What follows belongs to an exercise in optimizing a design on an open flow for small area and a short achievable clock period; a production flow would make more cautious choices. RTL that was checked went through simulation tests only; none was proved equivalent to the original. Some runs may be left out. An edit can pass the tests and still lose a function that they never use. Only the layout flow was run in runs 4 to 8; the RTL was not checked for function there.

**Run 1: met3 routing**

Drawn at 3 px/um.
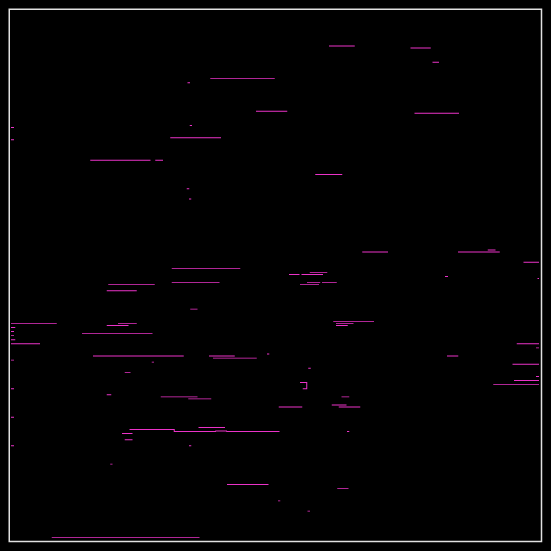
**Run 1: selected gate families**

Drawn at 3 px/um.
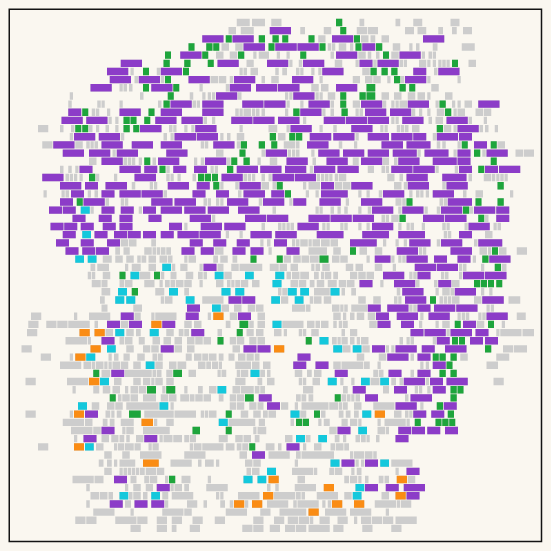
**Run 1: finished layout with every layer on**

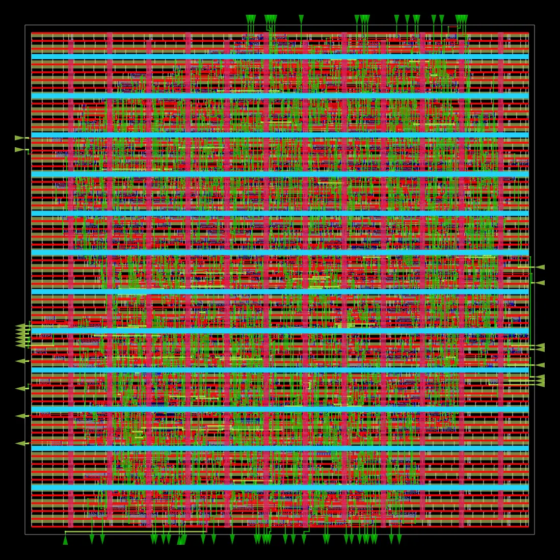
[flow/run.sh]
#!/bin/bash
# synth_recipe.tcl (not shown) runs the flow's synth.tcl, then flattens the netlist and writes it again
# the make line also repeats each setting of config.mk as NAME=value (left out here)
make -C /OpenROAD-flow-scripts/flow DESIGN_CONFIG=/design/flow/config.mk WORK_HOME=/design/flow/orfs CLKGATE_MAP_FILE= SYNTH_SCRIPT=/design/flow/synth_recipe.tcl finish
[flow/config.mk]
export PLATFORM = sky130hd
export DESIGN_NAME = ALU
export DESIGN_NICKNAME = ALU
export VERILOG_FILES = /design/flow/design.v
export SDC_FILE = /design/flow/constraint.sdc
export NUM_CORES = 4
export LEC_CHECK = 0
export CAP_MARGIN = 20
export CORE_MARGIN = 2
export CORE_UTILIZATION = 40
export SLEW_MARGIN = 20
[flow/constraint.sdc]
create_clock -name core_clock -period 10.0 [get_ports {clk}]
set_input_delay 2.0000 -clock core_clock [delete_from_list [all_inputs] [get_ports {clk}]]
set_output_delay 2.0000 -clock core_clock [all_outputs]
set_load 0.01 [all_outputs]
[flow/design.v]
`timescale 1ns/1ps
module ALU(X, B, R, y, valid_in, clk);
    input [15:0] X, B;
    input clk;
    input R;
	input valid_in;   
    output reg [38:0] y;
    wire [38:0] multiplier_out;
    wire [38:0] adder_out;
    multiplier multiplier (.A(X), .B(B), .Out(multiplier_out));
    addern adder (.X(multiplier_out), .Y(y), .S(adder_out), .valid_in(valid_in), .clk(clk));   
    always @(posedge clk) begin
        if (R) 
            y <= 39'b0;   
        else
            y <= adder_out;   
    end
endmodule
module multiplier(A,B,Out);
	input wire [15:0]A,B;
	output wire [38:0]Out;
	assign Out[31:0] = A * B;
	assign Out[38:32] = {7{Out[31]}};
endmodule
module addern(X, Y, S, valid_in, clk);
    parameter n = 38;  
    input wire [n:0] X, Y;
    input wire valid_in, clk;
    output wire [n:0] S;
	assign S = valid_in ? X + Y : Y;
endmodule
==> impl_metrics.env, run 1 <==
export IMPL_outcome="finished clean"
export IMPL_drt_initial_drc_count=435
export IMPL_crit_fanout=5
export IMPL_path_clk_slew_ns=0.06
export IMPL_fmax_mhz=103
export IMPL_top_register="y"
export IMPL_clockBufferDepth=2
export IMPL_slew_headroom=0.312
export IMPL_end_kind="register"
export IMPL_syn_cell_area_mm2=0.0120
export IMPL_h_tree_depth=2
export IMPL_tightest_slew_ns=1.03
export IMPL_cp_required_ns=10.18
export IMPL_synth_seq_cells=39
export IMPL_reg_top3="y x39"
export IMPL_skew_ns=0.00627
export IMPL_tns_ns=0
export IMPL_cp_start_kind="primary input"
export IMPL_cap_viol_max_count=0
export IMPL_rsz0062_at_grt="false"
export IMPL_arrival_ns=9.87
export IMPL_yosysMostFrequentCell="inv_1"
export IMPL_fin_ws_ns=0.314
export IMPL_min_period_over_period=0.969
export IMPL_slew_viol_final=0
export IMPL_cts_sinks=39
export IMPL_hpwl_um=26400
export IMPL_grt_max_degree=43
export IMPL_postSynthAreaPerCell_um2=8.46
export IMPL_start_util=0.404
export IMPL_hold_path_class="reg2reg"
export IMPL_crit_path_frequent_cell="fa_1"
export IMPL_synth_distinct_cells=65
export IMPL_drc=0
export IMPL_synthFlopType="dfxtp_1"
export IMPL_largest_register_ff_count=39
export IMPL_critPathSlowestCell="fa_1"
export IMPL_drive_above_1_share=0.155
export IMPL_ys_seq_area_frac=0.0653
export IMPL_syn_inst=1414
export IMPL_cts_tree="yes"
export IMPL_grt_overflow_total=0
export IMPL_area_growth_pct=22.9
export IMPL_final_hold_viol_count=0
export IMPL_dp_slack_ns=-0.542
export IMPL_ys_top_cells_by_area="fa_1 33%, ha_1 15%, inv_1 7.6%"
export IMPL_grt_pass1_vias=10700
export IMPL_cts_buffers=5
export IMPL_setup_violations=0
export IMPL_netlist_area_leader_share=0.326
export IMPL_viasPerCell=5.04
export IMPL_crit_type="in2reg"
export IMPL_io_pins=74
export IMPL_port_buffers=73
export IMPL_synth_fp_nets=1789
export IMPL_cts_root_buf="clkbuf_16"
export IMPL_cpPeakStageDelay_ns=0.56
export IMPL_grt_pass1_wl_um=52100
export IMPL_synth_edf_count=0
export IMPL_fp_row_count=63
export IMPL_dpl_cell_area_mm2=0.0143
export IMPL_layout_filler_cells=2874
export IMPL_diodes=0
export IMPL_min_period_ns=9.69
export IMPL_async_reset_ff_frac=0
export IMPL_dr_pass1_iters=5
export IMPL_antenna_found_initial=0
export IMPL_grt_util_all_layers=0.203
export IMPL_synth_top_area_cell="fa_1"
export IMPL_drt_wirelength_per_cell_um=15.1
export IMPL_yosys_warnings=1
export IMPL_coreArea_mm2=0.0296
export IMPL_finalNetCount=1995
export IMPL_layout_common_cells="240 x inv_1, 188 x fa_1, 181 x nand2_1"
export IMPL_routabilityCongestion=0.914
export IMPL_clkLatencyLatePin_ns=0.30
export IMPL_yosys_top_cells_count="242 x inv_1, 195 x fa_1, 185 x nand2_1, 145 x ha_1, 119 x and2_1"
export IMPL_ant_nets=0
-- 'met3 routing' (at the start) --
longest straight run = 49.0 um
nets with wire on the layer = 68
share of all routed wire = 2.0%
wire length on this layer = 604 um
Post-Route WL: 30400 um
GRT met3 Usage: 0.0150
DR vias: 10.1k

-- 'selected gate families' (at the start) --
green -> and/or cells  # cells 143, where spread over the die
cyan -> xor and xnor cells  # cells 56
orange -> mux cells  # cells 23
purple -> fa/ha/maj cells  # cells 340
post-route insts no fill: 2011
most common cell after layout, fill and taps aside: inv_1
multi-input gate share of the layout cell area: 0.697

-- 'finished layout with every layer on' (at the start) --
Die W: 177 um
fin util: 0.497
die area: 0.0313 mm2
Final Cell Area: 0.0147 mm2
die boundary height: 177 um

-- run 1: timing repair --
action	CTS	global route
hold buffers	0	0
setup buffers	4	1
gates resized for setup	37	50
pin swaps	27	26
endpoints found under the setup margin	1	7
-- run 1: layout make-up --
class                   instances  area [um2]  area share
clock buffers                   5         125     0.00852
clock inverters                 3        67.6     0.00460
inverters                     243         912      0.0621
multi-input cells            1076       10200       0.697
flip-flops and latches         39         781      0.0531
well taps                     390         488      0.0332
repair buffers                255        2080       0.142
-- run 1: per-layer routing --
layer	global-route usage	vias up	part of all wire
met4	0.0324	0	0.013
li1	-	4939	-
met1	0.273	5042	0.45
met5	0	-	0
met2	0.365	124	0.51
met3	0.0150	27	0.020
-- run 1: logic make-up after synthesis --
family | synth area share
buf+inv | 0.0952
mux | 0.0195
xor+xnor | 0.0410
fa+ha+maj | 0.478
flops | 0.0653
compound gates | 0.128
simple gates | 0.173
-- run 1: critical path, delay by kind of cell --
family	cells	cell delay (ns)
multiplexers	2	0.66
AND/OR/NAND/NOR	2	0.48
buffers and inverters	5	0.49
XOR/XNOR	1	0.13
adder cells (fa/ha/maj)	8	3.54
AO/OA/AOI/OAI	13	2.55
-- run 1: per-stage QoR --
stage	instances	hold WS [ns]
after detailed placement	1998	0.497
after floorplan	1414	0.516
final	2011	0.499
after global routing	2011	0.529
after global placement	1998	0.489
after CTS	2010	0.509
-- run 1: path summary, 6_finish.rpt --
| kind | start | slack [ns] | cells after the start | to |
|---|---|---|---|---|
| hold reg to reg | y[36] | 0.50 | 2 | y[36] |
| setup / recovery | B[3] | 0.31 | 31 | y[38] |
| hold / removal | y[36] | 0.50 | 2 | y[36] |
| setup reg to reg | y[0] | 6.77 | 11 | y[38] |
**Run 1: cell outlines without signal wires**

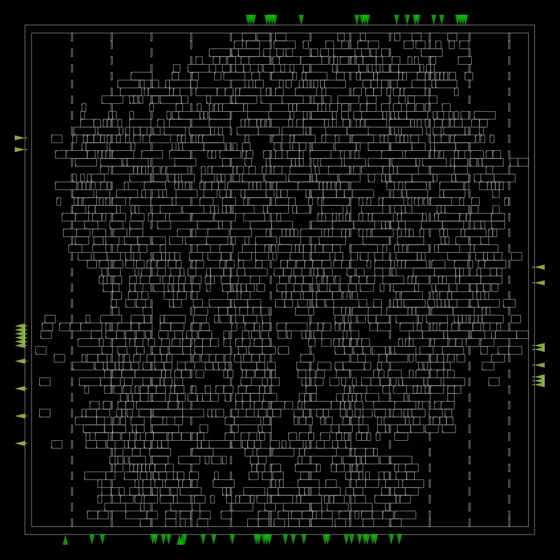

--- run 2 (changed files replaced; the others as in run 1) ---
==> flow/design.v <==
`timescale 1ns/1ps
module ALU(X, B, R, y, valid_in, clk);
    input [15:0] X, B;
    input clk;
    input R;
    input valid_in;
    output reg [38:0] y;
    wire v = valid_in & ~R;
    wire [15:0] bg = B & {16{v}};
    wire [38:0] yg = y & {39{~R}};
    wire [255:0] pp;
    genvar gi, gj;
    generate
        for (gi = 0; gi < 16; gi = gi + 1) begin : g_row
            for (gj = 0; gj < 16; gj = gj + 1) begin : g_col
                assign pp[gi*16+gj] = X[gi] & bg[gj];
            end
        end
    endgenerate
  wire hs0, hc0;
  ha u_ha0 (.a(pp[13]), .b(pp[28]), .s(hs0), .co(hc0));
  wire fs0, fc0;
  fa u_fa0 (.a(pp[14]), .b(pp[29]), .c(pp[44]), .s(fs0), .co(fc0));
  wire hs1, hc1;
  ha u_ha1 (.a(pp[59]), .b(pp[74]), .s(hs1), .co(hc1));
  wire fs1, fc1;
  fa u_fa1 (.a(pp[15]), .b(pp[30]), .c(pp[45]), .s(fs1), .co(fc1));
  wire fs2, fc2;
  fa u_fa2 (.a(pp[60]), .b(pp[75]), .c(pp[90]), .s(fs2), .co(fc2));
  wire hs2, hc2;
  ha u_ha2 (.a(pp[105]), .b(pp[120]), .s(hs2), .co(hc2));
  wire fs3, fc3;
  fa u_fa3 (.a(pp[31]), .b(pp[46]), .c(pp[61]), .s(fs3), .co(fc3));
  wire fs4, fc4;
  fa u_fa4 (.a(pp[76]), .b(pp[91]), .c(pp[106]), .s(fs4), .co(fc4));
  wire hs3, hc3;
  ha u_ha3 (.a(pp[121]), .b(pp[136]), .s(hs3), .co(hc3));
  wire fs5, fc5;
  fa u_fa5 (.a(pp[47]), .b(pp[62]), .c(pp[77]), .s(fs5), .co(fc5));
  wire fs6, fc6;
  fa u_fa6 (.a(pp[92]), .b(pp[107]), .c(pp[122]), .s(fs6), .co(fc6));
  wire fs7, fc7;
  fa u_fa7 (.a(pp[63]), .b(pp[78]), .c(pp[93]), .s(fs7), .co(fc7));
  wire hs4, hc4;
  ha u_ha4 (.a(pp[9]), .b(pp[24]), .s(hs4), .co(hc4));
  wire fs8, fc8;
  fa u_fa8 (.a(pp[10]), .b(pp[25]), .c(pp[40]), .s(fs8), .co(fc8));
  wire hs5, hc5;
  ha u_ha5 (.a(pp[55]), .b(pp[70]), .s(hs5), .co(hc5));
  wire fs9, fc9;
  fa u_fa9 (.a(pp[11]), .b(pp[26]), .c(pp[41]), .s(fs9), .co(fc9));
  wire fs10, fc10;
  fa u_fa10 (.a(pp[56]), .b(pp[71]), .c(pp[86]), .s(fs10), .co(fc10));
  wire hs6, hc6;
  ha u_ha6 (.a(pp[101]), .b(pp[116]), .s(hs6), .co(hc6));
  wire fs11, fc11;
  fa u_fa11 (.a(pp[12]), .b(pp[27]), .c(pp[42]), .s(fs11), .co(fc11));
  wire fs12, fc12;
  fa u_fa12 (.a(pp[57]), .b(pp[72]), .c(pp[87]), .s(fs12), .co(fc12));
  wire fs13, fc13;
  fa u_fa13 (.a(pp[102]), .b(pp[117]), .c(pp[132]), .s(fs13), .co(fc13));
  wire hs7, hc7;
  ha u_ha7 (.a(pp[147]), .b(pp[162]), .s(hs7), .co(hc7));
  wire fs14, fc14;
  fa u_fa14 (.a(pp[43]), .b(pp[58]), .c(pp[73]), .s(fs14), .co(fc14));
  wire fs15, fc15;
  fa u_fa15 (.a(pp[88]), .b(pp[103]), .c(pp[118]), .s(fs15), .co(fc15));
  wire fs16, fc16;
  fa u_fa16 (.a(pp[133]), .b(pp[148]), .c(pp[163]), .s(fs16), .co(fc16));
  wire fs17, fc17;
  fa u_fa17 (.a(pp[178]), .b(pp[193]), .c(pp[208]), .s(fs17), .co(fc17));
  wire fs18, fc18;
  fa u_fa18 (.a(pp[89]), .b(pp[104]), .c(pp[119]), .s(fs18), .co(fc18));
  wire fs19, fc19;
  fa u_fa19 (.a(pp[134]), .b(pp[149]), .c(pp[164]), .s(fs19), .co(fc19));
  wire fs20, fc20;
  fa u_fa20 (.a(pp[179]), .b(pp[194]), .c(pp[209]), .s(fs20), .co(fc20));
  wire fs21, fc21;
  fa u_fa21 (.a(pp[224]), .b(hc0), .c(hs1), .s(fs21), .co(fc21));
  wire fs22, fc22;
  fa u_fa22 (.a(pp[135]), .b(pp[150]), .c(pp[165]), .s(fs22), .co(fc22));
  wire fs23, fc23;
  fa u_fa23 (.a(pp[180]), .b(pp[195]), .c(pp[210]), .s(fs23), .co(fc23));
  wire fs24, fc24;
  fa u_fa24 (.a(pp[225]), .b(pp[240]), .c(hc1), .s(fs24), .co(fc24));
  wire fs25, fc25;
  fa u_fa25 (.a(hs2), .b(fc0), .c(fs1), .s(fs25), .co(fc25));
  wire fs26, fc26;
  fa u_fa26 (.a(pp[151]), .b(pp[166]), .c(pp[181]), .s(fs26), .co(fc26));
  wire fs27, fc27;
  fa u_fa27 (.a(pp[196]), .b(pp[211]), .c(pp[226]), .s(fs27), .co(fc27));
  wire fs28, fc28;
  fa u_fa28 (.a(pp[241]), .b(hc2), .c(hs3), .s(fs28), .co(fc28));
  wire fs29, fc29;
  fa u_fa29 (.a(fc1), .b(fc2), .c(fs3), .s(fs29), .co(fc29));
  wire fs30, fc30;
  fa u_fa30 (.a(pp[137]), .b(pp[152]), .c(pp[167]), .s(fs30), .co(fc30));
  wire fs31, fc31;
  fa u_fa31 (.a(pp[182]), .b(pp[197]), .c(pp[212]), .s(fs31), .co(fc31));
  wire fs32, fc32;
  fa u_fa32 (.a(pp[227]), .b(pp[242]), .c(hc3), .s(fs32), .co(fc32));
  wire fs33, fc33;
  fa u_fa33 (.a(fc3), .b(fc4), .c(fs5), .s(fs33), .co(fc33));
  wire fs34, fc34;
  fa u_fa34 (.a(pp[108]), .b(pp[123]), .c(pp[138]), .s(fs34), .co(fc34));
  wire fs35, fc35;
  fa u_fa35 (.a(pp[153]), .b(pp[168]), .c(pp[183]), .s(fs35), .co(fc35));
  wire fs36, fc36;
  fa u_fa36 (.a(pp[198]), .b(pp[213]), .c(pp[228]), .s(fs36), .co(fc36));
  wire fs37, fc37;
  fa u_fa37 (.a(pp[243]), .b(fc5), .c(fc6), .s(fs37), .co(fc37));
  wire fs38, fc38;
  fa u_fa38 (.a(pp[79]), .b(pp[94]), .c(pp[109]), .s(fs38), .co(fc38));
  wire fs39, fc39;
  fa u_fa39 (.a(pp[124]), .b(pp[139]), .c(pp[154]), .s(fs39), .co(fc39));
  wire fs40, fc40;
  fa u_fa40 (.a(pp[169]), .b(pp[184]), .c(pp[199]), .s(fs40), .co(fc40));
  wire fs41, fc41;
  fa u_fa41 (.a(pp[214]), .b(pp[229]), .c(pp[244]), .s(fs41), .co(fc41));
  wire fs42, fc42;
  fa u_fa42 (.a(pp[95]), .b(pp[110]), .c(pp[125]), .s(fs42), .co(fc42));
  wire fs43, fc43;
  fa u_fa43 (.a(pp[140]), .b(pp[155]), .c(pp[170]), .s(fs43), .co(fc43));
  wire fs44, fc44;
  fa u_fa44 (.a(pp[185]), .b(pp[200]), .c(pp[215]), .s(fs44), .co(fc44));
  wire fs45, fc45;
  fa u_fa45 (.a(pp[111]), .b(pp[126]), .c(pp[141]), .s(fs45), .co(fc45));
  wire fs46, fc46;
  fa u_fa46 (.a(pp[156]), .b(pp[171]), .c(pp[186]), .s(fs46), .co(fc46));
  wire fs47, fc47;
  fa u_fa47 (.a(pp[127]), .b(pp[142]), .c(pp[157]), .s(fs47), .co(fc47));
  wire hs8, hc8;
  ha u_ha8 (.a(pp[6]), .b(pp[21]), .s(hs8), .co(hc8));
  wire fs48, fc48;
  fa u_fa48 (.a(pp[7]), .b(pp[22]), .c(pp[37]), .s(fs48), .co(fc48));
  wire hs9, hc9;
  ha u_ha9 (.a(pp[52]), .b(pp[67]), .s(hs9), .co(hc9));
  wire fs49, fc49;
  fa u_fa49 (.a(pp[8]), .b(pp[23]), .c(pp[38]), .s(fs49), .co(fc49));
  wire fs50, fc50;
  fa u_fa50 (.a(pp[53]), .b(pp[68]), .c(pp[83]), .s(fs50), .co(fc50));
  wire hs10, hc10;
  ha u_ha10 (.a(pp[98]), .b(pp[113]), .s(hs10), .co(hc10));
  wire fs51, fc51;
  fa u_fa51 (.a(pp[39]), .b(pp[54]), .c(pp[69]), .s(fs51), .co(fc51));
  wire fs52, fc52;
  fa u_fa52 (.a(pp[84]), .b(pp[99]), .c(pp[114]), .s(fs52), .co(fc52));
  wire fs53, fc53;
  fa u_fa53 (.a(pp[129]), .b(pp[144]), .c(hs4), .s(fs53), .co(fc53));
  wire fs54, fc54;
  fa u_fa54 (.a(pp[85]), .b(pp[100]), .c(pp[115]), .s(fs54), .co(fc54));
  wire fs55, fc55;
  fa u_fa55 (.a(pp[130]), .b(pp[145]), .c(pp[160]), .s(fs55), .co(fc55));
  wire fs56, fc56;
  fa u_fa56 (.a(hc4), .b(hs5), .c(fs8), .s(fs56), .co(fc56));
  wire fs57, fc57;
  fa u_fa57 (.a(pp[131]), .b(pp[146]), .c(pp[161]), .s(fs57), .co(fc57));
  wire fs58, fc58;
  fa u_fa58 (.a(pp[176]), .b(hc5), .c(hs6), .s(fs58), .co(fc58));
  wire fs59, fc59;
  fa u_fa59 (.a(fc8), .b(fs9), .c(fs10), .s(fs59), .co(fc59));
  wire fs60, fc60;
  fa u_fa60 (.a(pp[177]), .b(pp[192]), .c(hc6), .s(fs60), .co(fc60));
  wire fs61, fc61;
  fa u_fa61 (.a(hs7), .b(fc9), .c(fc10), .s(fs61), .co(fc61));
  wire fs62, fc62;
  fa u_fa62 (.a(fs11), .b(fs12), .c(fs13), .s(fs62), .co(fc62));
  wire fs63, fc63;
  fa u_fa63 (.a(hc7), .b(hs0), .c(fc11), .s(fs63), .co(fc63));
  wire fs64, fc64;
  fa u_fa64 (.a(fc12), .b(fc13), .c(fs14), .s(fs64), .co(fc64));
  wire fs65, fc65;
  fa u_fa65 (.a(fs15), .b(fs16), .c(fs17), .s(fs65), .co(fc65));
  wire fs66, fc66;
  fa u_fa66 (.a(fc14), .b(fc15), .c(fc16), .s(fs66), .co(fc66));
  wire fs67, fc67;
  fa u_fa67 (.a(fc17), .b(fs18), .c(fs19), .s(fs67), .co(fc67));
  wire fs68, fc68;
  fa u_fa68 (.a(fs20), .b(fs0), .c(fs21), .s(fs68), .co(fc68));
  wire fs69, fc69;
  fa u_fa69 (.a(fc18), .b(fc19), .c(fc20), .s(fs69), .co(fc69));
  wire fs70, fc70;
  fa u_fa70 (.a(fs22), .b(fs23), .c(fs2), .s(fs70), .co(fc70));
  wire fs71, fc71;
  fa u_fa71 (.a(fc21), .b(fs24), .c(fs25), .s(fs71), .co(fc71));
  wire fs72, fc72;
  fa u_fa72 (.a(fc22), .b(fc23), .c(fs26), .s(fs72), .co(fc72));
  wire fs73, fc73;
  fa u_fa73 (.a(fs27), .b(fs4), .c(fc24), .s(fs73), .co(fc73));
  wire fs74, fc74;
  fa u_fa74 (.a(fs28), .b(fc25), .c(fs29), .s(fs74), .co(fc74));
  wire fs75, fc75;
  fa u_fa75 (.a(fc26), .b(fc27), .c(fs30), .s(fs75), .co(fc75));
  wire fs76, fc76;
  fa u_fa76 (.a(fs31), .b(fs6), .c(fc28), .s(fs76), .co(fc76));
  wire fs77, fc77;
  fa u_fa77 (.a(fs32), .b(fc29), .c(fs33), .s(fs77), .co(fc77));
  wire fs78, fc78;
  fa u_fa78 (.a(fc30), .b(fc31), .c(fs34), .s(fs78), .co(fc78));
  wire fs79, fc79;
  fa u_fa79 (.a(fs35), .b(fs36), .c(fs7), .s(fs79), .co(fc79));
  wire fs80, fc80;
  fa u_fa80 (.a(fc32), .b(fc33), .c(fs37), .s(fs80), .co(fc80));
  wire fs81, fc81;
  fa u_fa81 (.a(fc34), .b(fc35), .c(fc36), .s(fs81), .co(fc81));
  wire fs82, fc82;
  fa u_fa82 (.a(fc7), .b(fs38), .c(fs39), .s(fs82), .co(fc82));
  wire fs83, fc83;
  fa u_fa83 (.a(fs40), .b(fs41), .c(fc37), .s(fs83), .co(fc83));
  wire fs84, fc84;
  fa u_fa84 (.a(pp[230]), .b(pp[245]), .c(fc38), .s(fs84), .co(fc84));
  wire fs85, fc85;
  fa u_fa85 (.a(fc39), .b(fc40), .c(fc41), .s(fs85), .co(fc85));
  wire fs86, fc86;
  fa u_fa86 (.a(fs42), .b(fs43), .c(fs44), .s(fs86), .co(fc86));
  wire fs87, fc87;
  fa u_fa87 (.a(pp[201]), .b(pp[216]), .c(pp[231]), .s(fs87), .co(fc87));
  wire fs88, fc88;
  fa u_fa88 (.a(pp[246]), .b(fc42), .c(fc43), .s(fs88), .co(fc88));
  wire fs89, fc89;
  fa u_fa89 (.a(fc44), .b(fs45), .c(fs46), .s(fs89), .co(fc89));
  wire fs90, fc90;
  fa u_fa90 (.a(pp[172]), .b(pp[187]), .c(pp[202]), .s(fs90), .co(fc90));
  wire fs91, fc91;
  fa u_fa91 (.a(pp[217]), .b(pp[232]), .c(pp[247]), .s(fs91), .co(fc91));
  wire fs92, fc92;
  fa u_fa92 (.a(fc45), .b(fc46), .c(fs47), .s(fs92), .co(fc92));
  wire fs93, fc93;
  fa u_fa93 (.a(pp[143]), .b(pp[158]), .c(pp[173]), .s(fs93), .co(fc93));
  wire fs94, fc94;
  fa u_fa94 (.a(pp[188]), .b(pp[203]), .c(pp[218]), .s(fs94), .co(fc94));
  wire fs95, fc95;
  fa u_fa95 (.a(pp[233]), .b(pp[248]), .c(fc47), .s(fs95), .co(fc95));
  wire fs96, fc96;
  fa u_fa96 (.a(pp[159]), .b(pp[174]), .c(pp[189]), .s(fs96), .co(fc96));
  wire fs97, fc97;
  fa u_fa97 (.a(pp[204]), .b(pp[219]), .c(pp[234]), .s(fs97), .co(fc97));
  wire fs98, fc98;
  fa u_fa98 (.a(pp[175]), .b(pp[190]), .c(pp[205]), .s(fs98), .co(fc98));
  wire hs11, hc11;
  ha u_ha11 (.a(pp[4]), .b(pp[19]), .s(hs11), .co(hc11));
  wire fs99, fc99;
  fa u_fa99 (.a(pp[5]), .b(pp[20]), .c(pp[35]), .s(fs99), .co(fc99));
  wire hs12, hc12;
  ha u_ha12 (.a(pp[50]), .b(pp[65]), .s(hs12), .co(hc12));
  wire fs100, fc100;
  fa u_fa100 (.a(pp[36]), .b(pp[51]), .c(pp[66]), .s(fs100), .co(fc100));
  wire fs101, fc101;
  fa u_fa101 (.a(pp[81]), .b(pp[96]), .c(hs8), .s(fs101), .co(fc101));
  wire fs102, fc102;
  fa u_fa102 (.a(pp[82]), .b(pp[97]), .c(pp[112]), .s(fs102), .co(fc102));
  wire fs103, fc103;
  fa u_fa103 (.a(hc8), .b(hs9), .c(fs48), .s(fs103), .co(fc103));
  wire fs104, fc104;
  fa u_fa104 (.a(pp[128]), .b(hc9), .c(hs10), .s(fs104), .co(fc104));
  wire fs105, fc105;
  fa u_fa105 (.a(fc48), .b(fs49), .c(fs50), .s(fs105), .co(fc105));
  wire fs106, fc106;
  fa u_fa106 (.a(hc10), .b(fc49), .c(fc50), .s(fs106), .co(fc106));
  wire fs107, fc107;
  fa u_fa107 (.a(fs51), .b(fs52), .c(fs53), .s(fs107), .co(fc107));
  wire fs108, fc108;
  fa u_fa108 (.a(fc51), .b(fc52), .c(fs54), .s(fs108), .co(fc108));
  wire fs109, fc109;
  fa u_fa109 (.a(fs55), .b(fc53), .c(fs56), .s(fs109), .co(fc109));
  wire fs110, fc110;
  fa u_fa110 (.a(fc54), .b(fc55), .c(fs57), .s(fs110), .co(fc110));
  wire fs111, fc111;
  fa u_fa111 (.a(fs58), .b(fc56), .c(fs59), .s(fs111), .co(fc111));
  wire fs112, fc112;
  fa u_fa112 (.a(fc57), .b(fc58), .c(fs60), .s(fs112), .co(fc112));
  wire fs113, fc113;
  fa u_fa113 (.a(fc59), .b(fs61), .c(fs62), .s(fs113), .co(fc113));
  wire fs114, fc114;
  fa u_fa114 (.a(fc60), .b(fc61), .c(fc62), .s(fs114), .co(fc114));
  wire fs115, fc115;
  fa u_fa115 (.a(fs63), .b(fs64), .c(fs65), .s(fs115), .co(fc115));
  wire fs116, fc116;
  fa u_fa116 (.a(fc63), .b(fc64), .c(fc65), .s(fs116), .co(fc116));
  wire fs117, fc117;
  fa u_fa117 (.a(fs66), .b(fs67), .c(fs68), .s(fs117), .co(fc117));
  wire fs118, fc118;
  fa u_fa118 (.a(fc66), .b(fc67), .c(fs69), .s(fs118), .co(fc118));
  wire fs119, fc119;
  fa u_fa119 (.a(fs70), .b(fc68), .c(fs71), .s(fs119), .co(fc119));
  wire fs120, fc120;
  fa u_fa120 (.a(fc69), .b(fc70), .c(fs72), .s(fs120), .co(fc120));
  wire fs121, fc121;
  fa u_fa121 (.a(fs73), .b(fc71), .c(fs74), .s(fs121), .co(fc121));
  wire fs122, fc122;
  fa u_fa122 (.a(fc72), .b(fc73), .c(fs75), .s(fs122), .co(fc122));
  wire fs123, fc123;
  fa u_fa123 (.a(fs76), .b(fc74), .c(fs77), .s(fs123), .co(fc123));
  wire fs124, fc124;
  fa u_fa124 (.a(fc75), .b(fs78), .c(fs79), .s(fs124), .co(fc124));
  wire fs125, fc125;
  fa u_fa125 (.a(fc76), .b(fc77), .c(fs80), .s(fs125), .co(fc125));
  wire fs126, fc126;
  fa u_fa126 (.a(fc78), .b(fc79), .c(fs81), .s(fs126), .co(fc126));
  wire fs127, fc127;
  fa u_fa127 (.a(fs82), .b(fc80), .c(fs83), .s(fs127), .co(fc127));
  wire fs128, fc128;
  fa u_fa128 (.a(fc81), .b(fc82), .c(fs84), .s(fs128), .co(fc128));
  wire fs129, fc129;
  fa u_fa129 (.a(fs85), .b(fs86), .c(fc83), .s(fs129), .co(fc129));
  wire fs130, fc130;
  fa u_fa130 (.a(fs87), .b(fc84), .c(fc85), .s(fs130), .co(fc130));
  wire fs131, fc131;
  fa u_fa131 (.a(fc86), .b(fs88), .c(fs89), .s(fs131), .co(fc131));
  wire fs132, fc132;
  fa u_fa132 (.a(fc87), .b(fs90), .c(fs91), .s(fs132), .co(fc132));
  wire fs133, fc133;
  fa u_fa133 (.a(fc88), .b(fc89), .c(fs92), .s(fs133), .co(fc133));
  wire fs134, fc134;
  fa u_fa134 (.a(fc90), .b(fc91), .c(fs93), .s(fs134), .co(fc134));
  wire fs135, fc135;
  fa u_fa135 (.a(fs94), .b(fc92), .c(fs95), .s(fs135), .co(fc135));
  wire fs136, fc136;
  fa u_fa136 (.a(pp[249]), .b(fc93), .c(fc94), .s(fs136), .co(fc136));
  wire fs137, fc137;
  fa u_fa137 (.a(fs96), .b(fs97), .c(fc95), .s(fs137), .co(fc137));
  wire fs138, fc138;
  fa u_fa138 (.a(pp[220]), .b(pp[235]), .c(pp[250]), .s(fs138), .co(fc138));
  wire fs139, fc139;
  fa u_fa139 (.a(fc96), .b(fc97), .c(fs98), .s(fs139), .co(fc139));
  wire fs140, fc140;
  fa u_fa140 (.a(pp[191]), .b(pp[206]), .c(pp[221]), .s(fs140), .co(fc140));
  wire fs141, fc141;
  fa u_fa141 (.a(pp[236]), .b(pp[251]), .c(fc98), .s(fs141), .co(fc141));
  wire fs142, fc142;
  fa u_fa142 (.a(pp[207]), .b(pp[222]), .c(pp[237]), .s(fs142), .co(fc142));
  wire hs13, hc13;
  ha u_ha13 (.a(pp[3]), .b(pp[18]), .s(hs13), .co(hc13));
  wire fs143, fc143;
  fa u_fa143 (.a(pp[34]), .b(pp[49]), .c(pp[64]), .s(fs143), .co(fc143));
  wire fs144, fc144;
  fa u_fa144 (.a(pp[80]), .b(hc11), .c(hs12), .s(fs144), .co(fc144));
  wire fs145, fc145;
  fa u_fa145 (.a(hc12), .b(fc99), .c(fs100), .s(fs145), .co(fc145));
  wire fs146, fc146;
  fa u_fa146 (.a(fc100), .b(fs102), .c(fc101), .s(fs146), .co(fc146));
  wire fs147, fc147;
  fa u_fa147 (.a(fc102), .b(fs104), .c(fc103), .s(fs147), .co(fc147));
  wire fs148, fc148;
  fa u_fa148 (.a(fc104), .b(fc105), .c(fs106), .s(fs148), .co(fc148));
  wire fs149, fc149;
  fa u_fa149 (.a(fc106), .b(fs108), .c(fc107), .s(fs149), .co(fc149));
  wire fs150, fc150;
  fa u_fa150 (.a(fc108), .b(fs110), .c(fc109), .s(fs150), .co(fc150));
  wire fs151, fc151;
  fa u_fa151 (.a(fc110), .b(fs112), .c(fc111), .s(fs151), .co(fc151));
  wire fs152, fc152;
  fa u_fa152 (.a(fc112), .b(fc113), .c(fs114), .s(fs152), .co(fc152));
  wire fs153, fc153;
  fa u_fa153 (.a(fc114), .b(fc115), .c(fs116), .s(fs153), .co(fc153));
  wire fs154, fc154;
  fa u_fa154 (.a(fc116), .b(fs118), .c(fc117), .s(fs154), .co(fc154));
  wire fs155, fc155;
  fa u_fa155 (.a(fc118), .b(fs120), .c(fc119), .s(fs155), .co(fc155));
  wire fs156, fc156;
  fa u_fa156 (.a(fc120), .b(fs122), .c(fc121), .s(fs156), .co(fc156));
  wire fs157, fc157;
  fa u_fa157 (.a(fc122), .b(fs124), .c(fc123), .s(fs157), .co(fc157));
  wire fs158, fc158;
  fa u_fa158 (.a(fc124), .b(fs126), .c(fc125), .s(fs158), .co(fc158));
  wire fs159, fc159;
  fa u_fa159 (.a(fc126), .b(fs128), .c(fc127), .s(fs159), .co(fc159));
  wire fs160, fc160;
  fa u_fa160 (.a(fc128), .b(fs130), .c(fs131), .s(fs160), .co(fc160));
  wire fs161, fc161;
  fa u_fa161 (.a(fs132), .b(fc130), .c(fc131), .s(fs161), .co(fc161));
  wire fs162, fc162;
  fa u_fa162 (.a(fc132), .b(fs134), .c(fc133), .s(fs162), .co(fc162));
  wire fs163, fc163;
  fa u_fa163 (.a(fc134), .b(fs136), .c(fc135), .s(fs163), .co(fc163));
  wire fs164, fc164;
  fa u_fa164 (.a(fs138), .b(fc136), .c(fs139), .s(fs164), .co(fc164));
  wire fs165, fc165;
  fa u_fa165 (.a(fc138), .b(fs140), .c(fc139), .s(fs165), .co(fc165));
  wire fs166, fc166;
  fa u_fa166 (.a(pp[252]), .b(fc140), .c(fs142), .s(fs166), .co(fc166));
  wire fs167, fc167;
  fa u_fa167 (.a(pp[223]), .b(pp[238]), .c(pp[253]), .s(fs167), .co(fc167));
  wire hs14, hc14;
  ha u_ha14 (.a(pp[2]), .b(pp[17]), .s(hs14), .co(hc14));
  wire fs168, fc168;
  fa u_fa168 (.a(pp[33]), .b(pp[48]), .c(hs13), .s(fs168), .co(fc168));
  wire fs169, fc169;
  fa u_fa169 (.a(hc13), .b(hs11), .c(fs143), .s(fs169), .co(fc169));
  wire fs170, fc170;
  fa u_fa170 (.a(fc143), .b(fs99), .c(fs144), .s(fs170), .co(fc170));
  wire fs171, fc171;
  fa u_fa171 (.a(fc144), .b(fs101), .c(fs145), .s(fs171), .co(fc171));
  wire fs172, fc172;
  fa u_fa172 (.a(fc145), .b(fs103), .c(fs146), .s(fs172), .co(fc172));
  wire fs173, fc173;
  fa u_fa173 (.a(fs105), .b(fc146), .c(fs147), .s(fs173), .co(fc173));
  wire fs174, fc174;
  fa u_fa174 (.a(fc147), .b(fs107), .c(fs148), .s(fs174), .co(fc174));
  wire fs175, fc175;
  fa u_fa175 (.a(fc148), .b(fs109), .c(fs149), .s(fs175), .co(fc175));
  wire fs176, fc176;
  fa u_fa176 (.a(fs111), .b(fc149), .c(fs150), .s(fs176), .co(fc176));
  wire fs177, fc177;
  fa u_fa177 (.a(fs113), .b(fc150), .c(fs151), .s(fs177), .co(fc177));
  wire fs178, fc178;
  fa u_fa178 (.a(fs115), .b(fc151), .c(fs152), .s(fs178), .co(fc178));
  wire fs179, fc179;
  fa u_fa179 (.a(fc152), .b(fs117), .c(fs153), .s(fs179), .co(fc179));
  wire fs180, fc180;
  fa u_fa180 (.a(fc153), .b(fs119), .c(fs154), .s(fs180), .co(fc180));
  wire fs181, fc181;
  fa u_fa181 (.a(fs121), .b(fc154), .c(fs155), .s(fs181), .co(fc181));
  wire fs182, fc182;
  fa u_fa182 (.a(fs123), .b(fc155), .c(fs156), .s(fs182), .co(fc182));
  wire fs183, fc183;
  fa u_fa183 (.a(fs125), .b(fc156), .c(fs157), .s(fs183), .co(fc183));
  wire fs184, fc184;
  fa u_fa184 (.a(fs127), .b(fc157), .c(fs158), .s(fs184), .co(fc184));
  wire fs185, fc185;
  fa u_fa185 (.a(fs129), .b(fc158), .c(fs159), .s(fs185), .co(fc185));
  wire fs186, fc186;
  fa u_fa186 (.a(fc129), .b(fs160), .c(fc159), .s(fs186), .co(fc186));
  wire fs187, fc187;
  fa u_fa187 (.a(fs133), .b(fc160), .c(fs161), .s(fs187), .co(fc187));
  wire fs188, fc188;
  fa u_fa188 (.a(fs135), .b(fc161), .c(fs162), .s(fs188), .co(fc188));
  wire fs189, fc189;
  fa u_fa189 (.a(fs137), .b(fc162), .c(fs163), .s(fs189), .co(fc189));
  wire fs190, fc190;
  fa u_fa190 (.a(fc137), .b(fs164), .c(fc163), .s(fs190), .co(fc190));
  wire fs191, fc191;
  fa u_fa191 (.a(fs141), .b(fc164), .c(fs165), .s(fs191), .co(fc191));
  wire fs192, fc192;
  fa u_fa192 (.a(fc141), .b(fs166), .c(fc165), .s(fs192), .co(fc192));
  wire fs193, fc193;
  fa u_fa193 (.a(fc142), .b(fs167), .c(fc166), .s(fs193), .co(fc193));
  wire fs194, fc194;
  fa u_fa194 (.a(pp[239]), .b(pp[254]), .c(fc167), .s(fs194), .co(fc194));
  wire [31:0] ps, pc;
  assign ps[0] = pp[0]; assign pc[0] = 1'b0;
  assign ps[1] = pp[1]; assign pc[1] = pp[16];
  assign ps[2] = pp[32]; assign pc[2] = hs14;
  assign ps[3] = hc14; assign pc[3] = fs168;
  assign ps[4] = fc168; assign pc[4] = fs169;
  assign ps[5] = fc169; assign pc[5] = fs170;
  assign ps[6] = fc170; assign pc[6] = fs171;
  assign ps[7] = fc171; assign pc[7] = fs172;
  assign ps[8] = fc172; assign pc[8] = fs173;
  assign ps[9] = fc173; assign pc[9] = fs174;
  assign ps[10] = fc174; assign pc[10] = fs175;
  assign ps[11] = fc175; assign pc[11] = fs176;
  assign ps[12] = fc176; assign pc[12] = fs177;
  assign ps[13] = fc177; assign pc[13] = fs178;
  assign ps[14] = fc178; assign pc[14] = fs179;
  assign ps[15] = fc179; assign pc[15] = fs180;
  assign ps[16] = fc180; assign pc[16] = fs181;
  assign ps[17] = fc181; assign pc[17] = fs182;
  assign ps[18] = fc182; assign pc[18] = fs183;
  assign ps[19] = fc183; assign pc[19] = fs184;
  assign ps[20] = fc184; assign pc[20] = fs185;
  assign ps[21] = fc185; assign pc[21] = fs186;
  assign ps[22] = fs187; assign pc[22] = fc186;
  assign ps[23] = fc187; assign pc[23] = fs188;
  assign ps[24] = fc188; assign pc[24] = fs189;
  assign ps[25] = fc189; assign pc[25] = fs190;
  assign ps[26] = fs191; assign pc[26] = fc190;
  assign ps[27] = fc191; assign pc[27] = fs192;
  assign ps[28] = fs193; assign pc[28] = fc192;
  assign ps[29] = fs194; assign pc[29] = fc193;
  assign ps[30] = pp[255]; assign pc[30] = fc194;
  assign ps[31] = 1'b0; assign pc[31] = 1'b0;
    wire [31:0] s3 = yg[31:0] ^ ps ^ pc;
    wire [32:0] c3 = {(yg[31:0] & ps) | (yg[31:0] & pc) | (ps & pc), 1'b0};
    wire [32:0] lo = {1'b0, s3} + c3;
    wire [31:0] pfull = ps + pc;
    wire p31 = pfull[31];
    wire [6:0] yh = yg[38:32];
    wire [6:0] yinc = yh + 7'd1;
    wire [6:0] ydec = yh - 7'd1;
    wire [6:0] hi = (lo[32] & ~p31) ? yinc : (~lo[32] & p31) ? ydec : yh;
    always @(posedge clk)
        y <= {hi, lo[31:0]};
endmodule
module fa(a, b, c, s, co);
    input a, b, c;
    output s, co;
    assign s = a ^ b ^ c;
    assign co = (a & b) | (c & (a ^ b));
endmodule
module ha(a, b, s, co);
    input a, b;
    output s, co;
    assign s = a ^ b;
    assign co = a & b;
endmodule
==> flow/config.mk <==
export PLATFORM = sky130hd
export DESIGN_NAME = ALU
export DESIGN_NICKNAME = ALU
export VERILOG_FILES = /design/flow/design.v
export SDC_FILE = /design/flow/constraint.sdc
export NUM_CORES = 4
export LEC_CHECK = 0
export CAP_MARGIN = 20
export CORE_MARGIN = 2
export CORE_UTILIZATION = 40
export SETUP_SLACK_MARGIN = 3
export SLEW_MARGIN = 20
**Run 2: cell outlines without signal wires**

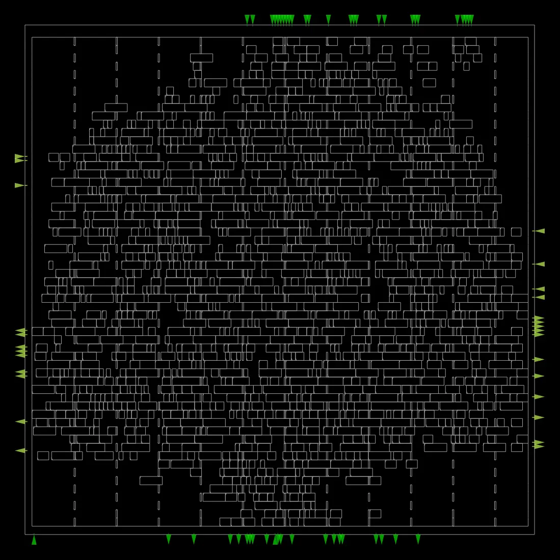
fill count: 2441
Tap Count: 335
Core Area: 0.0261 mm2
post-route insts no fill: 1683
FFs & Latches: 39

**Run 2: selected gate families**

Drawn at 3 px/um.
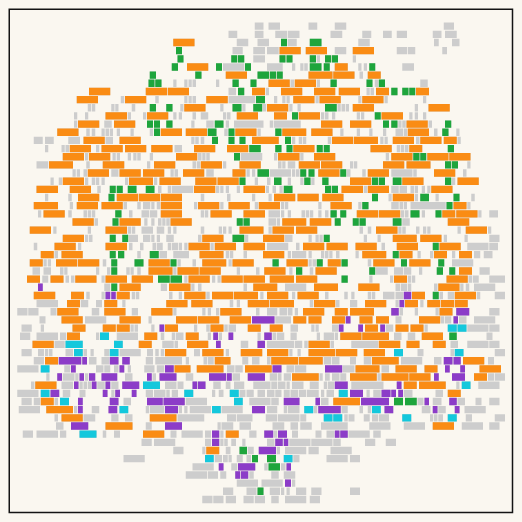
orange -> fa/ha/maj cells  # cells 304
cyan -> xor and xnor cells  # cells 29
green -> and/or cells  # cells 140
purple -> aoi and oai cells  # cells 93, where a band across the bottom
multi-input gate share of the layout cell area: 0.701

**Run 2: clock network drawn from the DEF**

Drawn at 3 px/um.
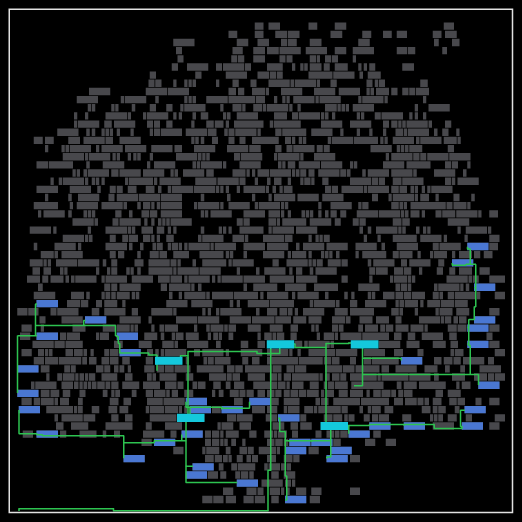
cyan -> clock-net drivers  # count 5
green -> clock wires  # length 759 um
blue -> flip-flops  # count 39
routed clock nets = 6
Post-Route Skew: 0.00497 ns
Skew-Pair Late Insertion Delay: 0.29 ns

**Run 2: wires at chosen ports, followed through buffers**

Drawn at 3 px/um.
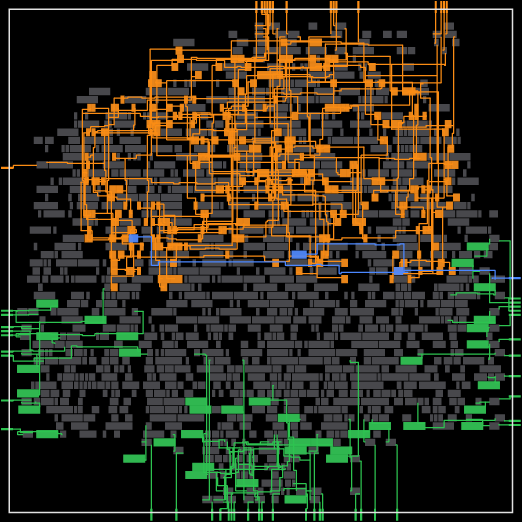
green -> `y`  # bits 39, direction output, edge 19 bottom, 11 right, 9 left, end cells 39, buffers 39, wire 1480 um
blue -> `valid_in`  # bits 1, direction input, edge right, end cells 3, buffers 2, wire 192 um
orange -> `X`  # bits 16, direction input, edge 15 top, 1 left, end cells 257, buffers 17, wire 5020 um
Port-buffer cells: 73
Top-Level Pins: 74

==> run 2 against run 1 <==
Net effect:
- design area fell by 8.4%
- synthesized cell count fell by 13%
- highest routed layer unchanged
- critical endpoint is now y[38]
- register-to-register slack got worse by 0.43 ns
==> impl_metrics.env, run 2 <==
export IMPL_synth_xor_area_frac=0.0238
export IMPL_end_kind="register"
export IMPL_grt_overflow_total=0
export IMPL_synth_fp_nets=1563
export IMPL_ant_nets=0
export IMPL_netlist_area_leader_share=0.425
export IMPL_dp_slack_ns=0.458
export IMPL_synthFlopType="dfxtp_1"
export IMPL_yosysMostFrequentCell="inv_1"
export IMPL_critPathSlowestCell="fa_2"
export IMPL_cp_endpoint="y[38]"
export IMPL_layout_common_cells="232 x inv_1, 204 x fa_1, 160 x nand2_1"
export IMPL_synth_seq_cells=39
export IMPL_async_reset_ff_frac=0
export IMPL_final_hold_viol_count=0
export IMPL_multi_input_area_mm2=0.00944
export IMPL_busiest_layer="met2"
export IMPL_h_tree_depth=2
export IMPL_top_register="y"
export IMPL_slew_viol_final=0
export IMPL_regArea_um2=781
export IMPL_cts_sinks=39
export IMPL_min_period_over_period=0.797
export IMPL_reg_top3="y x39"
export IMPL_cts_buffers=5
export IMPL_hpwl_um=23500
export IMPL_viasPerCell=5.31
export IMPL_finalNetCount=1687
export IMPL_fmax_mhz=126
export IMPL_start_util=0.408
export IMPL_dr_pass1_iters=16
export IMPL_synth_top_family_by_area="adder cells"
export IMPL_num_vias=8931
export IMPL_drive_above_1_share=0.199
export IMPL_syn_inst=1224
export IMPL_cts_hold_buffers=0
export IMPL_slew_headroom=0.458
export IMPL_ys_top_cells_by_area="fa_1 42%, ha_1 9.2%, inv_1 8.8%"
export IMPL_diodes=0
export IMPL_min_period_ns=7.97
export IMPL_largest_register_ff_count=39
export IMPL_rsz0062_at_grt="true"
export IMPL_synth_top_area_cell="fa_1"
export IMPL_dieArea_mm2=0.0280
export IMPL_path_depth=26
export IMPL_arrival_ns=8.20
export IMPL_drt_wirelength_per_cell_um=18.9
export IMPL_yosys_area_share_adder=0.516
export IMPL_fp_row_count=59
export IMPL_grt_pass1_wl_um=49700
export IMPL_yosys_top_cells_count="249 x inv_1, 226 x fa_1, 167 x nand2_1, 116 x and3_1, 78 x ha_1"
export IMPL_cts_tree="yes"
export IMPL_cap_viol_max_count=0
export IMPL_r2r_setup_slack_ns=6.34
export IMPL_synth_compound_area_frac=0.0831
export IMPL_fin_ws_ns=2.03
export IMPL_cts_root_buf="clkbuf_16"
export IMPL_cpPeakStageDelay_ns=0.61
export IMPL_cp_required_ns=10.24
export IMPL_grt_pass1_vias=9225
export IMPL_hold_path_class="reg2reg"
export IMPL_grt_util_all_layers=0.229
export IMPL_tns_ns=0
export IMPL_syn_cell_area_mm2=0.0107
export IMPL_synth_distinct_cells=54
export IMPL_routed_wl_um=31800
export IMPL_tightest_slew_ns=0.813
export IMPL_antenna_found_initial=0
export IMPL_min_delay_start="y[37]"
export IMPL_use_met1=0.299
export IMPL_postSynthAreaPerCell_um2=8.71
export IMPL_crit_fanout=5
export IMPL_synth_simple_gate_area_frac=0.197
export IMPL_grt_max_degree=45
export IMPL_synth_edf_count=0
export IMPL_yosys_warnings=1
export IMPL_outcome="finished clean"
export IMPL_r2r_start="y[2]"
export IMPL_drc=0
export IMPL_die_h_um=167
export IMPL_r2r_end="y[38]"
export IMPL_crit_type="in2reg"
export IMPL_yosys_mux_area_fraction=0
export IMPL_clockBufferDepth=2
export IMPL_area_growth_pct=26.3
export IMPL_mostFrequentLayoutCell="inv_1"
export IMPL_globalRouteMet2Util=0.394
export IMPL_ys_seq_area_frac=0.0733
export IMPL_crit_path_frequent_cell="fa_2"
export IMPL_path_clk_slew_ns=0.06
export IMPL_crit_buf_inv=6
export IMPL_critPathTopFamily="adder cells"
export IMPL_startpoint="valid_in"
export IMPL_min_path_cells=1
export IMPL_die_w_um=167
export IMPL_cp_start_kind="primary input"
export IMPL_use_met3=0.0255
export IMPL_setup_violations=0
export IMPL_rr_worst_depth=13
export IMPL_drt_initial_drc_count=508
export IMPL_routabilityCongestion=0.881
## run 2: cell count changes after synthesis, sizes merged, moves of 21 or more
cell / delta
a21oi: -21
and3: +108
nor2b: +26
mux2i: -21
fa: +31
ha: -67
and2: -102
nor2: -33
## run 2: per-layer routing
metal,vias to the layer above,part of all wire
li1,4074,-
met1,4520,0.41
met2,277,0.51
met3,60,0.048
met4,0,0.033
met5,-,0
## run 2: cells by family after synthesis
group,count (synthesis)
AOI/OAI and AO/OA,133
xor gates and xnor gates,29
adders and majority gates,304
buffers and inverters,303
DFF,39
and+or+nand+nor,416
## run 2: worst register-to-register path: stages (launching register included)
cell	delay [ns]
dfxtp_1	0.34
nand2b_1	0.08
fa_1	0.59
inv_1	0.06
ha_1	0.32
a211oi_2	0.27
o211ai_2	0.16
and4_4	0.22
o41a_1	0.44
a41o_2	0.30
o21a_4	0.25
and4_4	0.18
a2111o_1	0.34
nand2_1	0.06
## run 2: worst min-delay path by stage
stage,endpoint,slack [ns]
3_5_place_dp,y[37],0.51
4_1_cts,y[37],0.51
3_3_place_gp,y[37],0.52
5_1_grt,y[37],0.54
6_report,y[37],0.51
2_1_floorplan,y[37],0.51
## run 2: timing repair
item	4_1_cts	5_1_grt
resized for setup	187	78
endpoints found under the setup margin	31	26
pin swaps	49	53
gates cloned	3	2
buffers inserted	49	33
hold endpoints to repair	0	0
## run 2: cell type report
class	count	share of cell area
Sequential cell	39	0.0580
Inverter	249	0.0694
Clock buffer	5	0.00929
Timing Repair Buffer	170	0.128
Clock inverter	2	0.00279
Multi-Input combinational cell	883	0.701
Tap cell	335	0.0311
## run 2: through the flow
stage                     cells  utilization  instance area [um2]  hold slack, ns
after floorplan            1224            -                10900           0.515
after global placement     1589        0.453                11800           0.522
after detailed placement   1589        0.453                11800           0.513
after CTS                  1648        0.490                12800           0.508
after global routing       1683        0.515                13500           0.544
final                      1683        0.515                13500           0.508
**Run 2: met3 routing**

Drawn at 3 px/um.
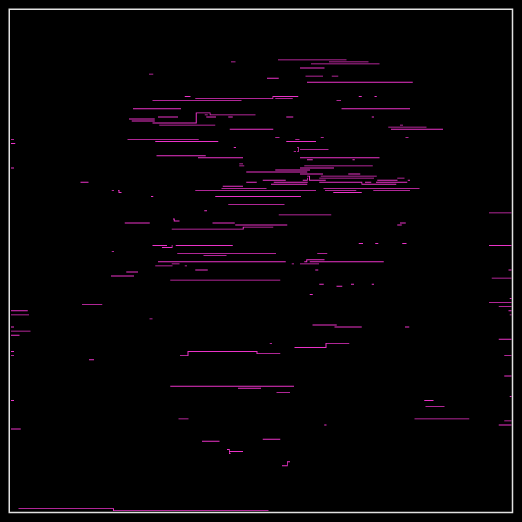

--- run 3 (diff from run 2) ---
--- a/flow/config.mk
+++ b/flow/config.mk
@@ -9,4 +9,3 @@
 export CORE_MARGIN = 2
 export CORE_UTILIZATION = 40
-export SETUP_SLACK_MARGIN = 3
 export SLEW_MARGIN = 20
**Run 3: met3 routing**

Drawn at 3 px/um.
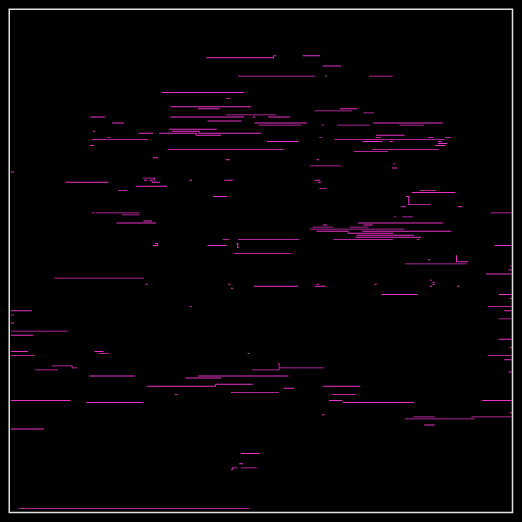
longest straight run = 76.6 um
wire length on this layer = 1500 um
nets with wire on the layer = 113
DR vias: 8485
GRT met3 Usage: 0.0300
Post-Route WL: 29100 um

**Run 3: wires at chosen ports, followed through buffers**

Drawn at 3 px/um.
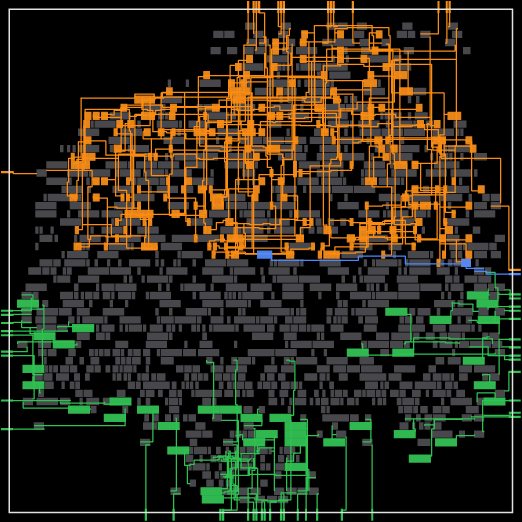
orange -> `X`  # bits 16, direction input, edge 14 top, 1 left, 1 right, end cells 257, buffers 21, wire 5160 um
green -> `y`  # bits 39, direction output, edge 17 bottom, 13 right, 9 left, end cells 39, buffers 39, wire 1490 um
blue -> `valid_in`  # bits 1, direction input, edge right, end cells 2, buffers 1, wire 91.5 um

**Run 3: finished layout with every layer on**

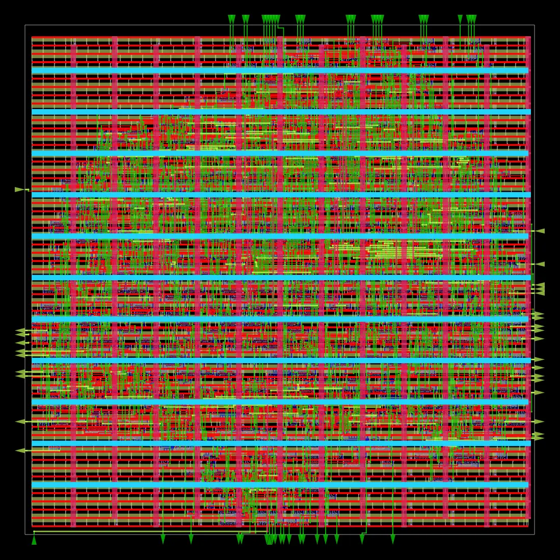
die area: 0.0280 mm2
die boundary height: 167 um
Row Count: 59
post-route insts no fill: 1602
Die W: 167 um

**Run 3: clock network drawn from the DEF**

Drawn at 3 px/um.
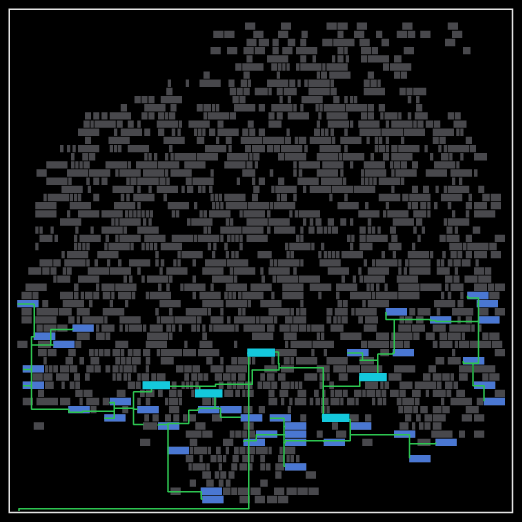
green -> clock wires  # length 682 um
cyan -> clock-net drivers  # count 5
blue -> flip-flops  # count 39
routed clock nets = 6

==> run 3 against run 2 <==
Net effect:
- still clean on timing, DRC and antenna
- global-route usage decreased by 1.5 points
- cell count decreased by 4.8%
- maximum frequency decreased by 16%
- worst hold slack improved by 0.037 ns
- area after synthesis unchanged
- critical endpoint is now y[36]
- largest cell class unchanged
==> impl_metrics.env, run 3 <==
export IMPL_ys_top_cells_by_area="fa_1 42%, ha_1 9.2%, inv_1 8.8%"
export IMPL_grt_overflow_total=0
export IMPL_min_period_over_period=0.949
export IMPL_tns_ns=0
export IMPL_synth_edf_count=0
export IMPL_tightest_slew_ns=0.856
export IMPL_synth_seq_cells=39
export IMPL_async_reset_ff_frac=0
export IMPL_clockBufferDepth=2
export IMPL_top_register="y"
export IMPL_layout_common_cells="249 x inv_1, 226 x fa_1, 167 x nand2_1"
export IMPL_netlist_area_leader_share=0.425
export IMPL_routabilityCongestion=0.875
export IMPL_critPathSlowestCell="nor2b_4"
export IMPL_regArea_um2=781
export IMPL_finalNetCount=1605
export IMPL_drc=0
export IMPL_cap_viol_max_count=0
export IMPL_ys_seq_area_frac=0.0733
export IMPL_largest_register_ff_count=39
export IMPL_grt_max_degree=102
export IMPL_dp_cells=1594
export IMPL_multi_input_area_mm2=0.00875
export IMPL_mostFrequentLayoutCell="inv_1"
export IMPL_cts_tree="yes"
export IMPL_layout_filler_cells=2601
export IMPL_crit_type="in2reg"
export IMPL_crit_path_frequent_cell="fa_1"
export IMPL_cts_repair_resized=0
export IMPL_cts_sinks=39
export IMPL_cts_setup_buffers=0
export IMPL_dr_pass1_iters=16
export IMPL_path_clk_slew_ns=0.06
export IMPL_cts_hold_buffers=0
export IMPL_cp_start_kind="primary input"
export IMPL_viasPerCell=5.30
export IMPL_cp_required_ns=10.15
export IMPL_syn_inst=1224
export IMPL_synth_top_area_cell="fa_1"
export IMPL_dpl_cell_area_mm2=0.0117
export IMPL_h_tree_depth=2
export IMPL_slew_viol_final=0
export IMPL_diodes=0
export IMPL_drt_initial_drc_count=475
export IMPL_clkLatencyLatePin_ns=0.29
export IMPL_hold_path_class="reg2reg"
export IMPL_outcome="finished clean"
export IMPL_grt_util_all_layers=0.214
export IMPL_yosys_top_cells_count="249 x inv_1, 226 x fa_1, 167 x nand2_1, 116 x and3_1, 78 x ha_1"
export IMPL_rsz0062_at_grt="false"
export IMPL_design_area_mm2=0.0119
export IMPL_end_kind="register"
export IMPL_reg_top3="y x39"
export IMPL_drt_wirelength_per_cell_um=18.1
export IMPL_ant_nets=0
export IMPL_grt_pass1_wl_um=46700
export IMPL_final_hold_viol_count=0
export IMPL_crit_fanout=101
export IMPL_fmax_mhz=105
export IMPL_arrival_ns=9.63
export IMPL_syn_cell_area_mm2=0.0107
export IMPL_grt_pass1_vias=8912
export IMPL_postSynthAreaPerCell_um2=8.71
export IMPL_synthFlopType="dfxtp_1"
export IMPL_min_period_ns=9.49
export IMPL_cts_root_buf="clkbuf_16"
export IMPL_yosys_warnings=1
export IMPL_yosysMostFrequentCell="inv_1"
export IMPL_port_buffers=73
export IMPL_synth_distinct_cells=54
export IMPL_cpPeakStageDelay_ns=0.57
export IMPL_area_growth_pct=11.7
export IMPL_skew_ns=0.0110
export IMPL_hpwl_um=23500
export IMPL_coreArea_mm2=0.0261
export IMPL_slew_headroom=0.428
==> run 3: cell counts after synthesis <==
Identical to the previous run, type by type.
==> run 3: cell type report <==
class,instances,area share
tap,335,0.0352
sequential,39,0.0656
clock buffer,7,0.0128
multi-input combinational,882,0.735
inverter,249,0.0785
clock inverter,1,0.000631
timing repair buffer,89,0.0725
==> run 3: routing by layer <==
metal | up-vias | track usage | part of all wire
met2 | 273 | 0.375 | 0.51
li1 | 3902 | - | -
met1 | 4251 | 0.276 | 0.41
met4 | 0 | 0.0647 | 0.028
met5 | - | 0 | 0
met3 | 59 | 0.0300 | 0.052
==> run 3: metrics by stage <==
| stage | utilization | setup WS [ns] |
|---|---|---|
| 6_report | 0.456 | 0.514 |
| 3_5_place_dp | 0.449 | 0.333 |
| 5_1_grt | 0.456 | 0.168 |
| 4_1_cts | 0.456 | 0.608 |
| 3_3_place_gp | 0.449 | 0.399 |
| 2_1_floorplan | - | 1.64 |
==> run 3: final timing paths <==
kind	from	end	slack, ns	cells after the start
min reg2reg	y[37]	y[37]	0.55	1
min	y[37]	y[37]	0.55	1
max	valid_in	y[36]	0.51	23
max reg2reg	y[1]	y[31]	6.05	15
==> run 3: cells by family (layout without fill, tap and decap cells) <==
family | after synthesis | in the layout | share of synthesized area
xor+xnor | 29 | 29 | 0.0238
buf+inv | 303 | 346 | 0.107
compound gates | 133 | 133 | 0.0831
fa+ha+maj | 304 | 304 | 0.516
simple gates | 416 | 416 | 0.197
flops | 39 | 39 | 0.0733
==> run 3: critical path: cells and delay by family <==
kind                     cells  cell delay, ns
AND/OR/NAND/NOR              5            1.71
buffers and inverters        5            1.10
adder cells (fa/ha/maj)      7            3.26
AO/OA/AOI/OAI                6            1.54
**Run 3: selected gate families**

Drawn at 3 px/um.
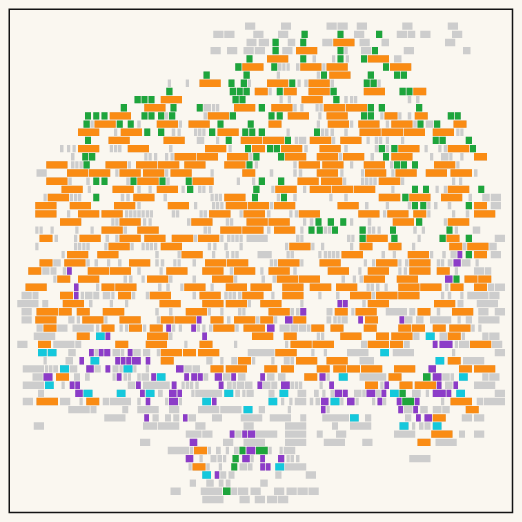

## Run 4: large edit since run 3, in outline
flow/design.v: 496 -> 2034 lines; modules unchanged: 0
  ALU: edited, 483 -> 1901 lines
  c_hipre: new, 12 lines
  c_f0: new, 5 lines
  c_f1: new, 5 lines
  c_f2: new, 5 lines
  c_f3: new, 5 lines
  c_f4: new, 5 lines
  c_f5: new, 5 lines
  c_f6: new, 5 lines
  c_f7: new, 5 lines
  c_f8: new, 5 lines
  c_f9: new, 5 lines
  c_f10: new, 5 lines
  c_f11: new, 5 lines
  c_f12: new, 5 lines
  c_f13: new, 5 lines
  c_f14: new, 5 lines
  c_f15: new, 5 lines
  c_f16: new, 5 lines
  c_f17: new, 5 lines
  c_f18: new, 5 lines
  c_f19: new, 5 lines
  c_f20: new, 5 lines
  c_f21: new, 5 lines
  c_f22: new, 5 lines
  c_f23: new, 5 lines
  removed: fa, ha
==> module c_f7 as of run 4 <==
module c_f7(i0, i1, i2, i3, o0);
  input i0, i1, i2, i3;
  output o0;
  assign o0 = ((i0 & ~i1 & ~i2) | (~i0 & i1 & i2)) & i3;
endmodule
==> module c_f20 as of run 4 <==
module c_f20(i0, i1, i2, o0);
  input i0, i1, i2;
  output o0;
  assign o0 = ~(~i0 | (i1 & i2));
endmodule
==> module c_f12 as of run 4 <==
module c_f12(i0, i1, o0);
  input i0, i1;
  output o0;
  assign o0 = ~i0 | i1;
endmodule
==> module c_f23 as of run 4 <==
module c_f23(i0, i1, i2, o0);
  input i0, i1, i2;
  output o0;
  assign o0 = i0 ? i1 : i2;
endmodule
==> module c_f6 as of run 4 <==
module c_f6(i0, i1, i2, o0);
  input i0, i1, i2;
  output o0;
  assign o0 = (i0 ^ i1) & i2;
endmodule
==> module c_f1 as of run 4 <==
module c_f1(i0, i1, o0);
  input i0, i1;
  output o0;
  assign o0 = i0 & i1;
endmodule
==> module c_f8 as of run 4 <==
module c_f8(i0, i1, o0);
  input i0, i1;
  output o0;
  assign o0 = ~(i0 ^ i1);
endmodule
==> module c_f14 as of run 4 <==
module c_f14(i0, i1, i2, o0);
  input i0, i1, i2;
  output o0;
  assign o0 = ~(i0 | (i1 & i2));
endmodule
==> module c_f13 as of run 4 <==
module c_f13(i0, i1, o0);
  input i0, i1;
  output o0;
  assign o0 = ~(i0 | i1);
endmodule
==> module c_f21 as of run 4 <==
module c_f21(i0, i1, o0);
  input i0, i1;
  output o0;
  assign o0 = (~i0 & i1);
endmodule
==> module c_f16 as of run 4 <==
module c_f16(i0, i1, i2, o0);
  input i0, i1, i2;
  output o0;
  assign o0 = ~(i0 | (i1 & ~i2));
endmodule
==> module c_f2 as of run 4 <==
module c_f2(i0, i1, i2, o0);
  input i0, i1, i2;
  output o0;
  assign o0 = i0 & ~i1 & i2;
endmodule
==> module c_f18 as of run 4 <==
module c_f18(i0, i1, i2, o0);
  input i0, i1, i2;
  output o0;
  assign o0 = (~i0 | (~i1 & ~i2));
endmodule
==> module c_f3 as of run 4 <==
module c_f3(i0, i1, o0);
  input i0, i1;
  output o0;
  assign o0 = ~(i0 & i1);
endmodule
==> module c_f11 as of run 4 <==
module c_f11(i0, o0);
  input i0;
  output o0;
  assign o0 = ~i0;
endmodule
==> module c_f15 as of run 4 <==
module c_f15(i0, i1, i2, o0);
  input i0, i1, i2;
  output o0;
  assign o0 = (~i0 | (~i1 & i2));
endmodule
==> module c_f10 as of run 4 <==
module c_f10(i0, i1, i2, o0, o1);
  input i0, i1, i2;
  output o0, o1;
  assign o0 = i0 ^ i1 ^ i2; assign o1 = (i0 & i1) | (i2 & (i0 ^ i1));
endmodule
==> module c_f22 as of run 4 <==
module c_f22(i0, i1, i2, o0);
  input i0, i1, i2;
  output o0;
  assign o0 = (~i0 | (i1 & ~i2));
endmodule
==> module c_hipre as of run 4 <==
module c_hipre(yh, a1, b0, b1, h1, h0);
  input [6:0] yh;
  input a1, b0, b1;
  output [6:0] h1, h0;
  wire [6:0] yinc = yh + 7'd1;
  wire [6:0] ydec = yh - 7'd1;
  wire [1:0] b = b0 + b1;
  wire [1:0] a = {1'b0, a1};
  wire [1:0] ap = a + 2'd1;
  assign h1 = (ap > b) ? yinc : (ap < b) ? ydec : yh;
  assign h0 = (a > b) ? yinc : (a < b) ? ydec : yh;
endmodule
==> module c_f4 as of run 4 <==
module c_f4(i0, i1, o0);
  input i0, i1;
  output o0;
  assign o0 = i0 ^ i1;
endmodule
==> module c_f9 as of run 4 <==
module c_f9(i0, i1, o0);
  input i0, i1;
  output o0;
  assign o0 = i0 | i1;
endmodule
==> module c_f5 as of run 4 <==
module c_f5(i0, i1, i2, i3, o0);
  input i0, i1, i2, i3;
  output o0;
  assign o0 = ~((i0 & i1) | (i2 & i3));
endmodule
==> module c_f17 as of run 4 <==
module c_f17(i0, i1, o0);
  input i0, i1;
  output o0;
  assign o0 = (i0 & ~i1);
endmodule
==> module c_f19 as of run 4 <==
module c_f19(i0, i1, o0);
  input i0, i1;
  output o0;
  assign o0 = (~i0 & ~i1);
endmodule
==> module c_f0 as of run 4 <==
module c_f0(i0, i1, o0);
  input i0, i1;
  output o0;
  assign o0 = i0 & ~i1;
endmodule
==> flow/flow/run.sh (new file) <==
#!/bin/bash
# The standard layout, with every input and output port buffered by a
# plain buffer (buf_2) instead of the default delay-cell buffer; the
# resizer may then size these buffers like any other.
set -euo pipefail
cd "$(dirname "$0")/.."
export BUFFER_PORTS_ARGS="-buffer_cell sky130_fd_sc_hd__buf_2"
bash standard.sh > flow_standard.log 2>&1
==> flow/standard.sh (new file) <==
#!/bin/bash
# synth_recipe.tcl (not shown) runs the flow's synth.tcl, then flattens the netlist and writes it again
# the make line also repeats each setting of config.mk as NAME=value (left out here)
make -C /OpenROAD-flow-scripts/flow DESIGN_CONFIG=/design/flow/config.mk WORK_HOME=/design/flow/orfs CLKGATE_MAP_FILE= SYNTH_SCRIPT=/design/flow/synth_recipe.tcl "${@:-finish}"
--- a/flow/config.mk
+++ b/flow/config.mk
@@ -9,3 +9,6 @@
 export CORE_MARGIN = 2
 export CORE_UTILIZATION = 40
+export SETUP_SLACK_MARGIN = 2.5
 export SLEW_MARGIN = 20
+export SYNTH_HIERARCHICAL = 1
+export SYNTH_MINIMUM_KEEP_SIZE = 0
removed: flow/run.sh
**Run 4: selected gate families**

Drawn at 3 px/um.
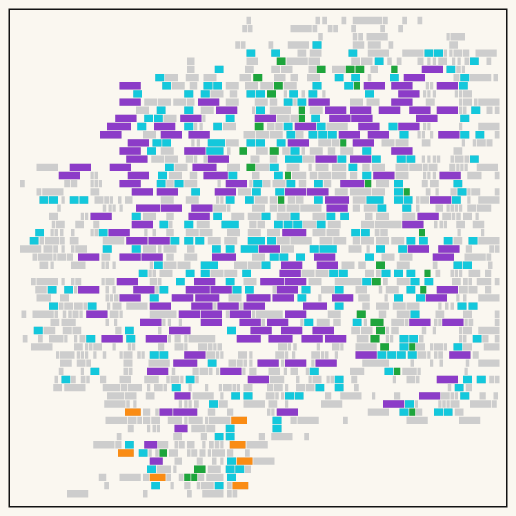
purple -> fa/ha/maj cells  # cells 150
cyan -> xor and xnor cells  # cells 233, where spread over the die
orange -> mux cells  # cells 7, where bottom middle
green -> and/or cells  # cells 37
post-route insts no fill: 1567
most common cell after layout, fill and taps aside: xor2_1
multi-input gate share of the layout cell area: 0.791

**Run 4: cell outlines without signal wires**

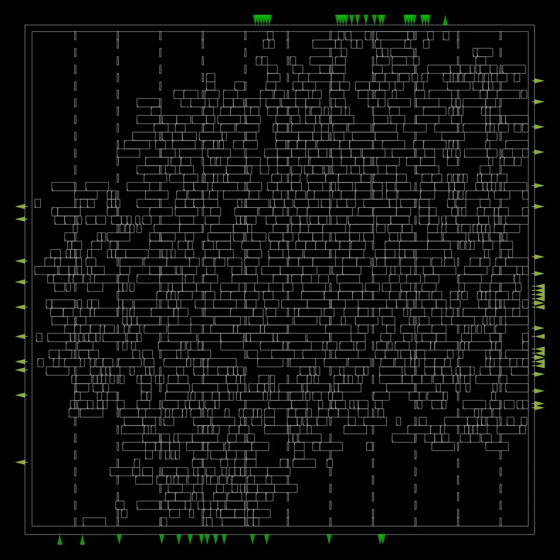
fin util: 0.480
Core Area: 0.0258 mm2
fill count: 2481

==> run 4 against run 3 <==
Net effect:
- critical path depth up 4
- still clean on timing, DRC and antenna
- routed wire length up 0.69%
- clock skew up 0.00050 ns
- worst hold slack better by 0.14 ns
- area after synthesis down 2.3%
- worst setup slack better by 2.1 ns
- maximum frequency up 28%
- utilization up 2.5 points
- design area up 4.2%
- register-to-register slack better by 0.84 ns
==> impl_metrics.env, run 4 <==
export IMPL_finalNetCount=1415
export IMPL_skew_ns=0.0115
export IMPL_slew_headroom=0.404
export IMPL_clockBufferDepth=2
export IMPL_syn_inst=1081
export IMPL_ys_seq_area_frac=0.0750
export IMPL_async_reset_ff_frac=0
export IMPL_syn_cell_area_mm2=0.0104
export IMPL_startpoint="valid_in"
export IMPL_grt_pass1_wl_um=44800
export IMPL_cp_endpoint="y[35]"
export IMPL_layout_common_cells="188 x xor2_1, 146 x nand2_1, 128 x fa_1"
export IMPL_io_pins=74
export IMPL_min_period_over_period=0.742
export IMPL_area_growth_pct=19.2
export IMPL_hpwl_um=20800
export IMPL_crit_fanout=5
export IMPL_cts_hold_buffers=0
export IMPL_antenna_found_initial=0
export IMPL_viasPerCell=5.39
export IMPL_start_util=0.403
export IMPL_synth_distinct_cells=45
export IMPL_routabilityCongestion=0.821
export IMPL_tns_ns=0
export IMPL_r2r_setup_slack_ns=6.89
export IMPL_reg_top3="y x39"
export IMPL_arrival_ns=7.61
export IMPL_yosys_warnings=7
export IMPL_synthFlopType="dfxtp_1"
export IMPL_grt_pass1_vias=8443
export IMPL_synth_seq_cells=39
export IMPL_cp_start_kind="primary input"
export IMPL_setup_violations=0
export IMPL_cts_root_buf="clkbuf_16"
export IMPL_cap_viol_max_count=0
export IMPL_fp_row_count=59
export IMPL_dp_cells=1486
export IMPL_outcome="finished clean"
export IMPL_dp_slack_ns=1.47
export IMPL_h_tree_depth=2
export IMPL_r2r_start="y[0]"
export IMPL_grt_max_degree=40
export IMPL_ys_top_cells_by_area="fa_1 28%, xor2_1 17%, a22oi_2 14%"
export IMPL_num_vias=8441
export IMPL_clkLatencyLatePin_ns=0.30
export IMPL_hold_ws_ns=0.687
export IMPL_cts_sinks=39
export IMPL_synth_edf_count=0
export IMPL_dpl_cell_area_mm2=0.0113
export IMPL_r2r_end="y[23]"
export IMPL_cts_buffers=5
export IMPL_synth_fp_nets=1266
export IMPL_fmax_mhz=135
export IMPL_yosys_top_cells_count="197 x xor2_1, 157 x nand2_1, 145 x fa_1, 120 x a22oi_2, 87 x nor2_1"
export IMPL_synth_top_area_cell="fa_1"
export IMPL_largest_register_ff_count=39
export IMPL_rr_worst_depth=11
export IMPL_dr_pass1_iters=5
export IMPL_netlist_area_leader_share=0.279
export IMPL_rsz0062_at_grt="true"
export IMPL_cts_tree="yes"
export IMPL_fin_ws_ns=2.58
export IMPL_crit_type="in2reg"
export IMPL_tightest_slew_ns=0.892
export IMPL_final_hold_viol_count=0
export IMPL_cp_required_ns=10.20
export IMPL_path_clk_slew_ns=0.07
export IMPL_postSynthAreaPerCell_um2=9.63
export IMPL_drive_above_1_share=0.375
export IMPL_slew_viol_final=0
export IMPL_hold_path_class="reg2reg"
export IMPL_drt_initial_drc_count=506
export IMPL_grt_overflow_total=0
export IMPL_ant_nets=0
export IMPL_port_buffers=73
export IMPL_yosysMostFrequentCell="xor2_1"
export IMPL_end_kind="register"
export IMPL_drt_wirelength_per_cell_um=18.7
export IMPL_top_register="y"
export IMPL_grt_util_all_layers=0.212
export IMPL_min_period_ns=7.42
export IMPL_drc=0
**Run 4: wires at chosen ports, followed through buffers**

Drawn at 3 px/um.
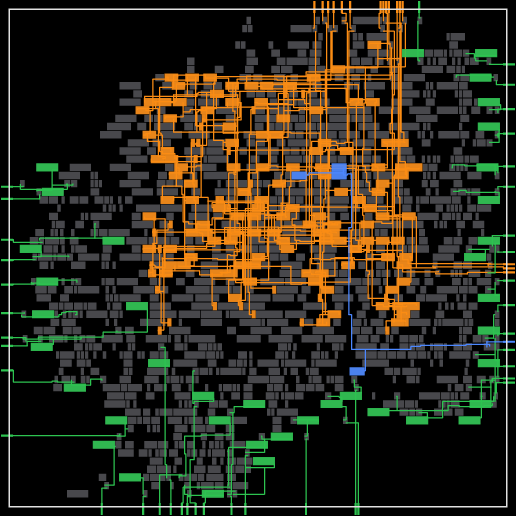
orange -> `X`  # bits 16, direction input, edge 13 top, 3 right, end cells 152, buffers 16, wire 4840 um
blue -> `valid_in`  # bits 1, direction input, edge right, end cells 4, buffers 1, wire 144 um
green -> `y`  # bits 39, direction output, edge 15 right, 13 bottom, 10 left, 1 top, end cells 39, buffers 39, wire 1230 um

**Run 4: finished layout with every layer on**

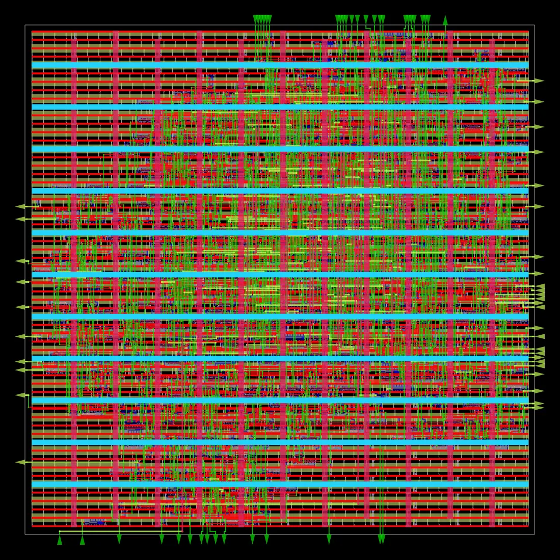
die area: 0.0273 mm2
Final Cell Area: 0.0124 mm2
Die W: 165 um
Post-Route WL: 29300 um

-- run 4: cell families (layout without fill, tap and decap cells) --
kind of cell / Yosys count / after routing / share of synthesized area
adder cells (fa/ha/maj): 150 / 150 / 0.285
multiplexers: 7 / 7 / 0.0101
buffers and inverters: 49 / 195 / 0.0187
XOR/XNOR: 233 / 233 / 0.196
flip-flops: 39 / 39 / 0.0750
other: 0 / 1 / 0
AO/OA/AOI/OAI: 241 / 241 / 0.238
AND/OR/NAND/NOR: 362 / 366 / 0.177
-- run 4: how the worst min path moves through the flow --
stage | cells after the start | slack (ns) | startpoint | endpoint
after CTS | 3 | 0.69 | y[1] | y[1]
after detailed placement | 3 | 0.67 | y[1] | y[1]
after global placement | 3 | 0.64 | y[1] | y[1]
after floorplan | 3 | 0.65 | y[1] | y[1]
final | 3 | 0.69 | y[0] | y[0]
after global routing | 3 | 0.72 | y[1] | y[1]
-- run 4: repair_timing --
item,in CTS,in global routing
resized for setup,18,56
pin swaps,8,39
setup buffers,28,39
setup endpoints to repair,18,7
gates cloned,3,2
-- run 4: critical path, cell delays in order --
cell	delay (ns)
buf_8	0.10
nor2b_4	0.21
buf_12	0.15
nand4b_1	0.19
buf_6	0.20
nand2_8	0.07
buf_6	0.10
a22oi_2	0.05
xor2_2	0.19
or2_1	0.29
fa_1	0.55
fa_1	0.46
fa_2	0.61
nand2_2	0.08
a21oi_2	0.11
o21ai_1	0.08
a21oi_2	0.16
o21ai_2	0.12
a21oi_2	0.21
xor2_1	0.19
inv_2	0.08
fa_2	0.61
nor2b_4	0.16
nor2_1	0.04
a22o_1	0.19
xor2_1	0.14
mux2_4	0.28
-- run 4: final cells by class --
class	instances	area [um2]
diodes	1	2.50
clock buffers	6	129
clock inverters	2	12.5
fillers	2481	13400
inverters	44	165
multi-input cells	997	9820
flip-flops and latches	39	781
well taps	335	419
repair buffers	143	1080
-- run 4: routing by layer --
metal	GRT usage	part of all wire	up-vias
li1	-	-	3940
met2	0.369	0.50	230
met1	0.263	0.41	4203
met3	0.0297	0.048	68
met4	0.0901	0.043	0
met5	0	0	-
**Run 4: met3 routing**

Drawn at 3 px/um.
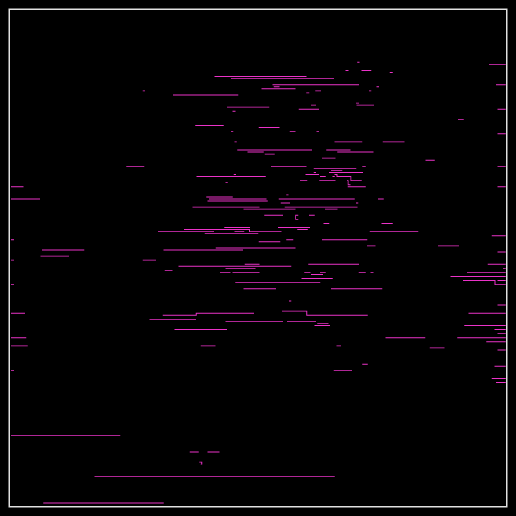

--- run 5: outline of the changes from run 4 ---
flow/design.v: 2034 -> 2081 lines; modules unchanged: 11
  ALU: edited, 1901 -> 1947 lines
  c_hipre: edited, 12 -> 13 lines
  c_f1: edited, 5 -> 5 lines
  c_f2: edited, 5 -> 5 lines
  c_f3: edited, 5 -> 5 lines
  c_f4: edited, 5 -> 5 lines
  c_f5: edited, 5 -> 5 lines
  c_f6: edited, 5 -> 5 lines
  c_f7: edited, 5 -> 5 lines
  c_f8: edited, 5 -> 5 lines
  c_f9: edited, 5 -> 5 lines
  c_f10: edited, 5 -> 5 lines
  c_f11: edited, 5 -> 5 lines
  c_f13: edited, 5 -> 5 lines
  c_f23: edited, 5 -> 5 lines
==> module c_f3 as of run 5 <==
module c_f3(i0, i1, o0);
  input i0, i1;
  output o0;
  assign o0 = ~(i0 & ~i1);
endmodule
==> module c_f4 as of run 5 <==
module c_f4(i0, i1, o0);
  input i0, i1;
  output o0;
  assign o0 = ~(i0 | i1);
endmodule
==> module c_f2 as of run 5 <==
module c_f2(i0, o0);
  input i0;
  output o0;
  assign o0 = ~i0;
endmodule
==> module c_f10 as of run 5 <==
module c_f10(i0, i1, o0);
  input i0, i1;
  output o0;
  assign o0 = i0 | i1;
endmodule
==> module c_hipre as of run 5 <==
module c_hipre(yh, a1, b0, b1, h1, h0);
  input [6:0] yh;
  input a1, b0, b1;
  output [6:0] h1, h0;
  wire [6:0] yinc = yh + 7'd1;
  wire [6:0] ydec = yh - 7'd1;
  wire inc1 = a1 ? ~(b0 & b1) : ~(b0 | b1);
  wire dec1 = ~a1 & b0 & b1;
  wire inc0 = a1 & ~b0 & ~b1;
  wire dec0 = a1 ? (b0 & b1) : (b0 | b1);
  assign h1 = ~(inc1 ? yinc : dec1 ? ydec : yh);
  assign h0 = ~(inc0 ? yinc : dec0 ? ydec : yh);
endmodule
==> module c_f5 as of run 5 <==
module c_f5(i0, i1, o0);
  input i0, i1;
  output o0;
  assign o0 = ~(i0 ^ i1);
endmodule
==> module c_f11 as of run 5 <==
module c_f11(i0, i1, i2, o0, o1);
  input i0, i1, i2;
  output o0, o1;
  assign o0 = i0 ^ i1 ^ i2; assign o1 = (i0 & i1) | (i2 & (i0 ^ i1));
endmodule
==> module c_f13 as of run 5 <==
module c_f13(i0, i1, o0);
  input i0, i1;
  output o0;
  assign o0 = i0 ^ i1;
endmodule
==> module c_f8 as of run 5 <==
module c_f8(i0, i1, i2, o0);
  input i0, i1, i2;
  output o0;
  assign o0 = ~((i0 & ~i1 & ~i2) | (~i0 & i1 & i2));
endmodule
==> module c_f1 as of run 5 <==
module c_f1(i0, i1, i2, o0);
  input i0, i1, i2;
  output o0;
  assign o0 = i0 & i1 & ~i2;
endmodule
==> module c_f23 as of run 5 <==
module c_f23(i0, i1, i2, o0);
  input i0, i1, i2;
  output o0;
  assign o0 = ~(i0 ? i1 : i2);
endmodule
==> module c_f7 as of run 5 <==
module c_f7(i0, i1, i2, o0);
  input i0, i1, i2;
  output o0;
  assign o0 = ~(i0 & i1 & ~i2);
endmodule
==> module c_f9 as of run 5 <==
module c_f9(i0, i1, o0);
  input i0, i1;
  output o0;
  assign o0 = ~(i0 & i1);
endmodule
==> module c_f6 as of run 5 <==
module c_f6(i0, i1, i2, i3, o0);
  input i0, i1, i2, i3;
  output o0;
  assign o0 = ~((i0 | i1) & (i2 | i3));
endmodule
--- a/flow/config.mk
+++ b/flow/config.mk
@@ -9,5 +9,5 @@
 export CORE_MARGIN = 2
 export CORE_UTILIZATION = 40
-export SETUP_SLACK_MARGIN = 2.5
+export SETUP_SLACK_MARGIN = 3.5
 export SLEW_MARGIN = 20
 export SYNTH_HIERARCHICAL = 1
**Run 5: met3 routing**

Drawn at 3 px/um.
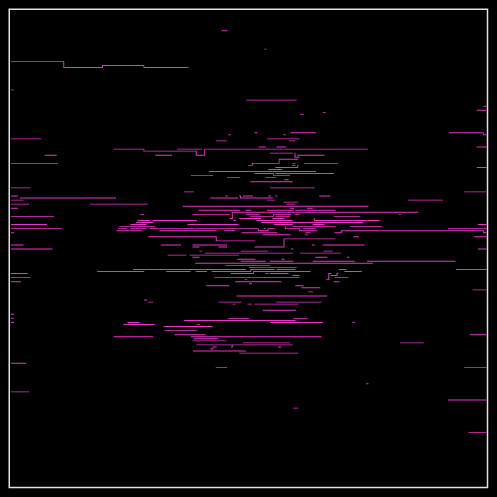
main direction = horizontal
longest straight run = 61.9 um
share of all routed wire = 7.1%
nets with wire on the layer = 140
wire length on this layer = 2200 um
DR vias: 8839
Post-Route WL: 31000 um
GRT met3 Usage: 0.0449

**Run 5: selected gate families**

Drawn at 4 px/um.
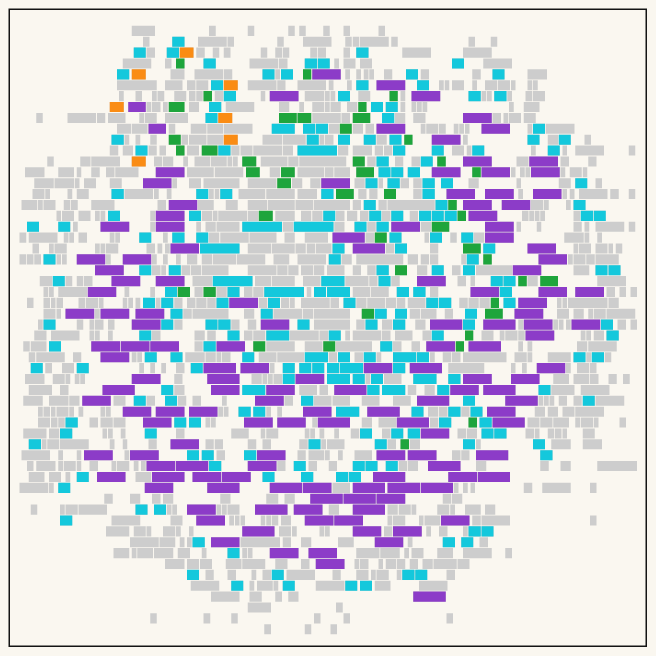
purple -> fa/ha/maj cells  # cells 145
orange -> mux cells  # cells 7, where top left
green -> and/or cells  # cells 45
cyan -> xor and xnor cells  # cells 233
multi-input gate share of the layout cell area: 0.748
post-route insts no fill: 1604
most common cell after layout, fill and taps aside: xnor2_1

**Run 5: clock network drawn from the DEF**

Drawn at 4 px/um.
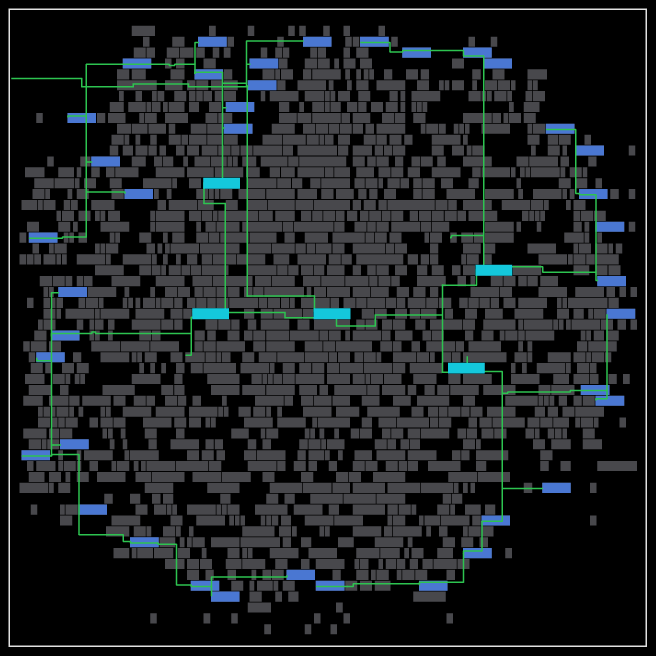
green -> clock wires  # length 1020 um
cyan -> clock-net drivers  # count 5
blue -> flip-flops  # count 39
routed clock nets = 6
Post-Route Skew: 0.0104 ns
Skew-Pair Late Insertion Delay: 0.31 ns

**Run 5: wires at chosen ports, followed through buffers**

Drawn at 3 px/um.
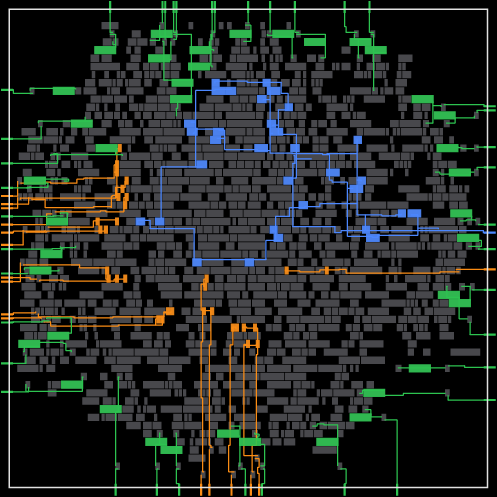
blue -> `valid_in`  # bits 1, direction input, edge right, end cells 32, buffers 2, wire 564 um
green -> `y`  # bits 39, direction output, edge 12 top, 10 right, 10 left, 7 bottom, end cells 39, buffers 39, wire 966 um
orange -> `X`  # bits 16, direction input, edge 10 left, 5 bottom, 1 right, end cells 32, buffers 16, wire 850 um

==> run 5 against run 4 <==
Net effect:
- sequential share of layout area shrank 0.27 points
- still clean on timing, DRC and antenna
- die area shrank 7.6%
- non-clock buffer count grew 45
- critical endpoint is now y[36]
- cell count grew 2.4%
==> impl_metrics.env, run 5 <==
export IMPL_synth_seq_cells=39
export IMPL_syn_cell_area_mm2=0.00960
export IMPL_crit_path_frequent_cell="a21oi_2"
export IMPL_fin_ws_ns=2.78
export IMPL_drt_wirelength_per_cell_um=19.3
export IMPL_min_path_cells=3
export IMPL_synth_edf_count=0
export IMPL_synth_top_area_cell="fa_1"
export IMPL_hold_path_class="reg2reg"
export IMPL_ant_nets=0
export IMPL_crit_buf_inv=4
export IMPL_fp_row_count=56
export IMPL_critPathTopFamily="adder cells"
export IMPL_regArea_um2=781
export IMPL_tns_ns=0
export IMPL_drc=0
export IMPL_largest_register_ff_count=39
export IMPL_netlist_area_leader_share=0.298
export IMPL_design_area_mm2=0.0130
export IMPL_synth_distinct_cells=40
export IMPL_outcome="finished clean"
export IMPL_cp_endpoint="y[36]"
export IMPL_path_depth=23
export IMPL_synth_fp_nets=1264
export IMPL_fmax_mhz=138
export IMPL_async_reset_ff_frac=0
export IMPL_cts_sinks=39
export IMPL_diodes=0
export IMPL_end_kind="register"
export IMPL_tightest_slew_ns=0.940
export IMPL_die_h_um=159
export IMPL_r2r_end="y[33]"
export IMPL_dp_cells=1477
export IMPL_dr_pass1_iters=5
export IMPL_cp_cell_sequence="bufbuf_16, and3b_1, clkinvlp_4, o22ai_1, xnor2_1, fa_2, fa_2, fa_1, fa_2, nand2_2, a21oi_2, o21ai_2, a21oi_2, o21ai_2, a21oi_2, inv_1, a21oi_2, inv_2, or3b_4, or2_1, o21ai_2, xnor2_1, mux2i_1"
export IMPL_crit_fanout=13
export IMPL_postSynthAreaPerCell_um2=8.85
export IMPL_cts_tree="yes"
export IMPL_ys_seq_area_frac=0.0813
export IMPL_yosys_warnings=7
export IMPL_yosysMostFrequentCell="xnor2_1"
export IMPL_grt_pass1_wl_um=48400
export IMPL_grt_max_degree=27
export IMPL_ys_top_cells_by_area="fa_1 30%, xnor2_1 17%, dfxtp_1 8.1%"
export IMPL_grt_overflow_total=0
export IMPL_rsz0062_at_grt="true"
export IMPL_startpoint="R"
export IMPL_slew_headroom=0.374
export IMPL_viasPerCell=5.51
export IMPL_finalNetCount=1464
export IMPL_path_clk_slew_ns=0.07
export IMPL_dpl_cell_area_mm2=0.0107
export IMPL_r2r_setup_slack_ns=7.31
export IMPL_final_hold_viol_count=0
export IMPL_cts_root_buf="clkbuf_16"
export IMPL_cts_buffers=5
export IMPL_die_w_um=159
export IMPL_min_period_ns=7.22
export IMPL_clockBufferDepth=2
export IMPL_cp_required_ns=10.19
export IMPL_rr_worst_depth=12
export IMPL_top_register="y"
export IMPL_layout_common_cells="166 x xnor2_1, 109 x fa_1, 103 x nand2_1"
export IMPL_arrival_ns=7.41
export IMPL_grt_pass1_vias=9059
export IMPL_critPathSlowestCell="fa_2"
export IMPL_h_tree_depth=2
export IMPL_final_util=0.551
export IMPL_drt_initial_drc_count=845
export IMPL_dp_slack_ns=1.53
export IMPL_cpPeakStageDelay_ns=0.57
export IMPL_start_util=0.408
export IMPL_drive_above_1_share=0.365
export IMPL_setup_violations=0
export IMPL_grt_util_all_layers=0.237
export IMPL_coreArea_mm2=0.0235
export IMPL_multi_input_area_mm2=0.00971
export IMPL_dieArea_mm2=0.0252
export IMPL_min_period_over_period=0.722
export IMPL_cap_viol_max_count=0
export IMPL_hold_ws_ns=0.655
export IMPL_r2r_start="y[0]"
export IMPL_synthFlopType="dfxtp_1"
export IMPL_yosys_top_cells_count="184 x xnor2_1, 143 x fa_1, 122 x o22ai_1, 120 x nand2_1, 104 x nor2_1"
export IMPL_hpwl_um=19500
export IMPL_syn_inst=1084
export IMPL_routabilityCongestion=0.867
export IMPL_cp_start_kind="primary input"
export IMPL_area_growth_pct=35.1
export IMPL_layout_filler_cells=2075
export IMPL_slew_viol_final=0
export IMPL_antenna_found_initial=0
export IMPL_port_buffers=73
export IMPL_crit_type="in2reg"
export IMPL_io_pins=74
export IMPL_reg_top3="y x39"
## run 5: Yosys stat by module, one instance, submodules excluded, a selection
module / cells / flip-flops and latches
c_f1: 1 / 0
c_hipre: 61 / 0
c_f20: 1 / 0
c_f7: 1 / 0
c_f17: 1 / 0
c_f9: 1 / 0
c_f18: 1 / 0
c_f8: 3 / 0
c_f12: 1 / 0
c_f21: 1 / 0
c_f16: 2 / 0
c_f13: 1 / 0
ALU: 46 / 39
c_f5: 1 / 0
c_f14: 1 / 0
c_f3: 1 / 0
## run 5: cell type report
| class | instances | area share |
|---|---|---|
| clock inverter | 2 | 0.00270 |
| multi-input combinational | 993 | 0.748 |
| sequential | 39 | 0.0602 |
| timing repair buffer | 188 | 0.130 |
| clock buffer | 6 | 0.0107 |
| inverter | 57 | 0.0168 |
| tap | 319 | 0.0308 |
## run 5: layer usage
| metal | track usage | vias to the layer above | share of wire |
|---|---|---|---|
| li1 | - | 4089 | - |
| met1 | 0.313 | 4319 | 0.41 |
| met2 | 0.396 | 345 | 0.48 |
| met3 | 0.0449 | 86 | 0.071 |
| met4 | 0.0748 | 0 | 0.038 |
| met5 | 0 | - | 0 |
## run 5: tightest hold or removal path, cell delays in order, from the launching register on
cell and delay, ns:
dfxtp_1 0.31, nand2b_1 0.09, fa_1 0.18, inv_1 0.04
## run 5: worst min path at each step
stage | startpoint | to | slack, ns
after floorplan | y[1] | y[1] | 0.65
after global placement | y[1] | y[1] | 0.64
after detailed placement | y[0] | y[0] | 0.63
after CTS | y[0] | y[0] | 0.66
after global routing | y[0] | y[0] | 0.71
final | y[0] | y[0] | 0.65
## run 5: logic make-up (layout without fill, tap and decap cells)
logic type,count (synthesis),in the layout,synth area share
DFF,39,39,0.0813
muxes,7,7,0.00730
buffers and inverters,61,253,0.0245
and+or+nand+nor,347,355,0.187
AOI/OAI and AO/OA,252,253,0.187
xor gates and xnor gates,233,233,0.213
adders and majority gates,145,145,0.301
## run 5: what timing repair did
item                       CTS  global route
setup endpoints to repair   30            25
gates resized for setup    121            71
gates cloned                14             3
buffers inserted            80            22
pin swaps                   71            63
hold buffers                 0             0
**Run 5: finished layout with every layer on**

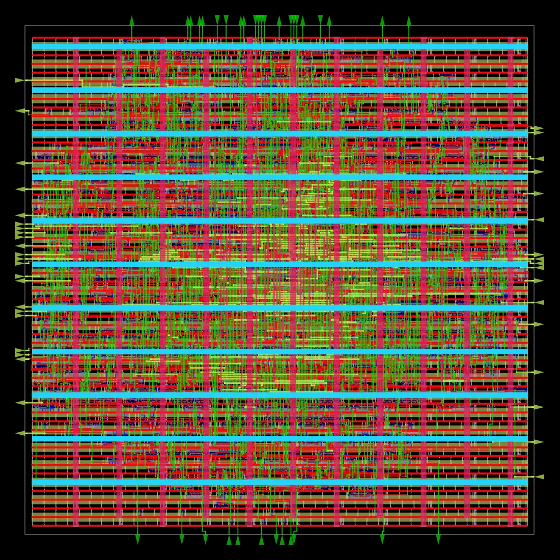

--- run 6 (diff from run 5) ---
--- a/flow/config.mk
+++ b/flow/config.mk
@@ -9,5 +9,5 @@
 export CORE_MARGIN = 2
 export CORE_UTILIZATION = 40
-export SETUP_SLACK_MARGIN = 3.5
+export SETUP_SLACK_MARGIN = 3
 export SLEW_MARGIN = 20
 export SYNTH_HIERARCHICAL = 1
**Run 6: finished layout with every layer on**

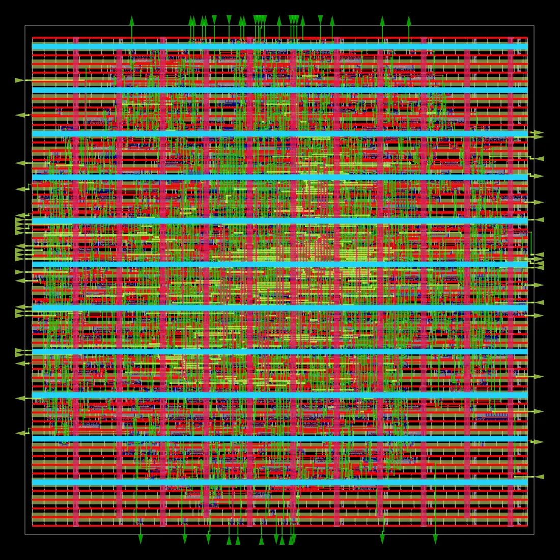
Post-Route WL: 30700 um
fin util: 0.551

**Run 6: selected gate families**

Drawn at 4 px/um.
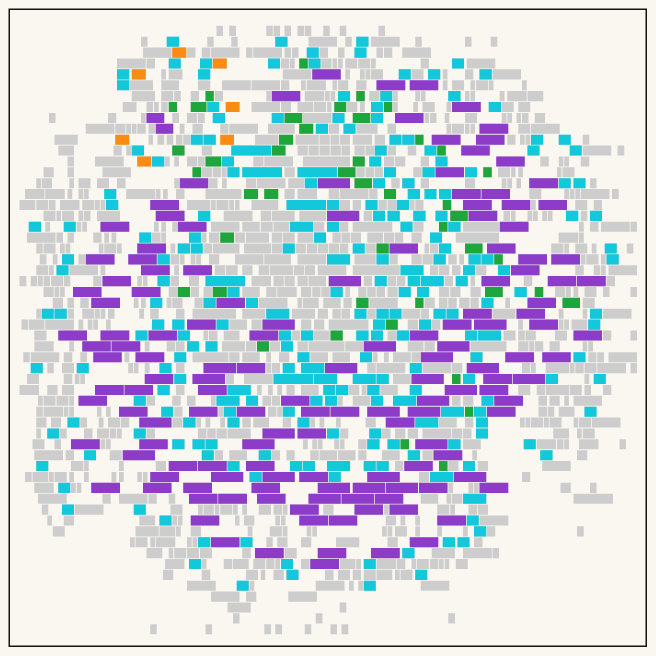
cyan -> xor and xnor cells  # cells 233
green -> and/or cells  # cells 45
purple -> fa/ha/maj cells  # cells 145
orange -> mux cells  # cells 7, where top left
post-route insts no fill: 1624
multi-input gate share of the layout cell area: 0.745

==> run 6 against run 5 <==
Net effect:
- area after synthesis stayed put
- synthesized cell count did not move
- utilization is essentially flat
- worst setup slack gained 0.086 ns
- clock skew fell by 0.00094 ns
- via count increased by 1.5%
- worst hold slack improved by 0.0066 ns
- non-clock buffer count is 20 higher
- critical path type unchanged
- critical endpoint is now y[25]
- highest routed layer unchanged
==> impl_metrics.env, run 6 <==
export IMPL_outcome="finished clean"
export IMPL_crit_buf_inv=6
export IMPL_synth_distinct_cells=40
export IMPL_slew_viol_final=0
export IMPL_yosys_warnings=7
export IMPL_cts_sinks=39
export IMPL_grt_max_degree=33
export IMPL_ys_top_cells_by_area="fa_1 30%, xnor2_1 17%, dfxtp_1 8.1%"
export IMPL_slew_headroom=0.375
export IMPL_synth_top_family_by_area="adder cells"
export IMPL_start_util=0.408
export IMPL_die_w_um=159
export IMPL_reg_top3="y x39"
export IMPL_fmax_mhz=140
export IMPL_cp_start_kind="primary input"
export IMPL_synth_simple_gate_area_frac=0.187
export IMPL_syn_cell_area_mm2=0.00960
export IMPL_crit_fanout=7
export IMPL_finalNetCount=1484
export IMPL_largest_register_ff_count=39
export IMPL_min_period_ns=7.14
export IMPL_ant_nets=0
export IMPL_num_vias=8973
export IMPL_clkLatencyLatePin_ns=0.31
export IMPL_dp_cells=1477
export IMPL_synth_top_area_cell="fa_1"
export IMPL_cp_required_ns=10.24
export IMPL_final_hold_viol_count=0
export IMPL_cp_cell_sequence="buf_16, and3b_4, nor3b_4, a21oi_4, buf_12, buf_16, o22ai_1, xnor2_1, fa_1, fa_2, fa_2, fa_1, buf_4, fa_1, nand2_2, a21oi_4, o21ai_1, a21oi_4, buf_4, inv_1, a21oi_2, a21boi_2, xnor2_1"
export IMPL_tns_ns=0
export IMPL_yosys_area_share_adder=0.301
export IMPL_synth_compound_area_frac=0.187
export IMPL_drc=0
export IMPL_area_growth_pct=35.1
export IMPL_cts_root_buf="clkbuf_16"
export IMPL_postSynthAreaPerCell_um2=8.85
export IMPL_io_pins=74
export IMPL_synth_fp_nets=1264
export IMPL_async_reset_ff_frac=0
export IMPL_grt_overflow_total=0
export IMPL_diodes=0
export IMPL_synthFlopType="dfxtp_1"
export IMPL_grt_pass1_vias=9136
export IMPL_dr_pass1_iters=9
export IMPL_rsz0062_at_grt="true"
export IMPL_synth_seq_cells=39
export IMPL_antenna_found_initial=0
export IMPL_viasPerCell=5.53
export IMPL_routabilityCongestion=0.869
export IMPL_grt_util_all_layers=0.238
export IMPL_cts_buffers=5
export IMPL_dieArea_mm2=0.0252
export IMPL_drive_above_1_share=0.369
export IMPL_syn_inst=1084
export IMPL_drt_wirelength_per_cell_um=18.9
export IMPL_layout_common_cells="161 x xnor2_1, 111 x fa_1, 107 x nand2_1, 107 x buf_4, 95 x o22ai_1"
export IMPL_yosys_mux_area_fraction=0.00730
export IMPL_end_kind="register"
export IMPL_h_tree_depth=2
export IMPL_drt_initial_drc_count=889
export IMPL_fp_row_count=56
export IMPL_crit_type="in2reg"
export IMPL_mostFrequentLayoutCell="xnor2_1"
export IMPL_netlist_area_leader_share=0.298
export IMPL_ys_seq_area_frac=0.0813
export IMPL_die_h_um=159
export IMPL_cap_viol_max_count=0
export IMPL_cts_hold_buffers=0
export IMPL_path_clk_slew_ns=0.07
export IMPL_grt_pass1_wl_um=48300
export IMPL_setup_violations=0
export IMPL_cpPeakStageDelay_ns=0.54
export IMPL_port_buffers=73
**Run 6: clock network drawn from the DEF**

Drawn at 4 px/um.
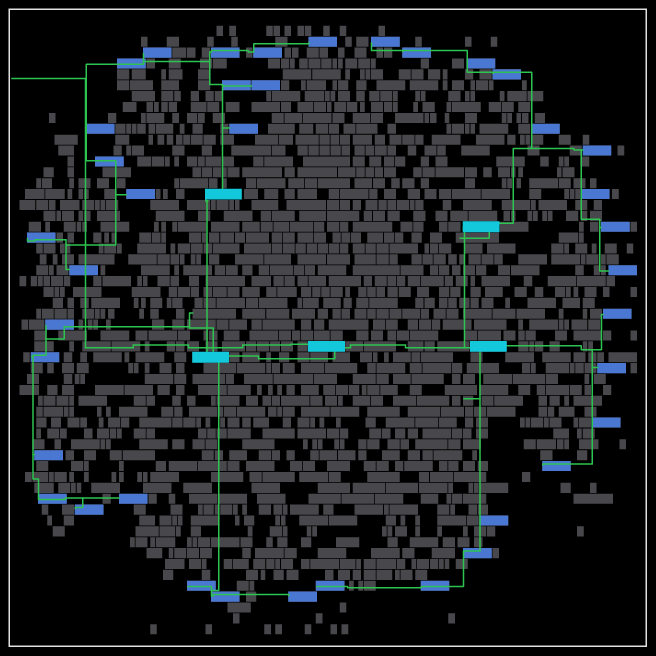
blue -> flip-flops  # count 39
green -> clock wires  # length 1050 um
cyan -> clock-net drivers  # count 5
flops lie = spread over the die
Post-Route Skew: 0.00943 ns

**Run 6: cell outlines without signal wires**

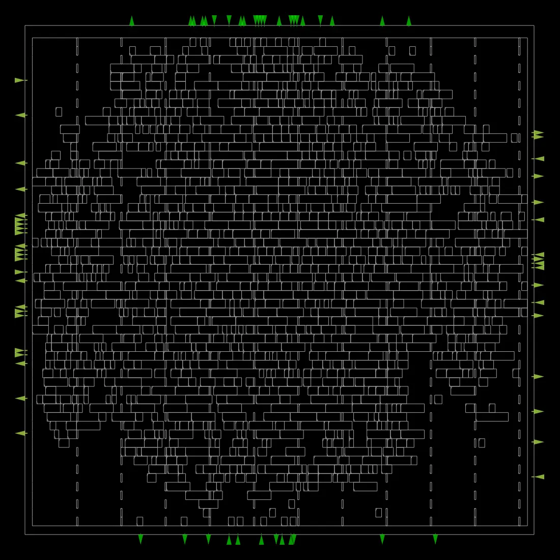
Core Area: 0.0235 mm2
sequential share of cell area: 0.0602
Tap Count: 319

-- run 6: final cells by class --
type                       count  area [um2]
clock inverter                 3        67.6
clock buffer                   5         125
fill                        2096       10600
multi-input combinational    993        9660
inverter                      57         218
tap                          319         399
sequential                    39         781
timing repair buffer         208        1720
-- run 6: metal layers --
layer	global-route usage	up-vias	wire (um)
li1	-	4119	-
met3	0.0462	121	2330
met5	0	-	0
met2	0.391	426	14700
met4	0.0967	0	1340
met1	0.308	4307	12300
-- run 6: path summary, 6_finish.rpt --
kind / from / endpoint / slack (ns) / cells after the start
min reg2reg: y[0] / y[0] / 0.66 / 3
min: y[0] / y[0] / 0.66 / 3
max reg2reg: y[0] / y[32] / 7.38 / 12
max: R / y[25] / 2.86 / 23
-- run 6: through the flow --
| step | cell area [um2] | worst slack [ns] | hold WS (ns) | util |
|---|---|---|---|---|
| finish | 13000 | 2.86 | 0.662 | 0.551 |
| global placement | 10700 | 1.62 | 0.643 | 0.453 |
| floorplan | 9890 | 2.97 | 0.652 | - |
| global route | 13000 | 2.67 | 0.732 | 0.551 |
| CTS | 12400 | 2.98 | 0.662 | 0.526 |
| detailed placement | 10700 | 1.58 | 0.636 | 0.453 |
-- run 6: modules after synthesis, one instance, submodules excluded, excerpt --
module  flip-flops and latches  times used  cell area [um2]
c_f7                         0           8             7.51
c_f8                         0           7             18.8
c_f22                        0           2             12.5
c_f16                        0          15             12.5
c_f10                        0          15             6.26
c_f5                         0         176             8.76
c_f4                         0          78             3.75
c_f18                        0          24             5.00
c_f23                        0           7             10.0
c_f19                        0          19             3.75
c_f14                        0          51             8.76
c_f3                         0           1             6.26
ALU                         39           1              825
-- run 6: cells by family after synthesis --
logic type,count (synthesis)
mux,7
fa+ha+maj,145
simple gates,347
buf+inv,61
xor+xnor,233
flops,39
compound gates,252
-- run 6: what timing repair did --
| item | 4_1_cts | 5_1_grt |
|---|---|---|
| setup endpoints to repair | 25 | 23 |
| setup buffers | 93 | 33 |
| endpoints found under the hold margin | 0 | 0 |
| pin swaps | 91 | 63 |
| gates resized for setup | 102 | 73 |
| gates cloned | 13 | 0 |
**Run 6: wires at chosen ports, followed through buffers**

Drawn at 3 px/um.
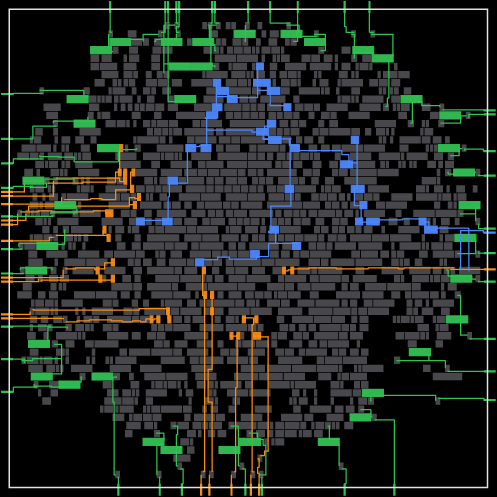

--- run 7: outline of the changes from run 6 ---
flow/design.v: 2081 -> 2067 lines; modules unchanged: 20
  ALU: edited, 1947 -> 1933 lines
  c_f1: edited, 5 -> 5 lines
  c_f4: edited, 5 -> 5 lines
  c_f5: edited, 5 -> 5 lines
  c_f6: edited, 5 -> 5 lines
  c_f7: edited, 5 -> 5 lines
==> module c_f7 as of run 7 <==
module c_f7(i0, i1, i2, i3, o0);
  input i0, i1, i2, i3;
  output o0;
  assign o0 = ~((i0 | i1) & (i2 | i3));
endmodule
==> module c_f6 as of run 7 <==
module c_f6(i0, i1, o0);
  input i0, i1;
  output o0;
  assign o0 = ~(i0 ^ i1);
endmodule
==> module c_f4 as of run 7 <==
module c_f4(i0, i1, i2, o0);
  input i0, i1, i2;
  output o0;
  assign o0 = i0 & i1 & ~i2;
endmodule
==> module c_f5 as of run 7 <==
module c_f5(i0, i1, o0);
  input i0, i1;
  output o0;
  assign o0 = ~(i0 | i1);
endmodule
==> module c_f1 as of run 7 <==
module c_f1(i0, i1, i2, o0);
  input i0, i1, i2;
  output o0;
  assign o0 = ~(i0 & i1 & ~i2);
endmodule
**Run 7: wires at chosen ports, followed through buffers**

Drawn at 3 px/um.
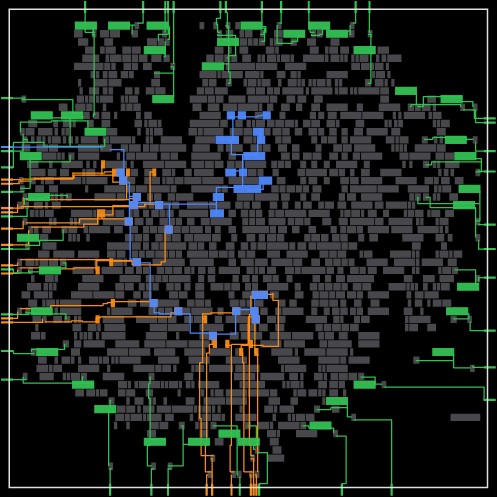
blue -> `valid_in`  # bits 1, direction input, edge left, end cells 33, buffers 1, wire 303 um
green -> `y`  # bits 39, direction output, edge 12 top, 10 right, 10 left, 7 bottom, end cells 39, buffers 39, wire 1140 um
orange -> `X`  # bits 16, direction input, edge 10 left, 6 bottom, end cells 32, buffers 16, wire 930 um

**Run 7: selected gate families**

Drawn at 4 px/um.
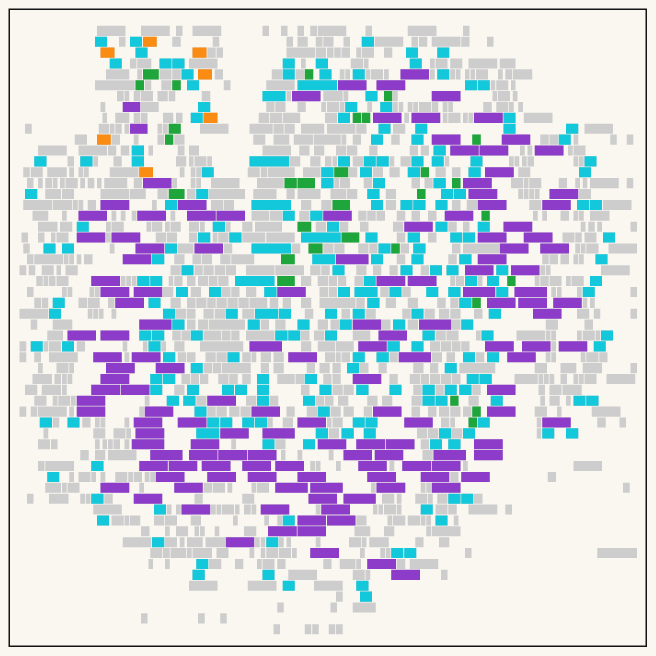
orange -> mux cells  # cells 7, where top left
green -> and/or cells  # cells 30
cyan -> xor and xnor cells  # cells 233
purple -> fa/ha/maj cells  # cells 145
post-route insts no fill: 1589
multi-input gate share of the layout cell area: 0.758

==> run 7 against run 6 <==
Net effect:
- still clean
- routed wire length decreased by 11%
- worst setup slack improved by 0.31 ns
- critical path depth decreased by 3
- cell count decreased by 2.2%
- die area about the same
- maximum frequency increased by 4.6%
- critical endpoint is now y[33]
==> impl_metrics.env, run 7 <==
export IMPL_outcome="finished clean"
export IMPL_cts_root_buf="clkbuf_16"
export IMPL_dp_slack_ns=1.78
export IMPL_cap_viol_max_count=0
export IMPL_cp_start_kind="primary input"
export IMPL_synth_edf_count=0
export IMPL_crit_path_frequent_cell="fa_1"
export IMPL_cts_sinks=39
export IMPL_ys_top_cells_by_area="fa_1 30%, xnor2_1 17%, dfxtp_1 8.1%"
export IMPL_synthFlopType="dfxtp_1"
export IMPL_syn_inst=1077
export IMPL_finalNetCount=1449
export IMPL_cpPeakStageDelay_ns=0.56
export IMPL_rr_worst_depth=12
export IMPL_slew_viol_final=0
export IMPL_wl_met1_um=11500
export IMPL_grt_max_degree=51
export IMPL_highest_layer="met4"
export IMPL_crit_fanout=50
export IMPL_routabilityCongestion=0.901
export IMPL_min_period_ns=6.82
export IMPL_cp_required_ns=10.19
export IMPL_area_growth_pct=25.7
export IMPL_netlist_area_leader_share=0.298
export IMPL_r2r_end="y[32]"
export IMPL_drive_above_1_share=0.299
export IMPL_diodes=0
export IMPL_ant_nets=0
export IMPL_synth_top_area_cell="fa_1"
export IMPL_setup_violations=0
export IMPL_yosys_top_cells_count="184 x xnor2_1, 143 x fa_1, 122 x o22ai_1, 120 x nand2_1, 104 x nor2_1"
export IMPL_tightest_slew_ns=0.610
export IMPL_r2r_start="y[3]"
export IMPL_dr_pass1_iters=5
export IMPL_top_register="y"
export IMPL_postSynthAreaPerCell_um2=8.91
export IMPL_clockBufferDepth=2
export IMPL_dieArea_mm2=0.0252
export IMPL_cts_buffers=5
export IMPL_drc=0
export IMPL_path_clk_slew_ns=0.07
export IMPL_port_buffers=73
export IMPL_critPathSlowestCell="fa_1"
export IMPL_drt_wirelength_per_cell_um=17.2
export IMPL_grt_pass1_vias=8679
export IMPL_tns_ns=0
export IMPL_fin_ws_ns=3.18
export IMPL_skew_ns=0.00843
export IMPL_drt_initial_drc_count=672
export IMPL_grt_pass1_wl_um=44000
export IMPL_coreArea_mm2=0.0235
export IMPL_syn_cell_area_mm2=0.00960
export IMPL_arrival_ns=7.01
export IMPL_ys_seq_area_frac=0.0814
export IMPL_start_util=0.408
export IMPL_async_reset_ff_frac=0
export IMPL_min_delay_start="y[1]"
export IMPL_synth_fp_nets=1257
export IMPL_cts_tree="yes"
export IMPL_synth_distinct_cells=40
export IMPL_num_vias=8603
export IMPL_end_kind="register"
export IMPL_crit_type="in2reg"
export IMPL_crit_buf_inv=5
export IMPL_min_path_cells=3
export IMPL_dp_cells=1480
export IMPL_io_pins=74
export IMPL_dr_wl_met3_um=1550
export IMPL_fmax_mhz=147
export IMPL_holdPathEnd="y[1]"
export IMPL_hpwl_um=20100
export IMPL_clkLatencyLatePin_ns=0.31
export IMPL_layout_common_cells="173 x xnor2_1, 129 x fa_1, 117 x nand2_1"
export IMPL_synth_seq_cells=39
export IMPL_mostFrequentLayoutCell="xnor2_1"
export IMPL_grt_overflow_total=0
export IMPL_grt_util_all_layers=0.212
export IMPL_viasPerCell=5.41
export IMPL_min_period_over_period=0.682
export IMPL_dpl_cell_area_mm2=0.0105
export IMPL_h_tree_depth=2
export IMPL_r2r_setup_slack_ns=7.13
export IMPL_reg_top3="y x39"
export IMPL_yosysMostFrequentCell="xnor2_1"
export IMPL_rsz0062_at_grt="false"
export IMPL_wl_met2_um=13500
export IMPL_yosys_warnings=7
export IMPL_antenna_found_initial=0
export IMPL_hold_ws_ns=0.661
export IMPL_critPathTopFamily="adder cells"
export IMPL_slew_headroom=0.594
export IMPL_hold_path_class="reg2reg"
export IMPL_cp_cell_sequence="buf_16, nand3b_1, buf_4, buf_4, o22ai_1, xnor2_1, fa_1, fa_1, fa_1, fa_1, fa_1, nand2_1, nand2_1, nor2_1, a21oi_2, buf_4, o21ai_1, a21oi_4, buf_12, mux2i_1"
export IMPL_largest_register_ff_count=39
export IMPL_final_hold_viol_count=0
**Run 7: finished layout with every layer on**

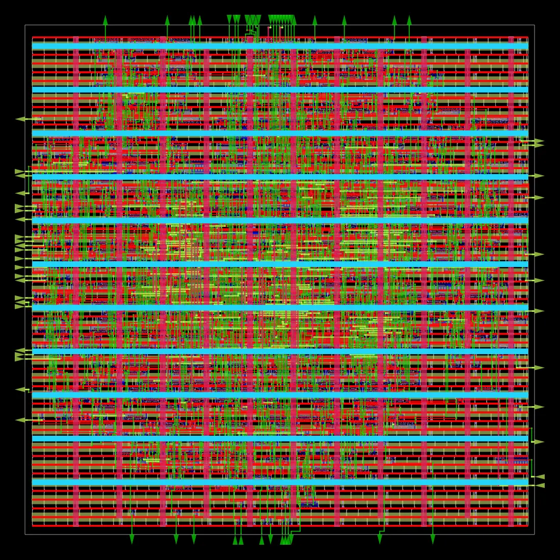
Die W: 159 um
Final Cell Area: 0.0121 mm2
die boundary height: 159 um
Post-Route WL: 27400 um

**Run 7: cell outlines without signal wires**

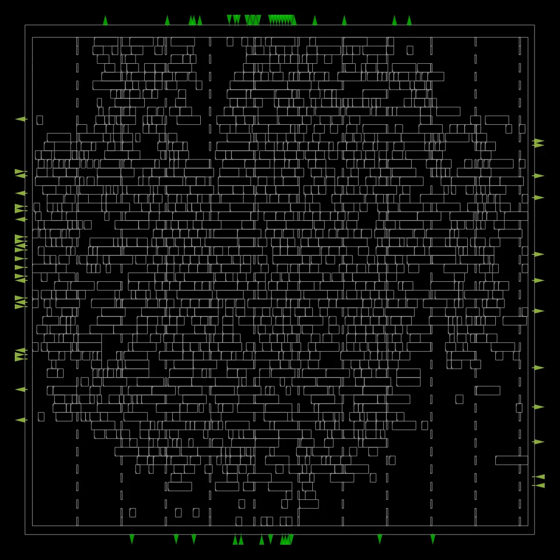
fill count: 2185
fin util: 0.513
sequential share of cell area: 0.0647
Row Count: 56

## run 7: cell types whose count changed after synthesis, sizes merged
cell	previous run	this run
and3b	16	9
nand3b	8	24
inv	57	41
## run 7: layout make-up
class / count / area (um2)
sequential: 39 / 781
clock inverter: 3 / 43.8
fill: 2185 / 11500
multi-input combinational: 993 / 9150
tap: 319 / 399
clock buffer: 5 / 125
inverter: 41 / 154
timing repair buffer: 189 / 1420
## run 7: cells by family (layout without fill, tap and decap cells)
| group | Yosys count | in the layout | synth area share |
|---|---|---|---|
| muxes | 7 | 7 | 0.00730 |
| DFF | 39 | 39 | 0.0814 |
| AOI/OAI and AO/OA | 252 | 252 | 0.187 |
| and+or+nand+nor | 356 | 356 | 0.193 |
| buffers and inverters | 45 | 238 | 0.0183 |
| xor gates and xnor gates | 233 | 233 | 0.213 |
| adders and majority gates | 145 | 145 | 0.301 |
## run 7: how the worst max path moves through the flow
stage                     startpoint  depth (start not counted)     to  slack, ns
after global routing               R                         23  y[36]       2.93
after global placement             R                         16  y[33]       1.83
after floorplan                    R                         14  y[32]       3.01
after detailed placement           R                         16  y[36]       1.78
after CTS                      B[11]                         22  y[37]       3.01
final                              R                         20  y[33]       3.18
## run 7: Yosys stat by module, one instance, submodules excluded, excerpt
module   cells inside  flops+latches  copies in the design  area, um2
c_f14               1              0                    51       8.76
c_f5                1              0                    78       3.75
c_f20               1              0                     8       11.3
c_f4                1              0                     9       8.76
c_f22               2              0                     2       12.5
c_f10               1              0                    15       6.26
c_f7                1              0                   120       6.26
c_f17               1              0                    12       13.8
c_f13               1              0                    45       8.76
c_f21               1              0                     3       13.8
c_f16               2              0                    15       12.5
c_f9                1              0                   117       3.75
c_hipre            61              0                     1        422
c_f1                1              0                    24       7.51
c_f23               1              0                     7       10.0
## run 7: per-layer routing
layer  vias to the layer above  global-route usage
li1                       4058                   -
met1                      4167               0.281
met2                       319               0.366
met3                        59              0.0235
met4                         0              0.0616
met5                         -                   0
## run 7: worst register-to-register path: cells and delay by family, from the launching register on
family          cells  cell delay (ns)
compound gates      5             1.06
fa+ha+maj           1             0.60
buf+inv             3             0.44
flops               1             0.34
mux                 1             0.18
simple gates        2             0.18
## run 7: repair_timing
item / in CTS / in global routing
hold buffers: 0 / 0
gates cloned: 0 / 0
pin swaps: 24 / 48
gates resized for setup: 30 / 76
endpoints found under the setup margin: 23 / 20
setup buffers: 59 / 42
**Run 7: met3 routing**

Drawn at 3 px/um.
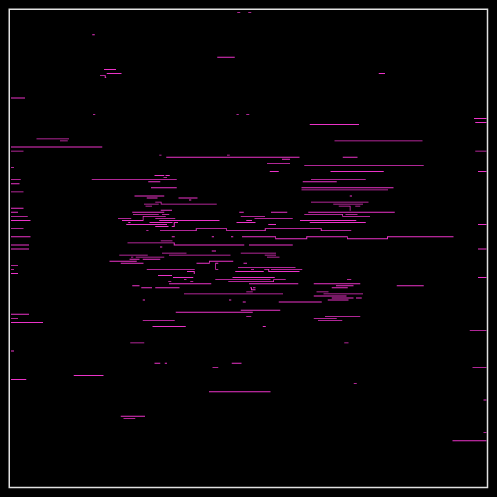

--- run 8 (diff from run 7) ---
==> flow/flow/run.sh (replaced) <==
#!/bin/bash
# The standard layout, with every input and output port buffered by a
# plain buffer (buf_1) instead of the default delay-cell buffer; the
# resizer may then size these buffers like any other.
set -euo pipefail
cd "$(dirname "$0")/.."
export BUFFER_PORTS_ARGS="-buffer_cell sky130_fd_sc_hd__buf_1"
bash standard.sh > flow_standard.log 2>&1
--- a/flow/config.mk
+++ b/flow/config.mk
@@ -9,4 +9,5 @@
 export CORE_MARGIN = 2
 export CORE_UTILIZATION = 40
+export PLACE_DENSITY = 0.8
 export SETUP_SLACK_MARGIN = 3
 export SLEW_MARGIN = 20
**Run 8: met3 routing**

Drawn at 3 px/um.
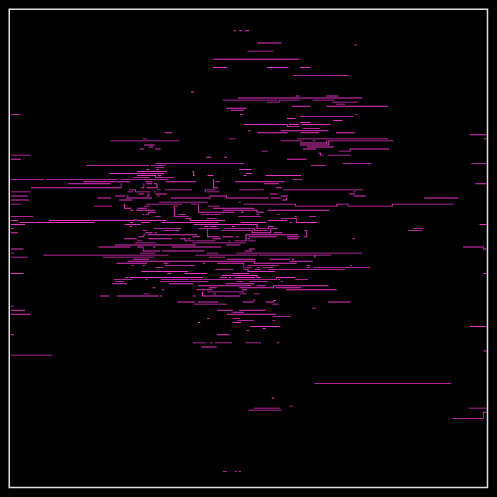
longest straight run = 45.3 um
share of all routed wire = 8.3%
wire length on this layer = 2600 um
GRT met3 Usage: 0.0319
DR vias: 9299
Post-Route WL: 31300 um

**Run 8: selected gate families**

Drawn at 4 px/um.
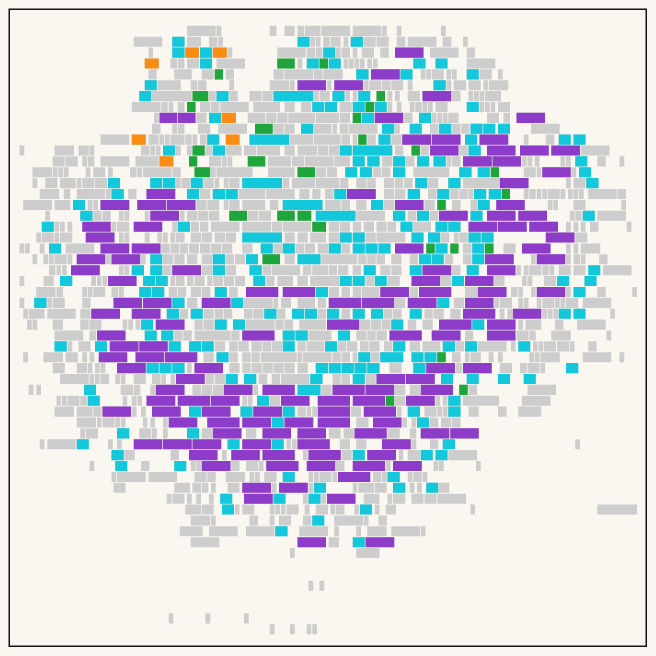
purple -> fa/ha/maj cells  # cells 145
cyan -> xor and xnor cells  # cells 233
green -> and/or cells  # cells 30, where top middle
orange -> mux cells  # cells 7
post-route insts no fill: 1600
multi-input gate share of the layout cell area: 0.754

==> run 8 against run 7 <==
Net effect:
- clock skew increased by 0.0026 ns
- worst hold slack got worse by 0.0059 ns
- critical path depth up 3
- global-route usage grew 0.61 points
- flip-flop and latch count did not move
- critical endpoint is now y[36]
- first-iteration DRC count up 57%
- non-clock buffer count increased by 10
- clock-buffer cell count unchanged
- utilization increased by 0.98 points
==> impl_metrics.env, run 8 <==
export IMPL_ys_top_cells_by_area="fa_1 30%, xnor2_1 17%, dfxtp_1 8.1%"
export IMPL_finalNetCount=1460
export IMPL_fmax_mhz=141
export IMPL_mostFrequentLayoutCell="xnor2_1"
export IMPL_die_w_um=159
export IMPL_cap_viol_max_count=0
export IMPL_routabilityCongestion=0.911
export IMPL_min_period_ns=7.07
export IMPL_grt_util_all_layers=0.218
export IMPL_top_register="y"
export IMPL_cts_sinks=39
export IMPL_r2r_end="y[38]"
export IMPL_h_tree_depth=2
export IMPL_tns_ns=0
export IMPL_synth_distinct_cells=40
export IMPL_antenna_found_initial=0
export IMPL_synth_edf_count=0
export IMPL_outcome="finished clean"
export IMPL_fin_ws_ns=2.93
export IMPL_cpPeakStageDelay_ns=0.57
export IMPL_postSynthAreaPerCell_um2=8.91
export IMPL_rsz0062_at_grt="true"
export IMPL_viasPerCell=5.81
export IMPL_highest_layer="met4"
export IMPL_critPathSlowestCell="fa_2"
export IMPL_dr_pass1_iters=8
export IMPL_rr_worst_depth=11
export IMPL_arrival_ns=7.27
export IMPL_dp_slack_ns=1.43
export IMPL_r2r_setup_slack_ns=7.20
export IMPL_crit_buf_inv=3
export IMPL_reg_top3="y x39"
export IMPL_io_pins=74
export IMPL_diodes=0
export IMPL_slew_viol_final=0
export IMPL_ant_nets=0
export IMPL_drt_initial_drc_count=1058
**Run 8: finished layout with every layer on**

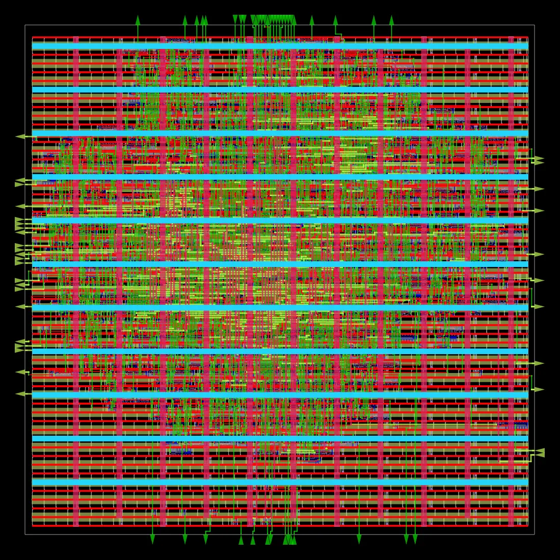
die area: 0.0252 mm2
Final Cell Area: 0.0123 mm2

**Run 8: wires at chosen ports, followed through buffers**

Drawn at 3 px/um.
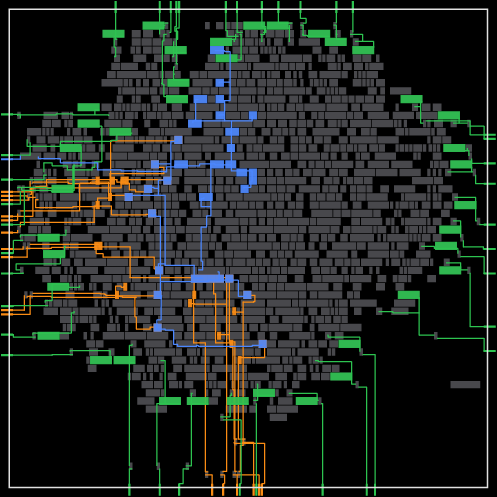
orange -> `X`  # bits 16, direction input, edge 10 left, 6 bottom, end cells 32, buffers 16, wire 1120 um
green -> `y`  # bits 39, direction output, edge 12 top, 10 left, 9 right, 8 bottom, end cells 39, buffers 39, wire 1240 um
blue -> `valid_in`  # bits 1, direction input, edge left, end cells 33, buffers 3, wire 449 um

[run 8: logic make-up after synthesis]
logic type / count (synthesis)
AOI/OAI and AO/OA: 252
adders and majority gates: 145
muxes: 7
buffers and inverters: 45
xor gates and xnor gates: 233
and+or+nand+nor: 356
DFF: 39
[run 8: Yosys stat by module (local to each module, per instance), excerpt]
module,cell area [um2],copies in the design,flip-flops and latches,cells
c_f4,8.76,9,0,1
c_f7,6.26,120,0,1
ALU,825,1,39,46
c_f15,12.5,9,0,2
c_f1,7.51,24,0,1
c_f9,3.75,117,0,1
c_f23,10.0,7,0,1
c_f5,3.75,78,0,1
c_f17,13.8,12,0,1
c_f8,18.8,7,0,3
c_f2,3.75,13,0,1
c_f13,8.76,45,0,1
c_f20,11.3,8,0,1
[run 8: worst max-delay path by stage]
| stage | startpoint | to | cells past startpoint |
|---|---|---|---|
| 3_5_place_dp | R | y[36] | 21 |
| 5_1_grt | B[4] | y[34] | 23 |
| 4_1_cts | B[2] | y[37] | 23 |
| 2_1_floorplan | R | y[32] | 14 |
| 3_3_place_gp | R | y[36] | 21 |
| 6_report | B[4] | y[36] | 23 |
[run 8: per-stage QoR]
step	hold slack, ns	cell area, um2	cells
5_1_grt	0.706	12300	1600
6_report	0.655	12300	1600
4_1_cts	0.662	11400	1552
3_3_place_gp	0.646	10400	1475
2_1_floorplan	0.652	9680	1077
3_5_place_dp	0.637	10400	1475
[run 8: timing repair]
action,in CTS,in global routing
resized for setup,52,117
setup endpoints to repair,24,23
hold buffers,0,0
setup buffers,69,45
gates cloned,0,3
pin swaps,4,71
[run 8: area by class of cell]
| cell class | instances | area, um2 | area share |
|---|---|---|---|
| Sequential cell | 39 | 781 | 0.0635 |
| Clock buffer | 5 | 125 | 0.0102 |
| Clock inverter | 3 | 15.0 | 0.00122 |
| Multi-Input combinational cell | 994 | 9280 | 0.754 |
| Tap cell | 319 | 399 | 0.0325 |
| Inverter | 41 | 154 | 0.0125 |
| Timing Repair Buffer | 199 | 1550 | 0.126 |

==> separate check: timing with driven ports <==
No port has a modelled driver above. Below, the same layouts with a new extraction and two added sets of constraints. Step 1: set_driving_cell puts a clkbuf_16 on clk and a buf_2 on each other input, an assumption about the parent block. Step 2 times the ports against the registers' clock, not the clock port: input delays grow and output delays shrink by t, the midpoint of the rising clock arrivals with the driver on. a / b / c = ideal / step 1 / step 2; a / b = the first two.
| run | t (ns) | setup WS [ns] | hold WS [ns] |
|---|---|---|---|
| run 1 | 0.328 | 0.314 / 0.323 / -0.005 | 0.499 / 0.499 / 0.499 |
| run 2 | 0.333 | 2.032 / 2.023 / 1.691 | 0.508 / 0.508 / 0.508 |
| run 3 | 0.324 | 0.514 / 0.522 / 0.198 | 0.546 / 0.546 / 0.546 |
| run 4 | 0.341 | 2.583 / 2.574 / 2.233 | 0.687 / 0.687 / 0.687 |
| run 5 | 0.351 | 2.779 / 2.661 / 2.310 | 0.655 / 0.655 / 0.655 |
| run 6 | 0.354 | 2.865 / 2.639 / 2.285 | 0.662 / 0.662 / 0.662 |
| run 7 | 0.351 | 3.176 / 3.162 / 2.811 | 0.661 / 0.661 / 0.661 |
| run 8 | 0.357 | 2.932 / 2.956 / 2.598 | 0.655 / 0.655 / 0.655 |
With both steps, setup timing fails in run 1, where it was met with ideal ports. The setup slack of run 6, which loses most, moves by -0.226 ns with the drivers and by -0.580 ns with both steps.
